This is an optimization exercise on Yosys and OpenROAD, whose aim is small area and a short achievable clock period, not a production implementation. In this exercise RTL edits were held to simulation tests only and were not proved equivalent to the original. The series may have gaps, and a smaller design here may also do less where the tests do not look. Power and IR drop assume default switching activity.

## flow/design.v

```verilog
module processing_element #(
        parameter DATA_WIDTH = 8,
        parameter ACC_WIDTH = 32
)(
        input logic clk,
        input logic rst_n,
        input logic [DATA_WIDTH-1:0] data_in,
        input logic [DATA_WIDTH-1:0] weight_in,
        input logic [ACC_WIDTH-1:0] partial_sum_in,
        input logic valid_in,
        input logic accumulate_en,
        input logic clear_acc,
        input logic use_partial_sum,
        output logic [DATA_WIDTH-1:0] data_out,
        output logic [DATA_WIDTH-1:0] weight_out,
        output logic [ACC_WIDTH-1:0] partial_sum_out,
        output logic valid_out
);
        logic [ACC_WIDTH-1:0] accumulator;
        logic [DATA_WIDTH-1:0] data_reg;
        logic [DATA_WIDTH-1:0] weight_reg;
        logic [2*DATA_WIDTH-1:0] product;
        logic [ACC_WIDTH-1:0] sum;
        logic valid_reg;
        always_ff @(posedge clk or negedge rst_n) begin
                if (!rst_n) begin
                        product <= '0;
                        data_reg <= '0;
                        weight_reg <= '0;
                        valid_reg <= '0;
                end else begin
                        if (valid_in) begin
                                product <= data_in * weight_in;
                                data_reg <= data_in;
                                weight_reg <= weight_in;
                        end
                        valid_reg <= valid_in;
                end
        end
        always_ff @(posedge clk or negedge rst_n) begin
                if (!rst_n) begin
                        accumulator <= '0;
                end else if (clear_acc) begin
                        accumulator <= '0;
                end else if (valid_reg) begin
                        if (accumulate_en) begin
                                accumulator <= accumulator + ACC_WIDTH'(product);
                        end else begin
                                accumulator <= ACC_WIDTH'(product);
                        end
                end
        end
        always_comb begin
                if (use_partial_sum) begin
                        sum = partial_sum_in + accumulator;
                end else begin
                        sum = accumulator;
                end
        end
        always_ff @(posedge clk or negedge rst_n) begin
                if (!rst_n) begin
                        partial_sum_out <= '0;
                        data_out <= '0;
                        weight_out <= '0;
                        valid_out <= '0;
                end else begin
                        partial_sum_out <= sum;
                        data_out <= data_reg;
                        weight_out <= weight_reg;
                        valid_out <= valid_reg;
                end
        end
endmodule
```

## flow/run.sh

```bash
#!/bin/bash
# synth_recipe.tcl (not shown) runs the flow's synth.tcl, then flattens the netlist and writes it again
# the make line also repeats each setting of config.mk as NAME=value (left out here)
make -C /OpenROAD-flow-scripts/flow DESIGN_CONFIG=/design/flow/config.mk WORK_HOME=/design/flow/orfs CLKGATE_MAP_FILE= SYNTH_SCRIPT=/design/flow/synth_recipe.tcl finish
```

## flow/config.mk

```make
export PLATFORM = sky130hd
export DESIGN_NAME = processing_element
export DESIGN_NICKNAME = processing_element
export VERILOG_FILES = /design/flow/design.v
export SDC_FILE = /design/flow/constraint.sdc
export NUM_CORES = 4
export LEC_CHECK = 0
export CAP_MARGIN = 20
export CORE_MARGIN = 2
export CORE_UTILIZATION = 40
export SLEW_MARGIN = 20
```

## flow/constraint.sdc

```tcl
create_clock -name core_clock -period 5.5 [get_ports {clk}]
set_input_delay 1.1000 -clock core_clock [delete_from_list [all_inputs] [get_ports {clk}]]
set_output_delay 1.1000 -clock core_clock [all_outputs]
set_load 0.01 [all_outputs]
```

Fig. 1: run 1, where the registers sit
Scale: 4 px per µm. Other sequential cells in the stronger gray, the rest of the logic in the fainter gray.
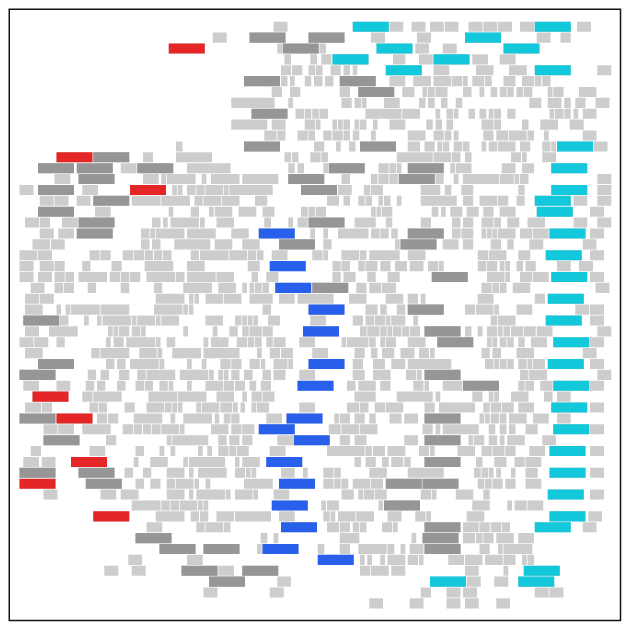
- data_out: red (placed flops 8)
- product: blue (placed flops 16)
- partial_sum_out: cyan (placed flops 32)
fraction of area in registers: 25.91%
Sequential Area: 0.002853 mm²

Fig. 2: run 1, cell classes on the final placement
Scale: 2 px per µm.
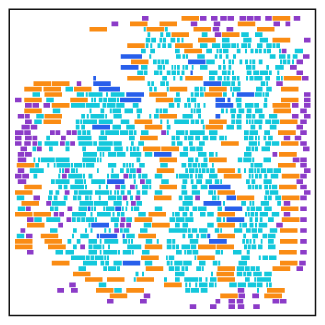
- remaining buffers and delay cells: purple (cells 143)
- clock drivers and dummy loads: blue (cells 32)
- registers: orange (cells 114)
- remaining logic cells: cyan (cells 748)
final instance area: 0.01101 mm²
core area: 0.02176 mm²

==> qor.txt, run 1 <==
Status = finished clean
Final setup skew = 9.455 ps
Antenna viol nets, final = 0
Die area = 0.02323 mm²
Router iterations before antenna repair = 5
Final WL = 19410 µm
Commonest non-fill, non-tap cells in the layout = dfrtp_1, clkdlybuf4s50_1, ha_1, inv_1, a21oi_1
GRT Total Usage = 17.53%
Diode count = 0
Leakage = 0.005135 µW
Number of synthesized flops with an enable pin = 0
Overflow left after global routing = 0
Worst hold start = weight_reg[0]
Crit path time final = 5231 ps
Initial drt markers = 307
Design Power = 3979 µW
CP Capture Type = register
Fin Hold WS = 368.1 ps
Crit path buffers/inverters = 3
Vias in the first global route = 6644
Actual slew at the worst max-slew pin = 1017 ps
Critical Path Sink = product[13]
# DRC = 0
Most used cell, CP = fa_1
CTS tree = done
Count of different cell masters after synthesis = 75
Area grow syn2layout = 24.95%
Hold Path Cell Cnt = 0
Top-area cell type share of the netlist area = 32.37%
Comb pwr share = 43.3%
Flop pwr share = 27.1%
Fig. 3: run 1, nets reached from selected ports
Scale: 3 px per µm.
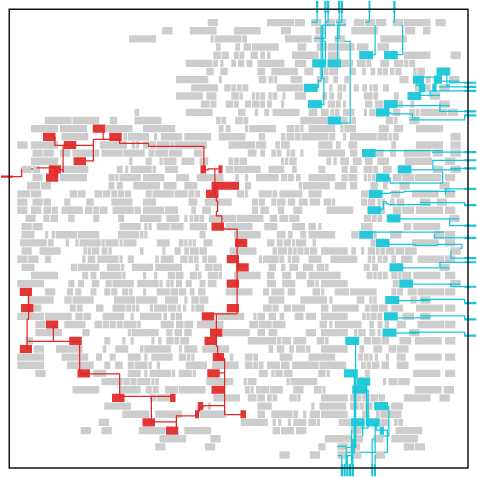
- partial_sum_in: cyan (bits 32; direction input; edge 18 right, 7 bottom, 7 top; end cells 36; buffers 32; wire 925 µm)
- valid_in: red (bits 1; direction input; edge left; end cells 36; buffers 2; wire 365 µm)
I/O Buffers: 102
# IOs: 103

==> run 1: cell usage after synthesis, types with 7 or more instances <==
| cell type | number |
|---|---|
| xor2_1 | 13 |
| nand4_1 | 10 |
| xnor2_1 | 33 |
| ha_1 | 83 |
| o211ai_1 | 12 |
| mux2i_1 | 11 |
| nor2b_1 | 9 |
| a31oi_1 | 9 |
| o21ai_0 | 35 |
| nor3_1 | 13 |
| a21o_1 | 15 |
| nand2_1 | 53 |
| inv_1 | 69 |
| a211oi_1 | 16 |
| and2_1 | 52 |
| mux2_2 | 51 |
| dfrtp_1 | 114 |
| a21oi_1 | 55 |
| fa_1 | 38 |
| clkbuf_1 | 16 |
| nor2_1 | 47 |
| nand3_1 | 18 |
| o21a_1 | 7 |
| o21bai_1 | 7 |
==> run 1: worst register-to-register path: stages (launching register included) <==
cell	delay [ps]
dfrtp_1	440
inv_1	140
fa_1	490
nor2b_4	130
o21a_1	150
o21ai_2	80
a21oi_2	170
a221oi_2	110
o21ai_2	250
a31oi_4	210
o311a_1	400
a211o_1	260
==> run 1: metrics by stage <==
stage / setup TNS, ps / instances
floorplan: 0 / 889
global placement: -769.9 / 1285
detailed placement: -1202 / 1285
CTS: 0 / 1317
global route: -22.00 / 1317
finish: 0 / 1317
==> run 1: layer usage <==
| layer | wire, µm | share of wire, % | global-route usage [%] | vias up |
|---|---|---|---|---|
| met5 | 0 | 0 | 0 | - |
| li1 | - | - | - | 3413 |
| met3 | 859 | 4.4 | 3.669 | 10 |
| met2 | 8666 | 45 | 27.63 | 126 |
| met4 | 165 | 0.85 | 4.497 | 0 |
| met1 | 9713 | 50 | 24.78 | 3236 |
==> run 1: final cells by class <==
class                      instances  area [µm²]  area share [%]
multi-input combinational        679        5592           50.78
clock inverter                    10       156.4           1.420
tap                              280       350.3           3.182
clock buffer                      22       464.2           4.216
sequential                       114        2853           25.91
inverter                          69       259.0           2.352
timing repair buffer             143        1336           12.14
==> run 1: cell families after synthesis <==
group	after synthesis	share of synthesized area, %
fa+ha+maj	121	20.42
mux	62	7.767
xor+xnor	46	4.572
buf+inv	96	4.330
flops	114	32.37
simple gates	250	15.12
compound gates	200	15.42
==> run 1: power by group through the flow <==
stage	registers (µW)	logic (µW)	clock network [µW]
2_1_floorplan	1090	1200	0
3_3_place_gp	1090	1690	0
3_5_place_dp	1090	1710	0
4_1_cts	1080	1720	1210
5_1_grt	1100	1940	1250
6_report	1080	1720	1180
Fig. 4: run 1, gate-type map
Scale: 4 px per µm.
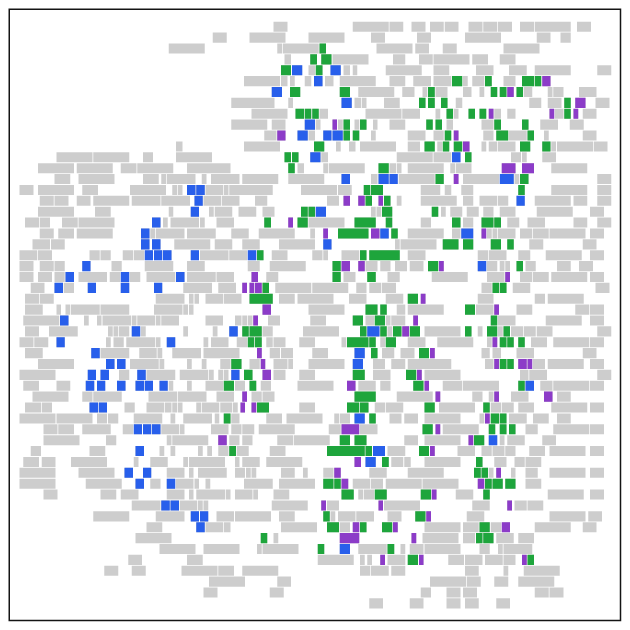

## Run 2: files that changed since run 1, shown whole
removed: flow/run.sh
==> flow/design.v <==
module processing_element #(
        parameter DATA_WIDTH = 8,
        parameter ACC_WIDTH = 32
)(
        input logic clk,
        input logic rst_n,
        input logic [DATA_WIDTH-1:0] data_in,
        input logic [DATA_WIDTH-1:0] weight_in,
        input logic [ACC_WIDTH-1:0] partial_sum_in,
        input logic valid_in,
        input logic accumulate_en,
        input logic clear_acc,
        input logic use_partial_sum,
        output logic [DATA_WIDTH-1:0] data_out,
        output logic [DATA_WIDTH-1:0] weight_out,
        output logic [ACC_WIDTH-1:0] partial_sum_out,
        output logic valid_out
);
        logic [ACC_WIDTH-1:0] accumulator;
        logic [DATA_WIDTH-1:0] data_reg;
        logic [DATA_WIDTH-1:0] weight_reg;
        logic valid_reg;
        wire pp0_0 = data_in[0] & weight_in[0];
        wire pp0_1 = data_in[0] & weight_in[1];
        wire pp0_2 = data_in[0] & weight_in[2];
        wire pp0_3 = data_in[0] & weight_in[3];
        wire pp0_4 = data_in[0] & weight_in[4];
        wire pp0_5 = data_in[0] & weight_in[5];
        wire pp0_6 = data_in[0] & weight_in[6];
        wire pp0_7 = data_in[0] & weight_in[7];
        wire pp1_0 = data_in[1] & weight_in[0];
        wire pp1_1 = data_in[1] & weight_in[1];
        wire pp1_2 = data_in[1] & weight_in[2];
        wire pp1_3 = data_in[1] & weight_in[3];
        wire pp1_4 = data_in[1] & weight_in[4];
        wire pp1_5 = data_in[1] & weight_in[5];
        wire pp1_6 = data_in[1] & weight_in[6];
        wire pp1_7 = data_in[1] & weight_in[7];
        wire pp2_0 = data_in[2] & weight_in[0];
        wire pp2_1 = data_in[2] & weight_in[1];
        wire pp2_2 = data_in[2] & weight_in[2];
        wire pp2_3 = data_in[2] & weight_in[3];
        wire pp2_4 = data_in[2] & weight_in[4];
        wire pp2_5 = data_in[2] & weight_in[5];
        wire pp2_6 = data_in[2] & weight_in[6];
        wire pp2_7 = data_in[2] & weight_in[7];
        wire pp3_0 = data_in[3] & weight_in[0];
        wire pp3_1 = data_in[3] & weight_in[1];
        wire pp3_2 = data_in[3] & weight_in[2];
        wire pp3_3 = data_in[3] & weight_in[3];
        wire pp3_4 = data_in[3] & weight_in[4];
        wire pp3_5 = data_in[3] & weight_in[5];
        wire pp3_6 = data_in[3] & weight_in[6];
        wire pp3_7 = data_in[3] & weight_in[7];
        wire pp4_0 = data_in[4] & weight_in[0];
        wire pp4_1 = data_in[4] & weight_in[1];
        wire pp4_2 = data_in[4] & weight_in[2];
        wire pp4_3 = data_in[4] & weight_in[3];
        wire pp4_4 = data_in[4] & weight_in[4];
        wire pp4_5 = data_in[4] & weight_in[5];
        wire pp4_6 = data_in[4] & weight_in[6];
        wire pp4_7 = data_in[4] & weight_in[7];
        wire pp5_0 = data_in[5] & weight_in[0];
        wire pp5_1 = data_in[5] & weight_in[1];
        wire pp5_2 = data_in[5] & weight_in[2];
        wire pp5_3 = data_in[5] & weight_in[3];
        wire pp5_4 = data_in[5] & weight_in[4];
        wire pp5_5 = data_in[5] & weight_in[5];
        wire pp5_6 = data_in[5] & weight_in[6];
        wire pp5_7 = data_in[5] & weight_in[7];
        wire pp6_0 = data_in[6] & weight_in[0];
        wire pp6_1 = data_in[6] & weight_in[1];
        wire pp6_2 = data_in[6] & weight_in[2];
        wire pp6_3 = data_in[6] & weight_in[3];
        wire pp6_4 = data_in[6] & weight_in[4];
        wire pp6_5 = data_in[6] & weight_in[5];
        wire pp6_6 = data_in[6] & weight_in[6];
        wire pp6_7 = data_in[6] & weight_in[7];
        wire pp7_0 = data_in[7] & weight_in[0];
        wire pp7_1 = data_in[7] & weight_in[1];
        wire pp7_2 = data_in[7] & weight_in[2];
        wire pp7_3 = data_in[7] & weight_in[3];
        wire pp7_4 = data_in[7] & weight_in[4];
        wire pp7_5 = data_in[7] & weight_in[5];
        wire pp7_6 = data_in[7] & weight_in[6];
        wire pp7_7 = data_in[7] & weight_in[7];
        wire hs1 = pp0_6 ^ pp1_5;
        wire hc2 = pp0_6 & pp1_5;
        wire fs3 = pp0_7 ^ pp1_6 ^ pp2_5;
        wire fc4 = (pp0_7 & pp1_6) | (pp0_7 & pp2_5) | (pp1_6 & pp2_5);
        wire hs5 = pp3_4 ^ pp4_3;
        wire hc6 = pp3_4 & pp4_3;
        wire fs7 = pp1_7 ^ pp2_6 ^ pp3_5;
        wire fc8 = (pp1_7 & pp2_6) | (pp1_7 & pp3_5) | (pp2_6 & pp3_5);
        wire hs9 = pp4_4 ^ pp5_3;
        wire hc10 = pp4_4 & pp5_3;
        wire fs11 = pp2_7 ^ pp3_6 ^ pp4_5;
        wire fc12 = (pp2_7 & pp3_6) | (pp2_7 & pp4_5) | (pp3_6 & pp4_5);
        wire hs13 = pp0_4 ^ pp1_3;
        wire hc14 = pp0_4 & pp1_3;
        wire fs15 = pp0_5 ^ pp1_4 ^ pp2_3;
        wire fc16 = (pp0_5 & pp1_4) | (pp0_5 & pp2_3) | (pp1_4 & pp2_3);
        wire hs17 = pp3_2 ^ pp4_1;
        wire hc18 = pp3_2 & pp4_1;
        wire fs19 = hs1 ^ pp2_4 ^ pp3_3;
        wire fc20 = (hs1 & pp2_4) | (hs1 & pp3_3) | (pp2_4 & pp3_3);
        wire fs21 = pp4_2 ^ pp5_1 ^ pp6_0;
        wire fc22 = (pp4_2 & pp5_1) | (pp4_2 & pp6_0) | (pp5_1 & pp6_0);
        wire fs23 = hc2 ^ fs3 ^ hs5;
        wire fc24 = (hc2 & fs3) | (hc2 & hs5) | (fs3 & hs5);
        wire fs25 = pp5_2 ^ pp6_1 ^ pp7_0;
        wire fc26 = (pp5_2 & pp6_1) | (pp5_2 & pp7_0) | (pp6_1 & pp7_0);
        wire fs27 = fc4 ^ hc6 ^ fs7;
        wire fc28 = (fc4 & hc6) | (fc4 & fs7) | (hc6 & fs7);
        wire fs29 = hs9 ^ pp6_2 ^ pp7_1;
        wire fc30 = (hs9 & pp6_2) | (hs9 & pp7_1) | (pp6_2 & pp7_1);
        wire fs31 = fc8 ^ hc10 ^ fs11;
        wire fc32 = (fc8 & hc10) | (fc8 & fs11) | (hc10 & fs11);
        wire fs33 = pp5_4 ^ pp6_3 ^ pp7_2;
        wire fc34 = (pp5_4 & pp6_3) | (pp5_4 & pp7_2) | (pp6_3 & pp7_2);
        wire fs35 = fc12 ^ pp3_7 ^ pp4_6;
        wire fc36 = (fc12 & pp3_7) | (fc12 & pp4_6) | (pp3_7 & pp4_6);
        wire fs37 = pp5_5 ^ pp6_4 ^ pp7_3;
        wire fc38 = (pp5_5 & pp6_4) | (pp5_5 & pp7_3) | (pp6_4 & pp7_3);
        wire fs39 = pp4_7 ^ pp5_6 ^ pp6_5;
        wire fc40 = (pp4_7 & pp5_6) | (pp4_7 & pp6_5) | (pp5_6 & pp6_5);
        wire hs41 = pp0_3 ^ pp1_2;
        wire hc42 = pp0_3 & pp1_2;
        wire fs43 = hs13 ^ pp2_2 ^ pp3_1;
        wire fc44 = (hs13 & pp2_2) | (hs13 & pp3_1) | (pp2_2 & pp3_1);
        wire fs45 = hc14 ^ fs15 ^ hs17;
        wire fc46 = (hc14 & fs15) | (hc14 & hs17) | (fs15 & hs17);
        wire fs47 = fc16 ^ hc18 ^ fs19;
        wire fc48 = (fc16 & hc18) | (fc16 & fs19) | (hc18 & fs19);
        wire fs49 = fc20 ^ fc22 ^ fs23;
        wire fc50 = (fc20 & fc22) | (fc20 & fs23) | (fc22 & fs23);
        wire fs51 = fc24 ^ fc26 ^ fs27;
        wire fc52 = (fc24 & fc26) | (fc24 & fs27) | (fc26 & fs27);
        wire fs53 = fc28 ^ fc30 ^ fs31;
        wire fc54 = (fc28 & fc30) | (fc28 & fs31) | (fc30 & fs31);
        wire fs55 = fc32 ^ fc34 ^ fs35;
        wire fc56 = (fc32 & fc34) | (fc32 & fs35) | (fc34 & fs35);
        wire fs57 = fc36 ^ fc38 ^ fs39;
        wire fc58 = (fc36 & fc38) | (fc36 & fs39) | (fc38 & fs39);
        wire fs59 = fc40 ^ pp5_7 ^ pp6_6;
        wire fc60 = (fc40 & pp5_7) | (fc40 & pp6_6) | (pp5_7 & pp6_6);
        wire hs61 = pp0_2 ^ pp1_1;
        wire hc62 = pp0_2 & pp1_1;
        wire fs63 = hs41 ^ pp2_1 ^ pp3_0;
        wire fc64 = (hs41 & pp2_1) | (hs41 & pp3_0) | (pp2_1 & pp3_0);
        wire fs65 = hc42 ^ fs43 ^ pp4_0;
        wire fc66 = (hc42 & fs43) | (hc42 & pp4_0) | (fs43 & pp4_0);
        wire fs67 = fc44 ^ fs45 ^ pp5_0;
        wire fc68 = (fc44 & fs45) | (fc44 & pp5_0) | (fs45 & pp5_0);
        wire fs69 = fc46 ^ fs47 ^ fs21;
        wire fc70 = (fc46 & fs47) | (fc46 & fs21) | (fs47 & fs21);
        wire fs71 = fc48 ^ fs49 ^ fs25;
        wire fc72 = (fc48 & fs49) | (fc48 & fs25) | (fs49 & fs25);
        wire fs73 = fc50 ^ fs51 ^ fs29;
        wire fc74 = (fc50 & fs51) | (fc50 & fs29) | (fs51 & fs29);
        wire fs75 = fc52 ^ fs53 ^ fs33;
        wire fc76 = (fc52 & fs53) | (fc52 & fs33) | (fs53 & fs33);
        wire fs77 = fc54 ^ fs55 ^ fs37;
        wire fc78 = (fc54 & fs55) | (fc54 & fs37) | (fs55 & fs37);
        wire fs79 = fc56 ^ fs57 ^ pp7_4;
        wire fc80 = (fc56 & fs57) | (fc56 & pp7_4) | (fs57 & pp7_4);
        wire fs81 = fc58 ^ fs59 ^ pp7_5;
        wire fc82 = (fc58 & fs59) | (fc58 & pp7_5) | (fs59 & pp7_5);
        wire fs83 = fc60 ^ pp6_7 ^ pp7_6;
        wire fc84 = (fc60 & pp6_7) | (fc60 & pp7_6) | (pp6_7 & pp7_6);
        logic [28:0] prod_cs;
        wire [28:0] prod_cs_d;
        assign prod_cs_d[0] = pp0_0;
        assign prod_cs_d[1] = pp0_1;
        assign prod_cs_d[2] = pp1_0;
        assign prod_cs_d[3] = hs61;
        assign prod_cs_d[4] = pp2_0;
        assign prod_cs_d[5] = hc62;
        assign prod_cs_d[6] = fs63;
        assign prod_cs_d[7] = fc64;
        assign prod_cs_d[8] = fs65;
        assign prod_cs_d[9] = fc66;
        assign prod_cs_d[10] = fs67;
        assign prod_cs_d[11] = fc68;
        assign prod_cs_d[12] = fs69;
        assign prod_cs_d[13] = fc70;
        assign prod_cs_d[14] = fs71;
        assign prod_cs_d[15] = fc72;
        assign prod_cs_d[16] = fs73;
        assign prod_cs_d[17] = fc74;
        assign prod_cs_d[18] = fs75;
        assign prod_cs_d[19] = fc76;
        assign prod_cs_d[20] = fs77;
        assign prod_cs_d[21] = fc78;
        assign prod_cs_d[22] = fs79;
        assign prod_cs_d[23] = fc80;
        assign prod_cs_d[24] = fs81;
        assign prod_cs_d[25] = fc82;
        assign prod_cs_d[26] = fs83;
        assign prod_cs_d[27] = fc84;
        assign prod_cs_d[28] = pp7_7;
        always_ff @(posedge clk or negedge rst_n) begin
                if (!rst_n) begin
                        data_reg <= '0;
                        weight_reg <= '0;
                        valid_reg <= '0;
                end else begin
                        if (valid_in) begin
                                data_reg <= data_in;
                                weight_reg <= weight_in;
                        end
                        valid_reg <= valid_in;
                end
        end
        always_ff @(posedge clk) begin
                prod_cs <= prod_cs_d;
        end
        wire [15:0] pa_a = {1'b0, prod_cs[27], prod_cs[25], prod_cs[23], prod_cs[21], prod_cs[19], prod_cs[17], prod_cs[15], prod_cs[13], prod_cs[11], prod_cs[9], prod_cs[7], prod_cs[5], prod_cs[3], prod_cs[1], prod_cs[0]};
        wire [15:0] pa_b = {1'b0, prod_cs[28], prod_cs[26], prod_cs[24], prod_cs[22], prod_cs[20], prod_cs[18], prod_cs[16], prod_cs[14], prod_cs[12], prod_cs[10], prod_cs[8], prod_cs[6], prod_cs[4], prod_cs[2], 1'b0};
        wire [15:0] pa_s = pa_a + pa_b;
        wire hs85 = accumulator[0] ^ prod_cs[0];
        wire hc86 = accumulator[0] & prod_cs[0];
        wire fs87 = accumulator[1] ^ prod_cs[1] ^ prod_cs[2];
        wire fc88 = (accumulator[1] & prod_cs[1]) | (accumulator[1] & prod_cs[2]) | (prod_cs[1] & prod_cs[2]);
        wire fs89 = accumulator[2] ^ prod_cs[3] ^ prod_cs[4];
        wire fc90 = (accumulator[2] & prod_cs[3]) | (accumulator[2] & prod_cs[4]) | (prod_cs[3] & prod_cs[4]);
        wire fs91 = accumulator[3] ^ prod_cs[5] ^ prod_cs[6];
        wire fc92 = (accumulator[3] & prod_cs[5]) | (accumulator[3] & prod_cs[6]) | (prod_cs[5] & prod_cs[6]);
        wire fs93 = accumulator[4] ^ prod_cs[7] ^ prod_cs[8];
        wire fc94 = (accumulator[4] & prod_cs[7]) | (accumulator[4] & prod_cs[8]) | (prod_cs[7] & prod_cs[8]);
        wire fs95 = accumulator[5] ^ prod_cs[9] ^ prod_cs[10];
        wire fc96 = (accumulator[5] & prod_cs[9]) | (accumulator[5] & prod_cs[10]) | (prod_cs[9] & prod_cs[10]);
        wire fs97 = accumulator[6] ^ prod_cs[11] ^ prod_cs[12];
        wire fc98 = (accumulator[6] & prod_cs[11]) | (accumulator[6] & prod_cs[12]) | (prod_cs[11] & prod_cs[12]);
        wire fs99 = accumulator[7] ^ prod_cs[13] ^ prod_cs[14];
        wire fc100 = (accumulator[7] & prod_cs[13]) | (accumulator[7] & prod_cs[14]) | (prod_cs[13] & prod_cs[14]);
        wire fs101 = accumulator[8] ^ prod_cs[15] ^ prod_cs[16];
        wire fc102 = (accumulator[8] & prod_cs[15]) | (accumulator[8] & prod_cs[16]) | (prod_cs[15] & prod_cs[16]);
        wire fs103 = accumulator[9] ^ prod_cs[17] ^ prod_cs[18];
        wire fc104 = (accumulator[9] & prod_cs[17]) | (accumulator[9] & prod_cs[18]) | (prod_cs[17] & prod_cs[18]);
        wire fs105 = accumulator[10] ^ prod_cs[19] ^ prod_cs[20];
        wire fc106 = (accumulator[10] & prod_cs[19]) | (accumulator[10] & prod_cs[20]) | (prod_cs[19] & prod_cs[20]);
        wire fs107 = accumulator[11] ^ prod_cs[21] ^ prod_cs[22];
        wire fc108 = (accumulator[11] & prod_cs[21]) | (accumulator[11] & prod_cs[22]) | (prod_cs[21] & prod_cs[22]);
        wire fs109 = accumulator[12] ^ prod_cs[23] ^ prod_cs[24];
        wire fc110 = (accumulator[12] & prod_cs[23]) | (accumulator[12] & prod_cs[24]) | (prod_cs[23] & prod_cs[24]);
        wire fs111 = accumulator[13] ^ prod_cs[25] ^ prod_cs[26];
        wire fc112 = (accumulator[13] & prod_cs[25]) | (accumulator[13] & prod_cs[26]) | (prod_cs[25] & prod_cs[26]);
        wire fs113 = accumulator[14] ^ prod_cs[27] ^ prod_cs[28];
        wire fc114 = (accumulator[14] & prod_cs[27]) | (accumulator[14] & prod_cs[28]) | (prod_cs[27] & prod_cs[28]);
        wire [31:0] aa_a = {accumulator[31], accumulator[30], accumulator[29], accumulator[28], accumulator[27], accumulator[26], accumulator[25], accumulator[24], accumulator[23], accumulator[22], accumulator[21], accumulator[20], accumulator[19], accumulator[18], accumulator[17], accumulator[16], accumulator[15], fs113, fs111, fs109, fs107, fs105, fs103, fs101, fs99, fs97, fs95, fs93, fs91, fs89, fs87, hs85};
        wire [31:0] aa_b = {1'b0, 1'b0, 1'b0, 1'b0, 1'b0, 1'b0, 1'b0, 1'b0, 1'b0, 1'b0, 1'b0, 1'b0, 1'b0, 1'b0, 1'b0, 1'b0, fc114, fc112, fc110, fc108, fc106, fc104, fc102, fc100, fc98, fc96, fc94, fc92, fc90, fc88, hc86, 1'b0};
        wire [31:0] aa_s = aa_a + aa_b;
        wire [31:0] acc_sum = {aa_s[31], aa_s[30], aa_s[29], aa_s[28], aa_s[27], aa_s[26], aa_s[25], aa_s[24], aa_s[23], aa_s[22], aa_s[21], aa_s[20], aa_s[19], aa_s[18], aa_s[17], aa_s[16], aa_s[15], aa_s[14], aa_s[13], aa_s[12], aa_s[11], aa_s[10], aa_s[9], aa_s[8], aa_s[7], aa_s[6], aa_s[5], aa_s[4], aa_s[3], aa_s[2], aa_s[1], aa_s[0]};
        wire [31:0] prod_ext = {16'b0, pa_s[15], pa_s[14], pa_s[13], pa_s[12], pa_s[11], pa_s[10], pa_s[9], pa_s[8], pa_s[7], pa_s[6], pa_s[5], pa_s[4], pa_s[3], pa_s[2], pa_s[1], pa_s[0]};
        wire [31:0] acc_next = !valid_reg ? accumulator : accumulate_en ? acc_sum : prod_ext;
        always_ff @(posedge clk or negedge rst_n) begin
                if (!rst_n)
                        accumulator <= '0;
                else
                        accumulator <= clear_acc ? '0 : acc_next;
        end
        wire [31:0] oa_a = {(partial_sum_in[31] & use_partial_sum), (partial_sum_in[30] & use_partial_sum), (partial_sum_in[29] & use_partial_sum), (partial_sum_in[28] & use_partial_sum), (partial_sum_in[27] & use_partial_sum), (partial_sum_in[26] & use_partial_sum), (partial_sum_in[25] & use_partial_sum), (partial_sum_in[24] & use_partial_sum), (partial_sum_in[23] & use_partial_sum), (partial_sum_in[22] & use_partial_sum), (partial_sum_in[21] & use_partial_sum), (partial_sum_in[20] & use_partial_sum), (partial_sum_in[19] & use_partial_sum), (partial_sum_in[18] & use_partial_sum), (partial_sum_in[17] & use_partial_sum), (partial_sum_in[16] & use_partial_sum), (partial_sum_in[15] & use_partial_sum), (partial_sum_in[14] & use_partial_sum), (partial_sum_in[13] & use_partial_sum), (partial_sum_in[12] & use_partial_sum), (partial_sum_in[11] & use_partial_sum), (partial_sum_in[10] & use_partial_sum), (partial_sum_in[9] & use_partial_sum), (partial_sum_in[8] & use_partial_sum), (partial_sum_in[7] & use_partial_sum), (partial_sum_in[6] & use_partial_sum), (partial_sum_in[5] & use_partial_sum), (partial_sum_in[4] & use_partial_sum), (partial_sum_in[3] & use_partial_sum), (partial_sum_in[2] & use_partial_sum), (partial_sum_in[1] & use_partial_sum), (partial_sum_in[0] & use_partial_sum)};
        wire [31:0] oa_b = {accumulator[31], accumulator[30], accumulator[29], accumulator[28], accumulator[27], accumulator[26], accumulator[25], accumulator[24], accumulator[23], accumulator[22], accumulator[21], accumulator[20], accumulator[19], accumulator[18], accumulator[17], accumulator[16], accumulator[15], accumulator[14], accumulator[13], accumulator[12], accumulator[11], accumulator[10], accumulator[9], accumulator[8], accumulator[7], accumulator[6], accumulator[5], accumulator[4], accumulator[3], accumulator[2], accumulator[1], accumulator[0]};
        wire [31:0] oa_s = oa_a + oa_b;
        wire [31:0] psum_next = {oa_s[31], oa_s[30], oa_s[29], oa_s[28], oa_s[27], oa_s[26], oa_s[25], oa_s[24], oa_s[23], oa_s[22], oa_s[21], oa_s[20], oa_s[19], oa_s[18], oa_s[17], oa_s[16], oa_s[15], oa_s[14], oa_s[13], oa_s[12], oa_s[11], oa_s[10], oa_s[9], oa_s[8], oa_s[7], oa_s[6], oa_s[5], oa_s[4], oa_s[3], oa_s[2], oa_s[1], oa_s[0]};
        always_ff @(posedge clk or negedge rst_n) begin
                if (!rst_n) begin
                        partial_sum_out <= '0;
                        data_out <= '0;
                        weight_out <= '0;
                        valid_out <= '0;
                end else begin
                        partial_sum_out <= psum_next;
                        data_out <= data_reg;
                        weight_out <= weight_reg;
                        valid_out <= valid_reg;
                end
        end
endmodule
==> flow/flow/run.sh <==
#!/bin/bash
# Layout flow: the standard ORFS flow (standard.sh), with the port
# buffers made from plain buffers instead of the delay buffers
# buffer_ports picks on its own, and power (and area) recovery on
# paths with slack after global routing.
set -euo pipefail
cd "$(dirname "$0")/.."
bash standard.sh finish \
  "BUFFER_PORTS_ARGS=-buffer_cell sky130_fd_sc_hd__buf_2" \
  > flow_standard.log 2>&1
==> flow/standard.sh <==
#!/bin/bash
# synth_recipe.tcl (not shown) runs the flow's synth.tcl, then flattens the netlist and writes it again
# the make line also repeats each setting of config.mk as NAME=value (left out here)
make -C /OpenROAD-flow-scripts/flow DESIGN_CONFIG=/design/flow/config.mk WORK_HOME=/design/flow/orfs CLKGATE_MAP_FILE= SYNTH_SCRIPT=/design/flow/synth_recipe.tcl "${@:-finish}"
==> flow/config.mk <==
export PLATFORM = sky130hd
export DESIGN_NAME = processing_element
export DESIGN_NICKNAME = processing_element
export VERILOG_FILES = /design/flow/design.v
export SDC_FILE = /design/flow/constraint.sdc
export NUM_CORES = 4
export LEC_CHECK = 0
export CAP_MARGIN = 20
export CORE_MARGIN = 2
export CORE_UTILIZATION = 40
export SETUP_SLACK_MARGIN = 2.5
export SLEW_MARGIN = 20
Fig. 5: run 2, gate-type map
Scale: 4 px per µm.
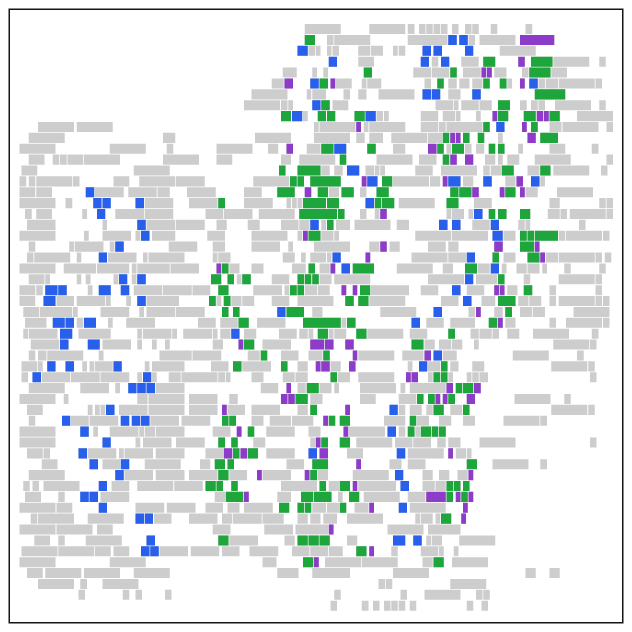
- aoi and oai cells: green (cells 168; most used a21oi_1)
- and/or cells: blue (cells 104; most used and2_1; where widely spread)
- nor cells: purple (cells 85; most used nor2_1)
multi-input combinational area share: 54.54%
most common cell after layout, fill and taps aside: dfrtp_1
final cell count without fillers: 1312

Fig. 6: run 2, where the registers sit
Scale: 4 px per µm. Other sequential cells in the stronger gray, the rest of the logic in the fainter gray.
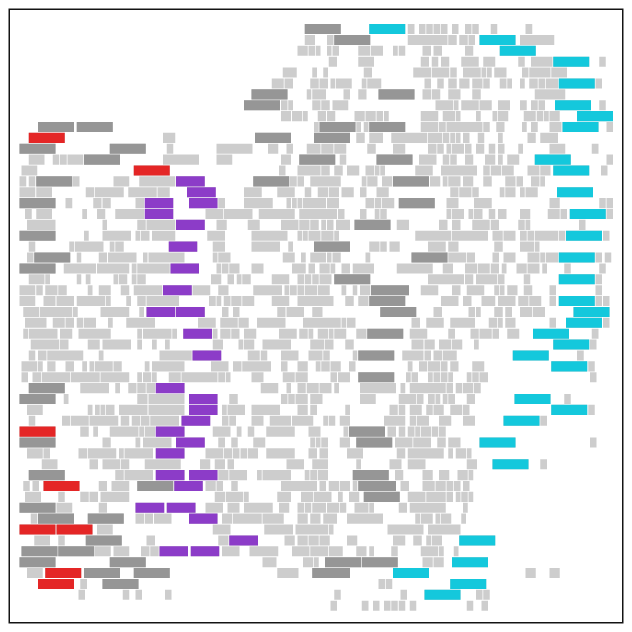
- prod_cs: purple (placed flops 29)
- data_out: red (placed flops 8)
- partial_sum_out: cyan (placed flops 32; where a column on the right)
Sequential Area: 0.003037 mm²
fraction of area in registers: 27.94%
fin util: 49.81%

==> run 2 against run 1 <==
Effect of this change:
- via count up 3.2%
- final cell count down 0.38%
- largest power group unchanged
- register-to-register slack worse by 50 ps
- sequential power up 11%
- worst setup slack better by 2200 ps
- flip-flop and latch count up 13
==> qor.txt, run 2 <==
Diode count = 0
Die area = 0.02341 mm²
Wl on met1 = 10150 µm
Core area = 0.02182 mm²
Final WL = 21030 µm
Most frequent cell after synthesis = dfrtp_1
TNS Setup = 0 ps
Overflow left after global routing = 0
Status = finished clean
CP Capture Type = register
Commonest non-fill, non-tap cells in the layout = dfrtp_1, buf_2, and2_1, nand2_1
Crit path time final = 3027 ps
GRT Total Usage = 18.05%
Hold Path Cell Cnt = 0
Uppermost layer routed = met4
Top-area cell type share of the netlist area = 27.61%
I/O Buffers = 102
# DRC = 0
Leakage = 0.005045 µW
CTS tree = done
Area grow syn2layout = 22.40%
Routed length on met2 = 9722 µm
Number of synthesized flops with an enable pin = 0
Antenna viol nets, final = 0
Initial drt markers = 257
Vias in the first global route = 6871
# IOs = 103
Actual slew at the worst max-slew pin = 891.9 ps
Router iterations before antenna repair = 4
Final setup skew = 12.29 ps
Fig. 7: run 2, nets reached from selected ports
Scale: 3 px per µm.
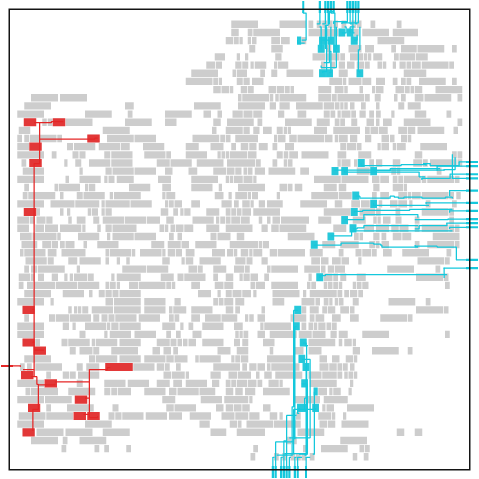
- partial_sum_in: cyan (bits 32; direction input; edge 12 right, 11 top, 9 bottom; end cells 32; buffers 32; wire 1080 µm)
- valid_in: red (bits 1; direction input; edge left; end cells 17; buffers 1; wire 197 µm)

run 2: changes by cell type after synthesis, sizes merged, moves of 12 or more:
| cell | delta |
|---|---|
| and2 | +31 |
| nand2 | +12 |
| dfrtp | -16 |
| inv | -24 |
| ha | -15 |
| mux2 | -35 |
| dfxtp | +29 |
| fa | +14 |
| a21oi | -14 |
run 2: final cells by class:
class	instances	area, µm²	share of cell area [%]
clock buffer	17	425.4	3.913
clock inverter	15	143.9	1.324
inverter	45	168.9	1.554
multi-input combinational	704	5928	54.54
sequential	127	3037	27.94
tap	280	350.3	3.223
timing repair buffer	124	817.0	7.516
run 2: worst max-delay path by stage:
stage | to | slack, ps | cells after the start
global route | accumulator[15] | 2340 | 11
detailed placement | partial_sum_out[30] | 1720 | 10
floorplan | partial_sum_out[30] | 2130 | 12
CTS | accumulator[15] | 2440 | 11
finish | prod_cs[18] | 2470 | 8
global placement | partial_sum_out[30] | 1780 | 10
run 2: critical path: stages:
cell	delay [ps]
buf_6	110
and2_4	160
fa_2	460
fa_1	480
inv_1	50
fa_1	470
inv_1	50
fa_2	510
run 2: power groups by stage:
stage	Combinational [µW]	Clock [µW]	Sequential, µW
floorplan	1310	0	1220
global placement	1710	0	1220
detailed placement	1730	0	1220
CTS	1830	1120	1200
global route	2170	1170	1230
finish	1940	1090	1200
run 2: cells by family (layout without fill, tap and decap cells):
family,Yosys count,after routing,share of synthesized area [%]
AOI/OAI and AO/OA,219,219,17.16
DFF,127,127,34.15
muxes,21,21,2.592
xor gates and xnor gates,46,46,4.537
and+or+nand+nor,298,298,17.27
buffers and inverters,70,201,2.987
adders and majority gates,120,120,21.30
run 2: per-stage QoR:
stage | worst slack [ps] | cell area, µm² | cells | hold WS (ps)
2_1_floorplan | 2134 | 9014 | 901 | 350.1
3_3_place_gp | 1783 | 9781 | 1260 | 355.5
3_5_place_dp | 1720 | 9781 | 1260 | 360.6
4_1_cts | 2438 | 10560 | 1302 | 371.7
5_1_grt | 2344 | 10870 | 1312 | 387.9
6_report | 2473 | 10870 | 1312 | 369.5
run 2: metal layers:
| layer | GRT usage, % | up-vias |
|---|---|---|
| met3 | 3.204 | 15 |
| met1 | 25.65 | 3379 |
| met4 | 5.071 | 0 |
| met5 | 0 | - |
| li1 | - | 3445 |
| met2 | 28.46 | 164 |
Fig. 8: run 2, the worst timing path
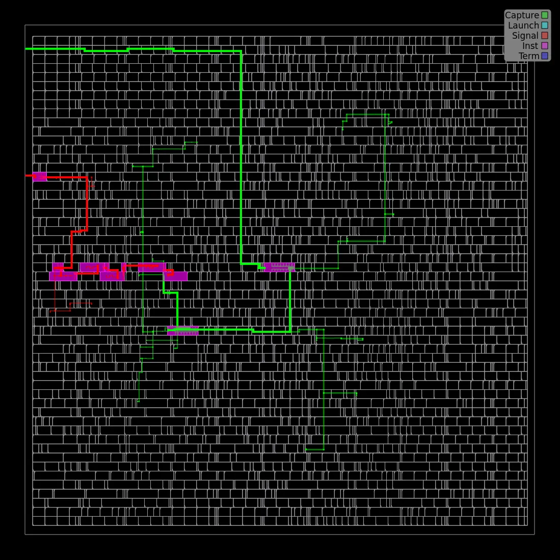

## Run 3: files that changed since run 2, shown whole
==> flow/design.v <==
module processing_element #(
        parameter DATA_WIDTH = 8,
        parameter ACC_WIDTH = 32
)(
        input logic clk,
        input logic rst_n,
        input logic [DATA_WIDTH-1:0] data_in,
        input logic [DATA_WIDTH-1:0] weight_in,
        input logic [ACC_WIDTH-1:0] partial_sum_in,
        input logic valid_in,
        input logic accumulate_en,
        input logic clear_acc,
        input logic use_partial_sum,
        output logic [DATA_WIDTH-1:0] data_out,
        output logic [DATA_WIDTH-1:0] weight_out,
        output logic [ACC_WIDTH-1:0] partial_sum_out,
        output logic valid_out
);
        logic [ACC_WIDTH-1:0] accumulator;
        logic [DATA_WIDTH-1:0] data_reg;
        logic [DATA_WIDTH-1:0] weight_reg;
        logic valid_reg;
        wire pp0_0 = data_in[0] & weight_in[0];
        wire pp0_1 = data_in[0] & weight_in[1];
        wire pp0_2 = data_in[0] & weight_in[2];
        wire pp0_3 = data_in[0] & weight_in[3];
        wire pp0_4 = data_in[0] & weight_in[4];
        wire pp0_5 = data_in[0] & weight_in[5];
        wire pp0_6 = data_in[0] & weight_in[6];
        wire pp0_7 = data_in[0] & weight_in[7];
        wire pp1_0 = data_in[1] & weight_in[0];
        wire pp1_1 = data_in[1] & weight_in[1];
        wire pp1_2 = data_in[1] & weight_in[2];
        wire pp1_3 = data_in[1] & weight_in[3];
        wire pp1_4 = data_in[1] & weight_in[4];
        wire pp1_5 = data_in[1] & weight_in[5];
        wire pp1_6 = data_in[1] & weight_in[6];
        wire pp1_7 = data_in[1] & weight_in[7];
        wire pp2_0 = data_in[2] & weight_in[0];
        wire pp2_1 = data_in[2] & weight_in[1];
        wire pp2_2 = data_in[2] & weight_in[2];
        wire pp2_3 = data_in[2] & weight_in[3];
        wire pp2_4 = data_in[2] & weight_in[4];
        wire pp2_5 = data_in[2] & weight_in[5];
        wire pp2_6 = data_in[2] & weight_in[6];
        wire pp2_7 = data_in[2] & weight_in[7];
        wire pp3_0 = data_in[3] & weight_in[0];
        wire pp3_1 = data_in[3] & weight_in[1];
        wire pp3_2 = data_in[3] & weight_in[2];
        wire pp3_3 = data_in[3] & weight_in[3];
        wire pp3_4 = data_in[3] & weight_in[4];
        wire pp3_5 = data_in[3] & weight_in[5];
        wire pp3_6 = data_in[3] & weight_in[6];
        wire pp3_7 = data_in[3] & weight_in[7];
        wire pp4_0 = data_in[4] & weight_in[0];
        wire pp4_1 = data_in[4] & weight_in[1];
        wire pp4_2 = data_in[4] & weight_in[2];
        wire pp4_3 = data_in[4] & weight_in[3];
        wire pp4_4 = data_in[4] & weight_in[4];
        wire pp4_5 = data_in[4] & weight_in[5];
        wire pp4_6 = data_in[4] & weight_in[6];
        wire pp4_7 = data_in[4] & weight_in[7];
        wire pp5_0 = data_in[5] & weight_in[0];
        wire pp5_1 = data_in[5] & weight_in[1];
        wire pp5_2 = data_in[5] & weight_in[2];
        wire pp5_3 = data_in[5] & weight_in[3];
        wire pp5_4 = data_in[5] & weight_in[4];
        wire pp5_5 = data_in[5] & weight_in[5];
        wire pp5_6 = data_in[5] & weight_in[6];
        wire pp5_7 = data_in[5] & weight_in[7];
        wire pp6_0 = data_in[6] & weight_in[0];
        wire pp6_1 = data_in[6] & weight_in[1];
        wire pp6_2 = data_in[6] & weight_in[2];
        wire pp6_3 = data_in[6] & weight_in[3];
        wire pp6_4 = data_in[6] & weight_in[4];
        wire pp6_5 = data_in[6] & weight_in[5];
        wire pp6_6 = data_in[6] & weight_in[6];
        wire pp6_7 = data_in[6] & weight_in[7];
        wire pp7_0 = data_in[7] & weight_in[0];
        wire pp7_1 = data_in[7] & weight_in[1];
        wire pp7_2 = data_in[7] & weight_in[2];
        wire pp7_3 = data_in[7] & weight_in[3];
        wire pp7_4 = data_in[7] & weight_in[4];
        wire pp7_5 = data_in[7] & weight_in[5];
        wire pp7_6 = data_in[7] & weight_in[6];
        wire pp7_7 = data_in[7] & weight_in[7];
        wire hs1 = pp0_6 ^ pp1_5;
        wire hc2 = pp0_6 & pp1_5;
        wire fs3 = pp0_7 ^ pp1_6 ^ pp2_5;
        wire fc4 = (pp0_7 & pp1_6) | (pp0_7 & pp2_5) | (pp1_6 & pp2_5);
        wire hs5 = pp3_4 ^ pp4_3;
        wire hc6 = pp3_4 & pp4_3;
        wire fs7 = pp1_7 ^ pp2_6 ^ pp3_5;
        wire fc8 = (pp1_7 & pp2_6) | (pp1_7 & pp3_5) | (pp2_6 & pp3_5);
        wire hs9 = pp4_4 ^ pp5_3;
        wire hc10 = pp4_4 & pp5_3;
        wire fs11 = pp2_7 ^ pp3_6 ^ pp4_5;
        wire fc12 = (pp2_7 & pp3_6) | (pp2_7 & pp4_5) | (pp3_6 & pp4_5);
        wire hs13 = pp0_4 ^ pp1_3;
        wire hc14 = pp0_4 & pp1_3;
        wire fs15 = pp0_5 ^ pp1_4 ^ pp2_3;
        wire fc16 = (pp0_5 & pp1_4) | (pp0_5 & pp2_3) | (pp1_4 & pp2_3);
        wire hs17 = pp3_2 ^ pp4_1;
        wire hc18 = pp3_2 & pp4_1;
        wire fs19 = pp2_4 ^ pp3_3 ^ pp4_2;
        wire fc20 = (pp2_4 & pp3_3) | (pp2_4 & pp4_2) | (pp3_3 & pp4_2);
        wire fs21 = pp5_1 ^ pp6_0 ^ hs1;
        wire fc22 = (pp5_1 & pp6_0) | (pp5_1 & hs1) | (pp6_0 & hs1);
        wire fs23 = pp5_2 ^ pp6_1 ^ pp7_0;
        wire fc24 = (pp5_2 & pp6_1) | (pp5_2 & pp7_0) | (pp6_1 & pp7_0);
        wire fs25 = hc2 ^ hs5 ^ fs3;
        wire fc26 = (hc2 & hs5) | (hc2 & fs3) | (hs5 & fs3);
        wire fs27 = pp6_2 ^ pp7_1 ^ hc6;
        wire fc28 = (pp6_2 & pp7_1) | (pp6_2 & hc6) | (pp7_1 & hc6);
        wire fs29 = hs9 ^ fc4 ^ fs7;
        wire fc30 = (hs9 & fc4) | (hs9 & fs7) | (fc4 & fs7);
        wire fs31 = pp5_4 ^ pp6_3 ^ pp7_2;
        wire fc32 = (pp5_4 & pp6_3) | (pp5_4 & pp7_2) | (pp6_3 & pp7_2);
        wire fs33 = hc10 ^ fc8 ^ fs11;
        wire fc34 = (hc10 & fc8) | (hc10 & fs11) | (fc8 & fs11);
        wire fs35 = pp3_7 ^ pp4_6 ^ pp5_5;
        wire fc36 = (pp3_7 & pp4_6) | (pp3_7 & pp5_5) | (pp4_6 & pp5_5);
        wire fs37 = pp6_4 ^ pp7_3 ^ fc12;
        wire fc38 = (pp6_4 & pp7_3) | (pp6_4 & fc12) | (pp7_3 & fc12);
        wire fs39 = pp4_7 ^ pp5_6 ^ pp6_5;
        wire fc40 = (pp4_7 & pp5_6) | (pp4_7 & pp6_5) | (pp5_6 & pp6_5);
        wire hs41 = pp0_3 ^ pp1_2;
        wire hc42 = pp0_3 & pp1_2;
        wire fs43 = pp2_2 ^ pp3_1 ^ pp4_0;
        wire fc44 = (pp2_2 & pp3_1) | (pp2_2 & pp4_0) | (pp3_1 & pp4_0);
        wire fs45 = pp5_0 ^ hc14 ^ hs17;
        wire fc46 = (pp5_0 & hc14) | (pp5_0 & hs17) | (hc14 & hs17);
        wire fs47 = hc18 ^ fc16 ^ fs19;
        wire fc48 = (hc18 & fc16) | (hc18 & fs19) | (fc16 & fs19);
        wire fs49 = fc20 ^ fs23 ^ fc22;
        wire fc50 = (fc20 & fs23) | (fc20 & fc22) | (fs23 & fc22);
        wire fs51 = fc24 ^ fs27 ^ fc26;
        wire fc52 = (fc24 & fs27) | (fc24 & fc26) | (fs27 & fc26);
        wire fs53 = fs31 ^ fc28 ^ fc30;
        wire fc54 = (fs31 & fc28) | (fs31 & fc30) | (fc28 & fc30);
        wire fs55 = fc32 ^ fs35 ^ fc34;
        wire fc56 = (fc32 & fs35) | (fc32 & fc34) | (fs35 & fc34);
        wire fs57 = pp7_4 ^ fc36 ^ fs39;
        wire fc58 = (pp7_4 & fc36) | (pp7_4 & fs39) | (fc36 & fs39);
        wire fs59 = pp5_7 ^ pp6_6 ^ pp7_5;
        wire fc60 = (pp5_7 & pp6_6) | (pp5_7 & pp7_5) | (pp6_6 & pp7_5);
        wire hs61 = pp0_2 ^ pp1_1;
        wire hc62 = pp0_2 & pp1_1;
        wire fs63 = pp2_1 ^ pp3_0 ^ hs41;
        wire fc64 = (pp2_1 & pp3_0) | (pp2_1 & hs41) | (pp3_0 & hs41);
        wire fs65 = hc42 ^ hs13 ^ fs43;
        wire fc66 = (hc42 & hs13) | (hc42 & fs43) | (hs13 & fs43);
        wire fs67 = fc44 ^ fs15 ^ fs45;
        wire fc68 = (fc44 & fs15) | (fc44 & fs45) | (fs15 & fs45);
        wire fs69 = fc46 ^ fs21 ^ fs47;
        wire fc70 = (fc46 & fs21) | (fc46 & fs47) | (fs21 & fs47);
        wire fs71 = fc48 ^ fs25 ^ fs49;
        wire fc72 = (fc48 & fs25) | (fc48 & fs49) | (fs25 & fs49);
        wire fs73 = fs29 ^ fc50 ^ fs51;
        wire fc74 = (fs29 & fc50) | (fs29 & fs51) | (fc50 & fs51);
        wire fs75 = fs33 ^ fc52 ^ fs53;
        wire fc76 = (fs33 & fc52) | (fs33 & fs53) | (fc52 & fs53);
        wire fs77 = fs37 ^ fc54 ^ fs55;
        wire fc78 = (fs37 & fc54) | (fs37 & fs55) | (fc54 & fs55);
        wire fs79 = fc38 ^ fs57 ^ fc56;
        wire fc80 = (fc38 & fs57) | (fc38 & fc56) | (fs57 & fc56);
        wire fs81 = fc40 ^ fs59 ^ fc58;
        wire fc82 = (fc40 & fs59) | (fc40 & fc58) | (fs59 & fc58);
        wire fs83 = pp6_7 ^ pp7_6 ^ fc60;
        wire fc84 = (pp6_7 & pp7_6) | (pp6_7 & fc60) | (pp7_6 & fc60);
        logic [28:0] prod_cs;
        wire [28:0] prod_cs_d;
        assign prod_cs_d[0] = pp0_0;
        assign prod_cs_d[1] = pp0_1;
        assign prod_cs_d[2] = pp1_0;
        assign prod_cs_d[3] = hs61;
        assign prod_cs_d[4] = pp2_0;
        assign prod_cs_d[5] = hc62;
        assign prod_cs_d[6] = fs63;
        assign prod_cs_d[7] = fc64;
        assign prod_cs_d[8] = fs65;
        assign prod_cs_d[9] = fc66;
        assign prod_cs_d[10] = fs67;
        assign prod_cs_d[11] = fc68;
        assign prod_cs_d[12] = fs69;
        assign prod_cs_d[13] = fc70;
        assign prod_cs_d[14] = fs71;
        assign prod_cs_d[15] = fc72;
        assign prod_cs_d[16] = fs73;
        assign prod_cs_d[17] = fc74;
        assign prod_cs_d[18] = fs75;
        assign prod_cs_d[19] = fc76;
        assign prod_cs_d[20] = fs77;
        assign prod_cs_d[21] = fc78;
        assign prod_cs_d[22] = fs79;
        assign prod_cs_d[23] = fc80;
        assign prod_cs_d[24] = fs81;
        assign prod_cs_d[25] = fc82;
        assign prod_cs_d[26] = fs83;
        assign prod_cs_d[27] = fc84;
        assign prod_cs_d[28] = pp7_7;
        always_ff @(posedge clk or negedge rst_n) begin
                if (!rst_n) begin
                        data_reg <= '0;
                        weight_reg <= '0;
                        valid_reg <= '0;
                end else begin
                        if (valid_in) begin
                                data_reg <= data_in;
                                weight_reg <= weight_in;
                        end
                        valid_reg <= valid_in;
                end
        end
        always_ff @(posedge clk) begin
                prod_cs <= prod_cs_d;
        end
        wire [15:0] pa_a = {1'b0, prod_cs[27], prod_cs[25], prod_cs[23], prod_cs[21], prod_cs[19], prod_cs[17], prod_cs[15], prod_cs[13], prod_cs[11], prod_cs[9], prod_cs[7], prod_cs[5], prod_cs[3], prod_cs[1], prod_cs[0]};
        wire [15:0] pa_b = {1'b0, prod_cs[28], prod_cs[26], prod_cs[24], prod_cs[22], prod_cs[20], prod_cs[18], prod_cs[16], prod_cs[14], prod_cs[12], prod_cs[10], prod_cs[8], prod_cs[6], prod_cs[4], prod_cs[2], 1'b0};
        wire [15:0] pa_s = pa_a + pa_b;
        wire hs85 = accumulator[0] ^ prod_cs[0];
        wire hc86 = accumulator[0] & prod_cs[0];
        wire fs87 = accumulator[1] ^ prod_cs[1] ^ prod_cs[2];
        wire fc88 = (accumulator[1] & prod_cs[1]) | (accumulator[1] & prod_cs[2]) | (prod_cs[1] & prod_cs[2]);
        wire fs89 = accumulator[2] ^ prod_cs[3] ^ prod_cs[4];
        wire fc90 = (accumulator[2] & prod_cs[3]) | (accumulator[2] & prod_cs[4]) | (prod_cs[3] & prod_cs[4]);
        wire fs91 = accumulator[3] ^ prod_cs[5] ^ prod_cs[6];
        wire fc92 = (accumulator[3] & prod_cs[5]) | (accumulator[3] & prod_cs[6]) | (prod_cs[5] & prod_cs[6]);
        wire fs93 = accumulator[4] ^ prod_cs[7] ^ prod_cs[8];
        wire fc94 = (accumulator[4] & prod_cs[7]) | (accumulator[4] & prod_cs[8]) | (prod_cs[7] & prod_cs[8]);
        wire fs95 = accumulator[5] ^ prod_cs[9] ^ prod_cs[10];
        wire fc96 = (accumulator[5] & prod_cs[9]) | (accumulator[5] & prod_cs[10]) | (prod_cs[9] & prod_cs[10]);
        wire fs97 = accumulator[6] ^ prod_cs[11] ^ prod_cs[12];
        wire fc98 = (accumulator[6] & prod_cs[11]) | (accumulator[6] & prod_cs[12]) | (prod_cs[11] & prod_cs[12]);
        wire fs99 = accumulator[7] ^ prod_cs[13] ^ prod_cs[14];
        wire fc100 = (accumulator[7] & prod_cs[13]) | (accumulator[7] & prod_cs[14]) | (prod_cs[13] & prod_cs[14]);
        wire fs101 = accumulator[8] ^ prod_cs[15] ^ prod_cs[16];
        wire fc102 = (accumulator[8] & prod_cs[15]) | (accumulator[8] & prod_cs[16]) | (prod_cs[15] & prod_cs[16]);
        wire fs103 = accumulator[9] ^ prod_cs[17] ^ prod_cs[18];
        wire fc104 = (accumulator[9] & prod_cs[17]) | (accumulator[9] & prod_cs[18]) | (prod_cs[17] & prod_cs[18]);
        wire fs105 = accumulator[10] ^ prod_cs[19] ^ prod_cs[20];
        wire fc106 = (accumulator[10] & prod_cs[19]) | (accumulator[10] & prod_cs[20]) | (prod_cs[19] & prod_cs[20]);
        wire fs107 = accumulator[11] ^ prod_cs[21] ^ prod_cs[22];
        wire fc108 = (accumulator[11] & prod_cs[21]) | (accumulator[11] & prod_cs[22]) | (prod_cs[21] & prod_cs[22]);
        wire fs109 = accumulator[12] ^ prod_cs[23] ^ prod_cs[24];
        wire fc110 = (accumulator[12] & prod_cs[23]) | (accumulator[12] & prod_cs[24]) | (prod_cs[23] & prod_cs[24]);
        wire fs111 = accumulator[13] ^ prod_cs[25] ^ prod_cs[26];
        wire fc112 = (accumulator[13] & prod_cs[25]) | (accumulator[13] & prod_cs[26]) | (prod_cs[25] & prod_cs[26]);
        wire fs113 = accumulator[14] ^ prod_cs[27] ^ prod_cs[28];
        wire fc114 = (accumulator[14] & prod_cs[27]) | (accumulator[14] & prod_cs[28]) | (prod_cs[27] & prod_cs[28]);
        wire [31:0] aa_a = {accumulator[31], accumulator[30], accumulator[29], accumulator[28], accumulator[27], accumulator[26], accumulator[25], accumulator[24], accumulator[23], accumulator[22], accumulator[21], accumulator[20], accumulator[19], accumulator[18], accumulator[17], accumulator[16], accumulator[15], fs113, fs111, fs109, fs107, fs105, fs103, fs101, fs99, fs97, fs95, fs93, fs91, fs89, fs87, hs85};
        wire [31:0] aa_b = {1'b0, 1'b0, 1'b0, 1'b0, 1'b0, 1'b0, 1'b0, 1'b0, 1'b0, 1'b0, 1'b0, 1'b0, 1'b0, 1'b0, 1'b0, 1'b0, fc114, fc112, fc110, fc108, fc106, fc104, fc102, fc100, fc98, fc96, fc94, fc92, fc90, fc88, hc86, 1'b0};
        wire [31:0] aa_s = aa_a + aa_b;
        wire [31:0] acc_sum = {aa_s[31], aa_s[30], aa_s[29], aa_s[28], aa_s[27], aa_s[26], aa_s[25], aa_s[24], aa_s[23], aa_s[22], aa_s[21], aa_s[20], aa_s[19], aa_s[18], aa_s[17], aa_s[16], aa_s[15], aa_s[14], aa_s[13], aa_s[12], aa_s[11], aa_s[10], aa_s[9], aa_s[8], aa_s[7], aa_s[6], aa_s[5], aa_s[4], aa_s[3], aa_s[2], aa_s[1], aa_s[0]};
        wire [31:0] prod_ext = {16'b0, pa_s[15], pa_s[14], pa_s[13], pa_s[12], pa_s[11], pa_s[10], pa_s[9], pa_s[8], pa_s[7], pa_s[6], pa_s[5], pa_s[4], pa_s[3], pa_s[2], pa_s[1], pa_s[0]};
        wire [31:0] acc_next = !valid_reg ? accumulator : accumulate_en ? acc_sum : prod_ext;
        always_ff @(posedge clk or negedge rst_n) begin
                if (!rst_n)
                        accumulator <= '0;
                else
                        accumulator <= clear_acc ? '0 : acc_next;
        end
        wire [31:0] oa_a = {(partial_sum_in[31] & use_partial_sum), (partial_sum_in[30] & use_partial_sum), (partial_sum_in[29] & use_partial_sum), (partial_sum_in[28] & use_partial_sum), (partial_sum_in[27] & use_partial_sum), (partial_sum_in[26] & use_partial_sum), (partial_sum_in[25] & use_partial_sum), (partial_sum_in[24] & use_partial_sum), (partial_sum_in[23] & use_partial_sum), (partial_sum_in[22] & use_partial_sum), (partial_sum_in[21] & use_partial_sum), (partial_sum_in[20] & use_partial_sum), (partial_sum_in[19] & use_partial_sum), (partial_sum_in[18] & use_partial_sum), (partial_sum_in[17] & use_partial_sum), (partial_sum_in[16] & use_partial_sum), (partial_sum_in[15] & use_partial_sum), (partial_sum_in[14] & use_partial_sum), (partial_sum_in[13] & use_partial_sum), (partial_sum_in[12] & use_partial_sum), (partial_sum_in[11] & use_partial_sum), (partial_sum_in[10] & use_partial_sum), (partial_sum_in[9] & use_partial_sum), (partial_sum_in[8] & use_partial_sum), (partial_sum_in[7] & use_partial_sum), (partial_sum_in[6] & use_partial_sum), (partial_sum_in[5] & use_partial_sum), (partial_sum_in[4] & use_partial_sum), (partial_sum_in[3] & use_partial_sum), (partial_sum_in[2] & use_partial_sum), (partial_sum_in[1] & use_partial_sum), (partial_sum_in[0] & use_partial_sum)};
        wire [31:0] oa_b = {accumulator[31], accumulator[30], accumulator[29], accumulator[28], accumulator[27], accumulator[26], accumulator[25], accumulator[24], accumulator[23], accumulator[22], accumulator[21], accumulator[20], accumulator[19], accumulator[18], accumulator[17], accumulator[16], accumulator[15], accumulator[14], accumulator[13], accumulator[12], accumulator[11], accumulator[10], accumulator[9], accumulator[8], accumulator[7], accumulator[6], accumulator[5], accumulator[4], accumulator[3], accumulator[2], accumulator[1], accumulator[0]};
        wire [31:0] oa_s = oa_a + oa_b;
        wire [31:0] psum_add = {oa_s[31], oa_s[30], oa_s[29], oa_s[28], oa_s[27], oa_s[26], oa_s[25], oa_s[24], oa_s[23], oa_s[22], oa_s[21], oa_s[20], oa_s[19], oa_s[18], oa_s[17], oa_s[16], oa_s[15], oa_s[14], oa_s[13], oa_s[12], oa_s[11], oa_s[10], oa_s[9], oa_s[8], oa_s[7], oa_s[6], oa_s[5], oa_s[4], oa_s[3], oa_s[2], oa_s[1], oa_s[0]};
        wire [31:0] psum_next = psum_add;
        always_ff @(posedge clk or negedge rst_n) begin
                if (!rst_n) begin
                        partial_sum_out <= '0;
                        data_out <= '0;
                        weight_out <= '0;
                        valid_out <= '0;
                end else begin
                        partial_sum_out <= psum_next;
                        data_out <= data_reg;
                        weight_out <= weight_reg;
                        valid_out <= valid_reg;
                end
        end
endmodule
==> flow/flow/run.sh <==
#!/bin/bash
set -euo pipefail
cd "$(dirname "$0")/.."
bash standard.sh finish \
  "BUFFER_PORTS_ARGS=-buffer_cell sky130_fd_sc_hd__buf_2" \
  "CTS_ARGS=-sink_clustering_enable -repair_clock_nets -dont_use_dummy_load" \
  > flow_standard.log 2>&1
Fig. 9: run 3, the worst timing path
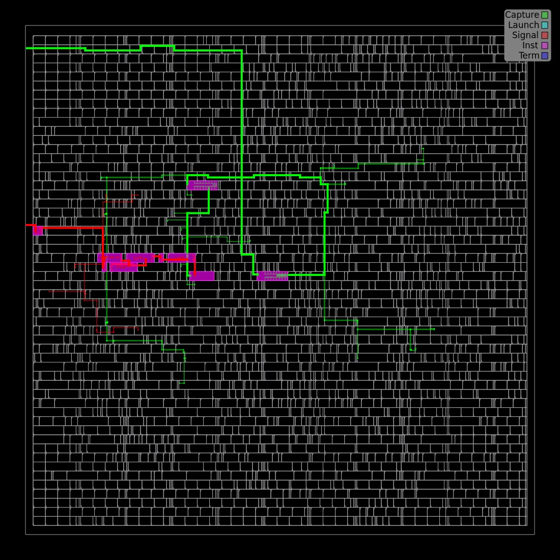
final cell count without fillers: 1284
fin util: 48.26%
crit path time final: 2940 ps

Fig. 10: run 3, where the registers sit
Scale: 4 px per µm. Other sequential cells in the stronger gray, the rest of the logic in the fainter gray.
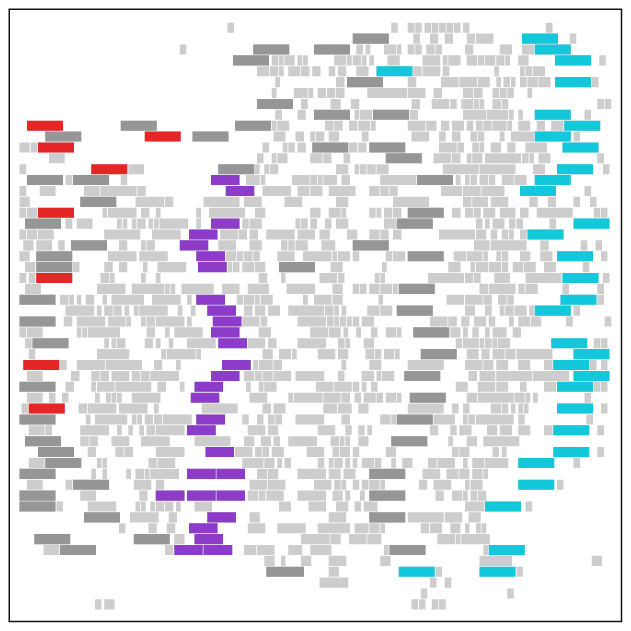
- prod_cs: purple (placed flops 29)
- partial_sum_out: cyan (placed flops 32; where a column on the right)
- data_out: red (placed flops 8)
fraction of area in registers: 28.90%
Seq. pwr: 1210 µW
Sequential Area: 0.003034 mm²

==> run 3 against run 2 <==
Effect of this change:
- register-to-register slack gained 120 ps
- area after synthesis shrank 0.44%
- combinational power shrank 13%
- worst setup slack gained 86 ps
- core utilization shrank 1.5 points
- hold slack gained 1.6 ps
- via count shrank 4.0%
- clock-buffer cell count is the same
- clock power shrank about 20%
- die area shrank 0.42%
- largest cell class unchanged
==> qor.txt, run 3 <==
Multi-input gate area = 0.005858 mm²
Met2 GRT Util = 28.66%
Fin Hold WS = 371.1 ps
Diode count = 0
CP top delay family = adder cells
# IOs = 103
Most Used Layer, Global Route = met2
Antenna viol nets, final = 0
Slowest cell on crit path = fa_2
Worst hold start = data_reg[0]
Count of different cell masters after synthesis = 70
Router iterations before antenna repair = 4
I/O Buffers = 102
Status = finished clean
CP Capture Type = register
TNS Setup = 0 ps
Leakage = 0.005071 µW
Vias per inst = 5.238
WHS Endpoint = data_out[0]
Uppermost layer routed = met4
Area grow syn2layout = 18.75%
Cells after DPL = 1263
Flop pwr share = 32.0%
Post-synth top cells = dfrtp_1, and2_1, nand2_1
Met1 Track Usage GR = 24.56%
Most common cell after layout, fill and taps aside = dfrtp_1
Final setup skew = 21.42 ps
Core area = 0.02176 mm²
Number of synthesized flops with an enable pin = 0
RSZ-0062 raised after global routing = true
Final WL = 20150 µm
CP Cell Sequence = clkbuf_4 > nand2_1 > fa_1 > fa_2 > fa_2 > inv_1 > fa_2
Met3 Wirelength = 896 µm
CTS Buffer Depth = 2
Most used cell, CP = fa_2
Vias in the first global route = 6731
Routed length on met2 = 9103 µm
Actual slew at the worst max-slew pin = 826.8 ps
Crit path buffers/inverters = 2
# DRC = 0
CTS tree = done
Final hold vios = 0
GRT Total Usage = 17.67%
Comb pwr share = 45.0%
Hold Path Cell Cnt = 0
Top-area cell type share of the netlist area = 27.73%
Flops & latches, synth = 127
Initial drt markers = 315
Max incr delay on CP = 520 ps
Most frequent cell after synthesis = dfrtp_1
Wl on met1 = 9993 µm
M3 GR Usage = 3.527%
WS Path Type = primary input to register
Commonest non-fill, non-tap cells in the layout = dfrtp_1, buf_2, and2_1, nand2_1, nor2_1
Internal Power = 2374 µW
Fig. 11: run 3, cell classes on the final placement
Scale: 2 px per µm.
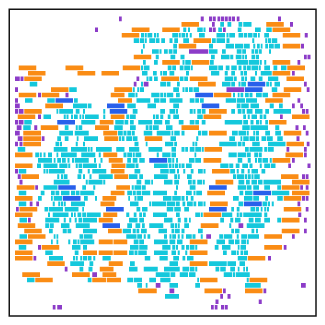
- remaining buffers and delay cells: purple (cells 109)
- remaining logic cells: cyan (cells 751)
- registers: orange (cells 127)
- clock-net drivers: blue (cells 17)
final instance area: 0.01050 mm²
row count: 54

==> run 3: cell types whose count changed after synthesis, sizes merged, moves of 6 or more <==
| cell | change |
|---|---|
| a31oi | +7 |
| and2 | -11 |
| nor4 | -7 |
| xnor2 | -8 |
| nand3 | -17 |
| nor3 | -6 |
| and3 | +13 |
| inv | +10 |
==> run 3: through the flow <==
step	worst slack (ps)	total power, µW	util [%]	area, µm²
2_1_floorplan	2278	2459	-	9107
3_3_place_gp	1670	2841	45.27	9849
3_5_place_dp	1639	2857	45.27	9849
4_1_cts	2484	3762	47.50	10330
5_1_grt	2490	4077	48.26	10500
6_report	2560	3768	48.26	10500
==> run 3: cells by family (layout without fill, tap and decap cells) <==
logic type / after synthesis / in the layout / synth area share, %
flip-flops: 127 / 127 / 34.30
multiplexers: 22 / 22 / 2.731
buffers and inverters: 77 / 181 / 3.269
AND/OR/NAND/NOR: 280 / 280 / 16.24
adder cells (fa/ha/maj): 120 / 120 / 21.40
XOR/XNOR: 43 / 43 / 4.259
AO/OA/AOI/OAI: 231 / 231 / 17.80
==> run 3: how the worst max path moves through the flow <==
stage	depth (start not counted)	from	to	slack [ps]
2_1_floorplan	9	weight_in[7]	prod_cs[16]	2280
3_3_place_gp	12	use_partial_sum	partial_sum_out[30]	1670
3_5_place_dp	12	use_partial_sum	partial_sum_out[30]	1640
4_1_cts	12	use_partial_sum	partial_sum_out[30]	2480
5_1_grt	10	accumulator[1]	accumulator[23]	2490
6_report	7	weight_in[5]	prod_cs[20]	2560
==> run 3: power groups by stage <==
stage	Combinational, µW	Clock (µW)	Sequential, µW
finish	1690	869	1210
global route	1910	933	1230
CTS	1660	894	1210
detailed placement	1630	0	1220
global placement	1620	0	1220
floorplan	1240	0	1220
==> run 3: what timing repair did <==
| action | in CTS | in global routing |
|---|---|---|
| setup buffers | 0 | 3 |
| setup endpoints to repair | 31 | 32 |
| gates cloned | 0 | 1 |
| gates resized for setup | 15 | 30 |
| pin swaps | 4 | 8 |
==> run 3: layout make-up <==
type / instances / area share (%)
well taps: 280 / 3.337
clock buffers: 17 / 4.051
flip-flops and latches: 127 / 28.90
inverters: 55 / 1.966
multi-input cells: 696 / 55.79
repair buffers: 109 / 5.958
Fig. 12: run 3, nets reached from selected ports
Scale: 3 px per µm.
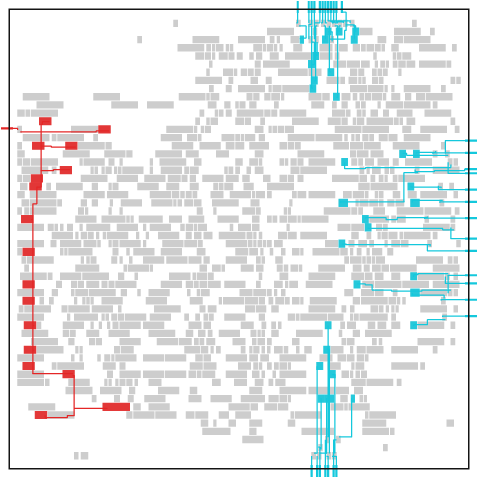

==> run 3 -> run 4 <==
==> flow/flow/run.sh (replaced) <==
#!/bin/bash
set -euo pipefail
cd "$(dirname "$0")/.."
bash standard.sh finish \
  "BUFFER_PORTS_ARGS=-buffer_cell sky130_fd_sc_hd__buf_2" \
  "CTS_ARGS=-sink_clustering_enable -repair_clock_nets -dont_use_dummy_load -buf_list {sky130_fd_sc_hd__clkbuf_8}" \
  > flow_standard.log 2>&1
Fig. 13: run 4, nets reached from selected ports
Scale: 3 px per µm.
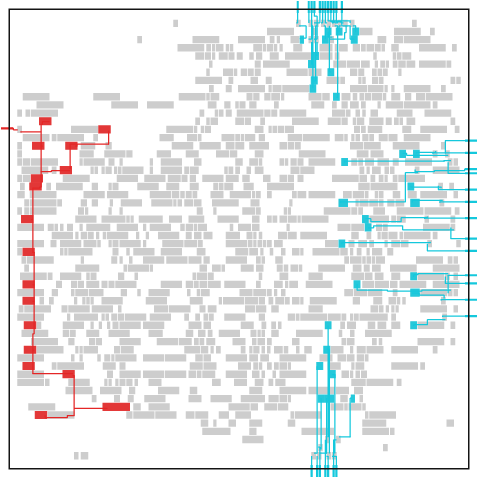
- valid_in: red (bits 1; direction input; edge left; end cells 17; buffers 1; wire 188 µm)
- partial_sum_in: cyan (bits 32; direction input; edge 13 right, 12 top, 7 bottom; end cells 32; buffers 32; wire 859 µm)

Fig. 14: run 4, the worst timing path
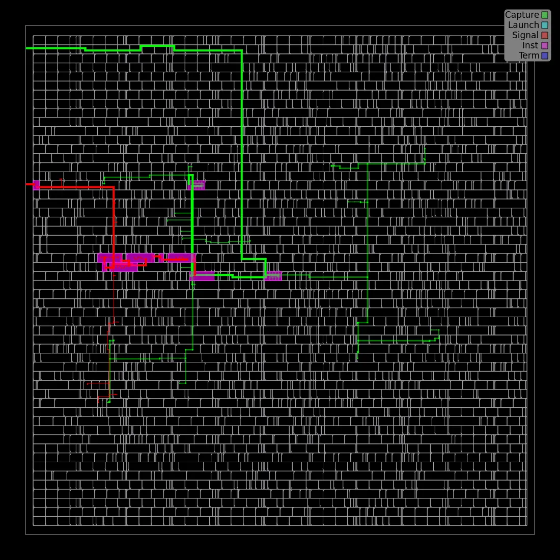
crit path time final: 2939 ps
fin util: 47.10%

==> run 4 against run 3 <==
Effect of this change:
- first-iteration DRC count fell by 15%
- synthesized cell count stayed put
- highest routed layer unchanged
- largest power group unchanged
- hold slack is essentially flat
- critical path depth did not move
- via count decreased by 0.28%
- flip-flop and latch count did not move
- clock power is 35% lower
- core utilization decreased by 1.2 points
- total power shrank 8.1%
==> qor.txt, run 4 <==
Status = finished clean
TNS Setup = 0 ps
Router iterations before antenna repair = 5
Actual slew at the worst max-slew pin = 822.1 ps
PD cells = 338.1 mW/mm²
Final WL = 19830 µm
Reg2Reg Capture Point = accumulator[15]
# IOs = 103
Sequential Area = 0.003034 mm²
Post-detail-place hpwl = 15640 µm
Place WS = 1639 ps
Diode count = 0
Post-synth top cells = dfrtp_1, and2_1, nand2_1
Most frequent cell after synthesis = dfrtp_1
Number of synthesized flops with an enable pin = 0
Worst Hold Class = register to register
Most common cell after layout, fill and taps aside = dfrtp_1
Post-synth ARST share = 77.17%
GRT Total Usage = 17.59%
Initial drt markers = 269
Leakage = 0.004964 µW
Crit. Startpoint = data_in[4]
Multi-input gate area = 0.005838 mm²
Critical Path Sink = prod_cs[20]
I/O Buffers = 102
RSZ-0062 raised after global routing = true
Flops & latches, synth = 127
Post-Syn Instances = 900
Crit-path max FO = 9
Most Used Layer, Global Route = met2
Met2 GRT Util = 28.53%
M3 GR Usage = 3.441%
Fillers = 2090
Post-synthesis sequential area ratio = 34.30%
# DRC = 0
Max Cap Viol = 0
Vias per inst = 5.227
Area grow syn2layout = 15.88%
Vias in the first global route = 6734
Row count = 54
CTS tree = done
Commonest non-fill, non-tap cells in the layout = dfrtp_1, buf_2, and2_1, nand2_1
Final hold vios = 0
Top-area cell type share of the netlist area = 27.73%
Count of different cell masters after synthesis = 70
CTS Buffer Depth = 2
Overflow left after global routing = 0
Die area = 0.02331 mm²
WS Path Type = primary input to register
R2r worst-path depth = 10
Clock root buffer master = clkbuf_8
Fin. max-slew vios = 0
Fig. 15: run 4, gate-type map
Scale: 4 px per µm.
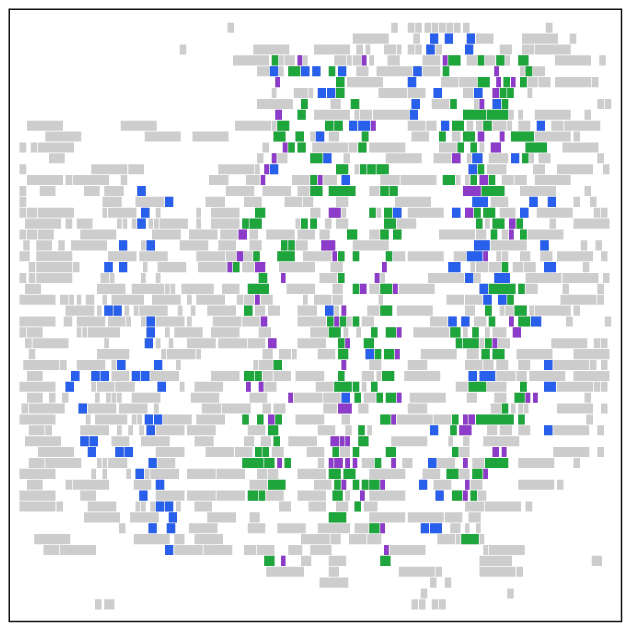
- nor cells: purple (cells 83; most used nor2_1)
- aoi and oai cells: green (cells 173; most used a21oi_1)
- and/or cells: blue (cells 103; most used and2_1; where widely spread)
final cell count without fillers: 1283
multi-input combinational area share: 56.98%

-- run 4: changes by cell type in the layout (fill, tap and decap cells not counted), moves of 3 or more --
cell	delta
buf_2	+4
clkbuf_16	-18
clkbuf_8	+17
clkbuf_4	-3
-- run 4: per-stage QoR --
step,power [µW],instances,hold WS (ps),instance area [µm²]
after floorplan,2459,900,350.1,9107
after global placement,2841,1263,354.7,9849
after detailed placement,2857,1263,359.9,9849
after CTS,3469,1281,374.6,10140
after global routing,3774,1283,379.7,10250
final,3464,1283,370.7,10250
-- run 4: logic make-up (layout without fill, tap and decap cells) --
kind of cell	count (synthesis)	count (layout)	synth area share (%)
AOI/OAI and AO/OA	231	231	17.80
xor gates and xnor gates	43	43	4.259
adders and majority gates	120	120	21.40
buffers and inverters	77	180	3.269
DFF	127	127	34.30
muxes	22	22	2.731
and+or+nand+nor	280	280	16.24
-- run 4: power by group --
part	internal [µW]	switching, µW
combinational	757	938
sequential	1090	118
clock	271	295
-- run 4: what timing repair did --
item,4_1_cts,5_1_grt
pin swaps,4,6
setup endpoints to repair,28,32
resized for setup,13,21
buffers inserted,1,2
-- run 4: cell type report --
class | instances | area share (%)
Multi-Input combinational cell | 696 | 56.98
Sequential cell | 127 | 29.61
Timing Repair Buffer | 108 | 5.691
Tap cell | 280 | 3.419
Clock buffer | 17 | 2.284
Inverter | 55 | 2.015
-- run 4: worst min path at each step --
| stage | cells after the start | slack (ps) | endpoint | start |
|---|---|---|---|---|
| 3_5_place_dp | 0 | 360 | weight_out[0] | weight_reg[0] |
| 6_report | 0 | 370 | weight_out[5] | weight_reg[5] |
| 4_1_cts | 0 | 370 | weight_out[5] | weight_reg[5] |
| 5_1_grt | 0 | 380 | weight_out[3] | weight_reg[3] |
| 2_1_floorplan | 0 | 350 | data_out[0] | data_reg[0] |
| 3_3_place_gp | 0 | 350 | weight_out[6] | weight_reg[6] |
-- run 4: layer usage --
| metal | part of all wire, % | up-vias |
|---|---|---|
| li1 | - | 3373 |
| met1 | 50 | 3177 |
| met2 | 45 | 141 |
| met3 | 4.4 | 15 |
| met4 | 0.95 | 0 |
| met5 | 0 | - |
-- run 4: critical path, cell delays in order --
cell and delay, ps:
buf_2 180, nand2_1 100, fa_1 500, fa_2 360, fa_2 520, inv_1 50
fa_2 500

what the ideal ports hide:
In the flow no input, the clock included, has a driving cell. The finished layouts below were timed again as built, in two steps.
Step 1 assumes that a clkbuf_16 drives the clock port and a buf_2 every other input.
Step 2 adds t to the input delays and takes it off the output delays; t is the mean of the earliest and latest rising clock arrival at the registers after step 1. Input paths then give back, and output paths get back, about the clock's delay inside the block.
a / b / c = no drivers / after step 1 / after step 2; a / b = the first two.
run | shift t [ns] | slack for setup (ns) | worst setup path at the end
run 1 | 0.459 | 0.269 / 0.288 / -0.170 | input to register
run 2 | 0.465 | 2.473 / 2.451 / 1.987 | input to register
run 3 | 0.447 | 2.560 / 2.546 / 2.099 | input to register
run 4 | 0.460 | 2.561 / 2.548 / 2.088 | input to register
Met with ideal ports but missed after step 2: setup timing in run 1. The setup slack of run 2, which loses most, moves by -0.022 ns with the drivers and by -0.486 ns with both steps.
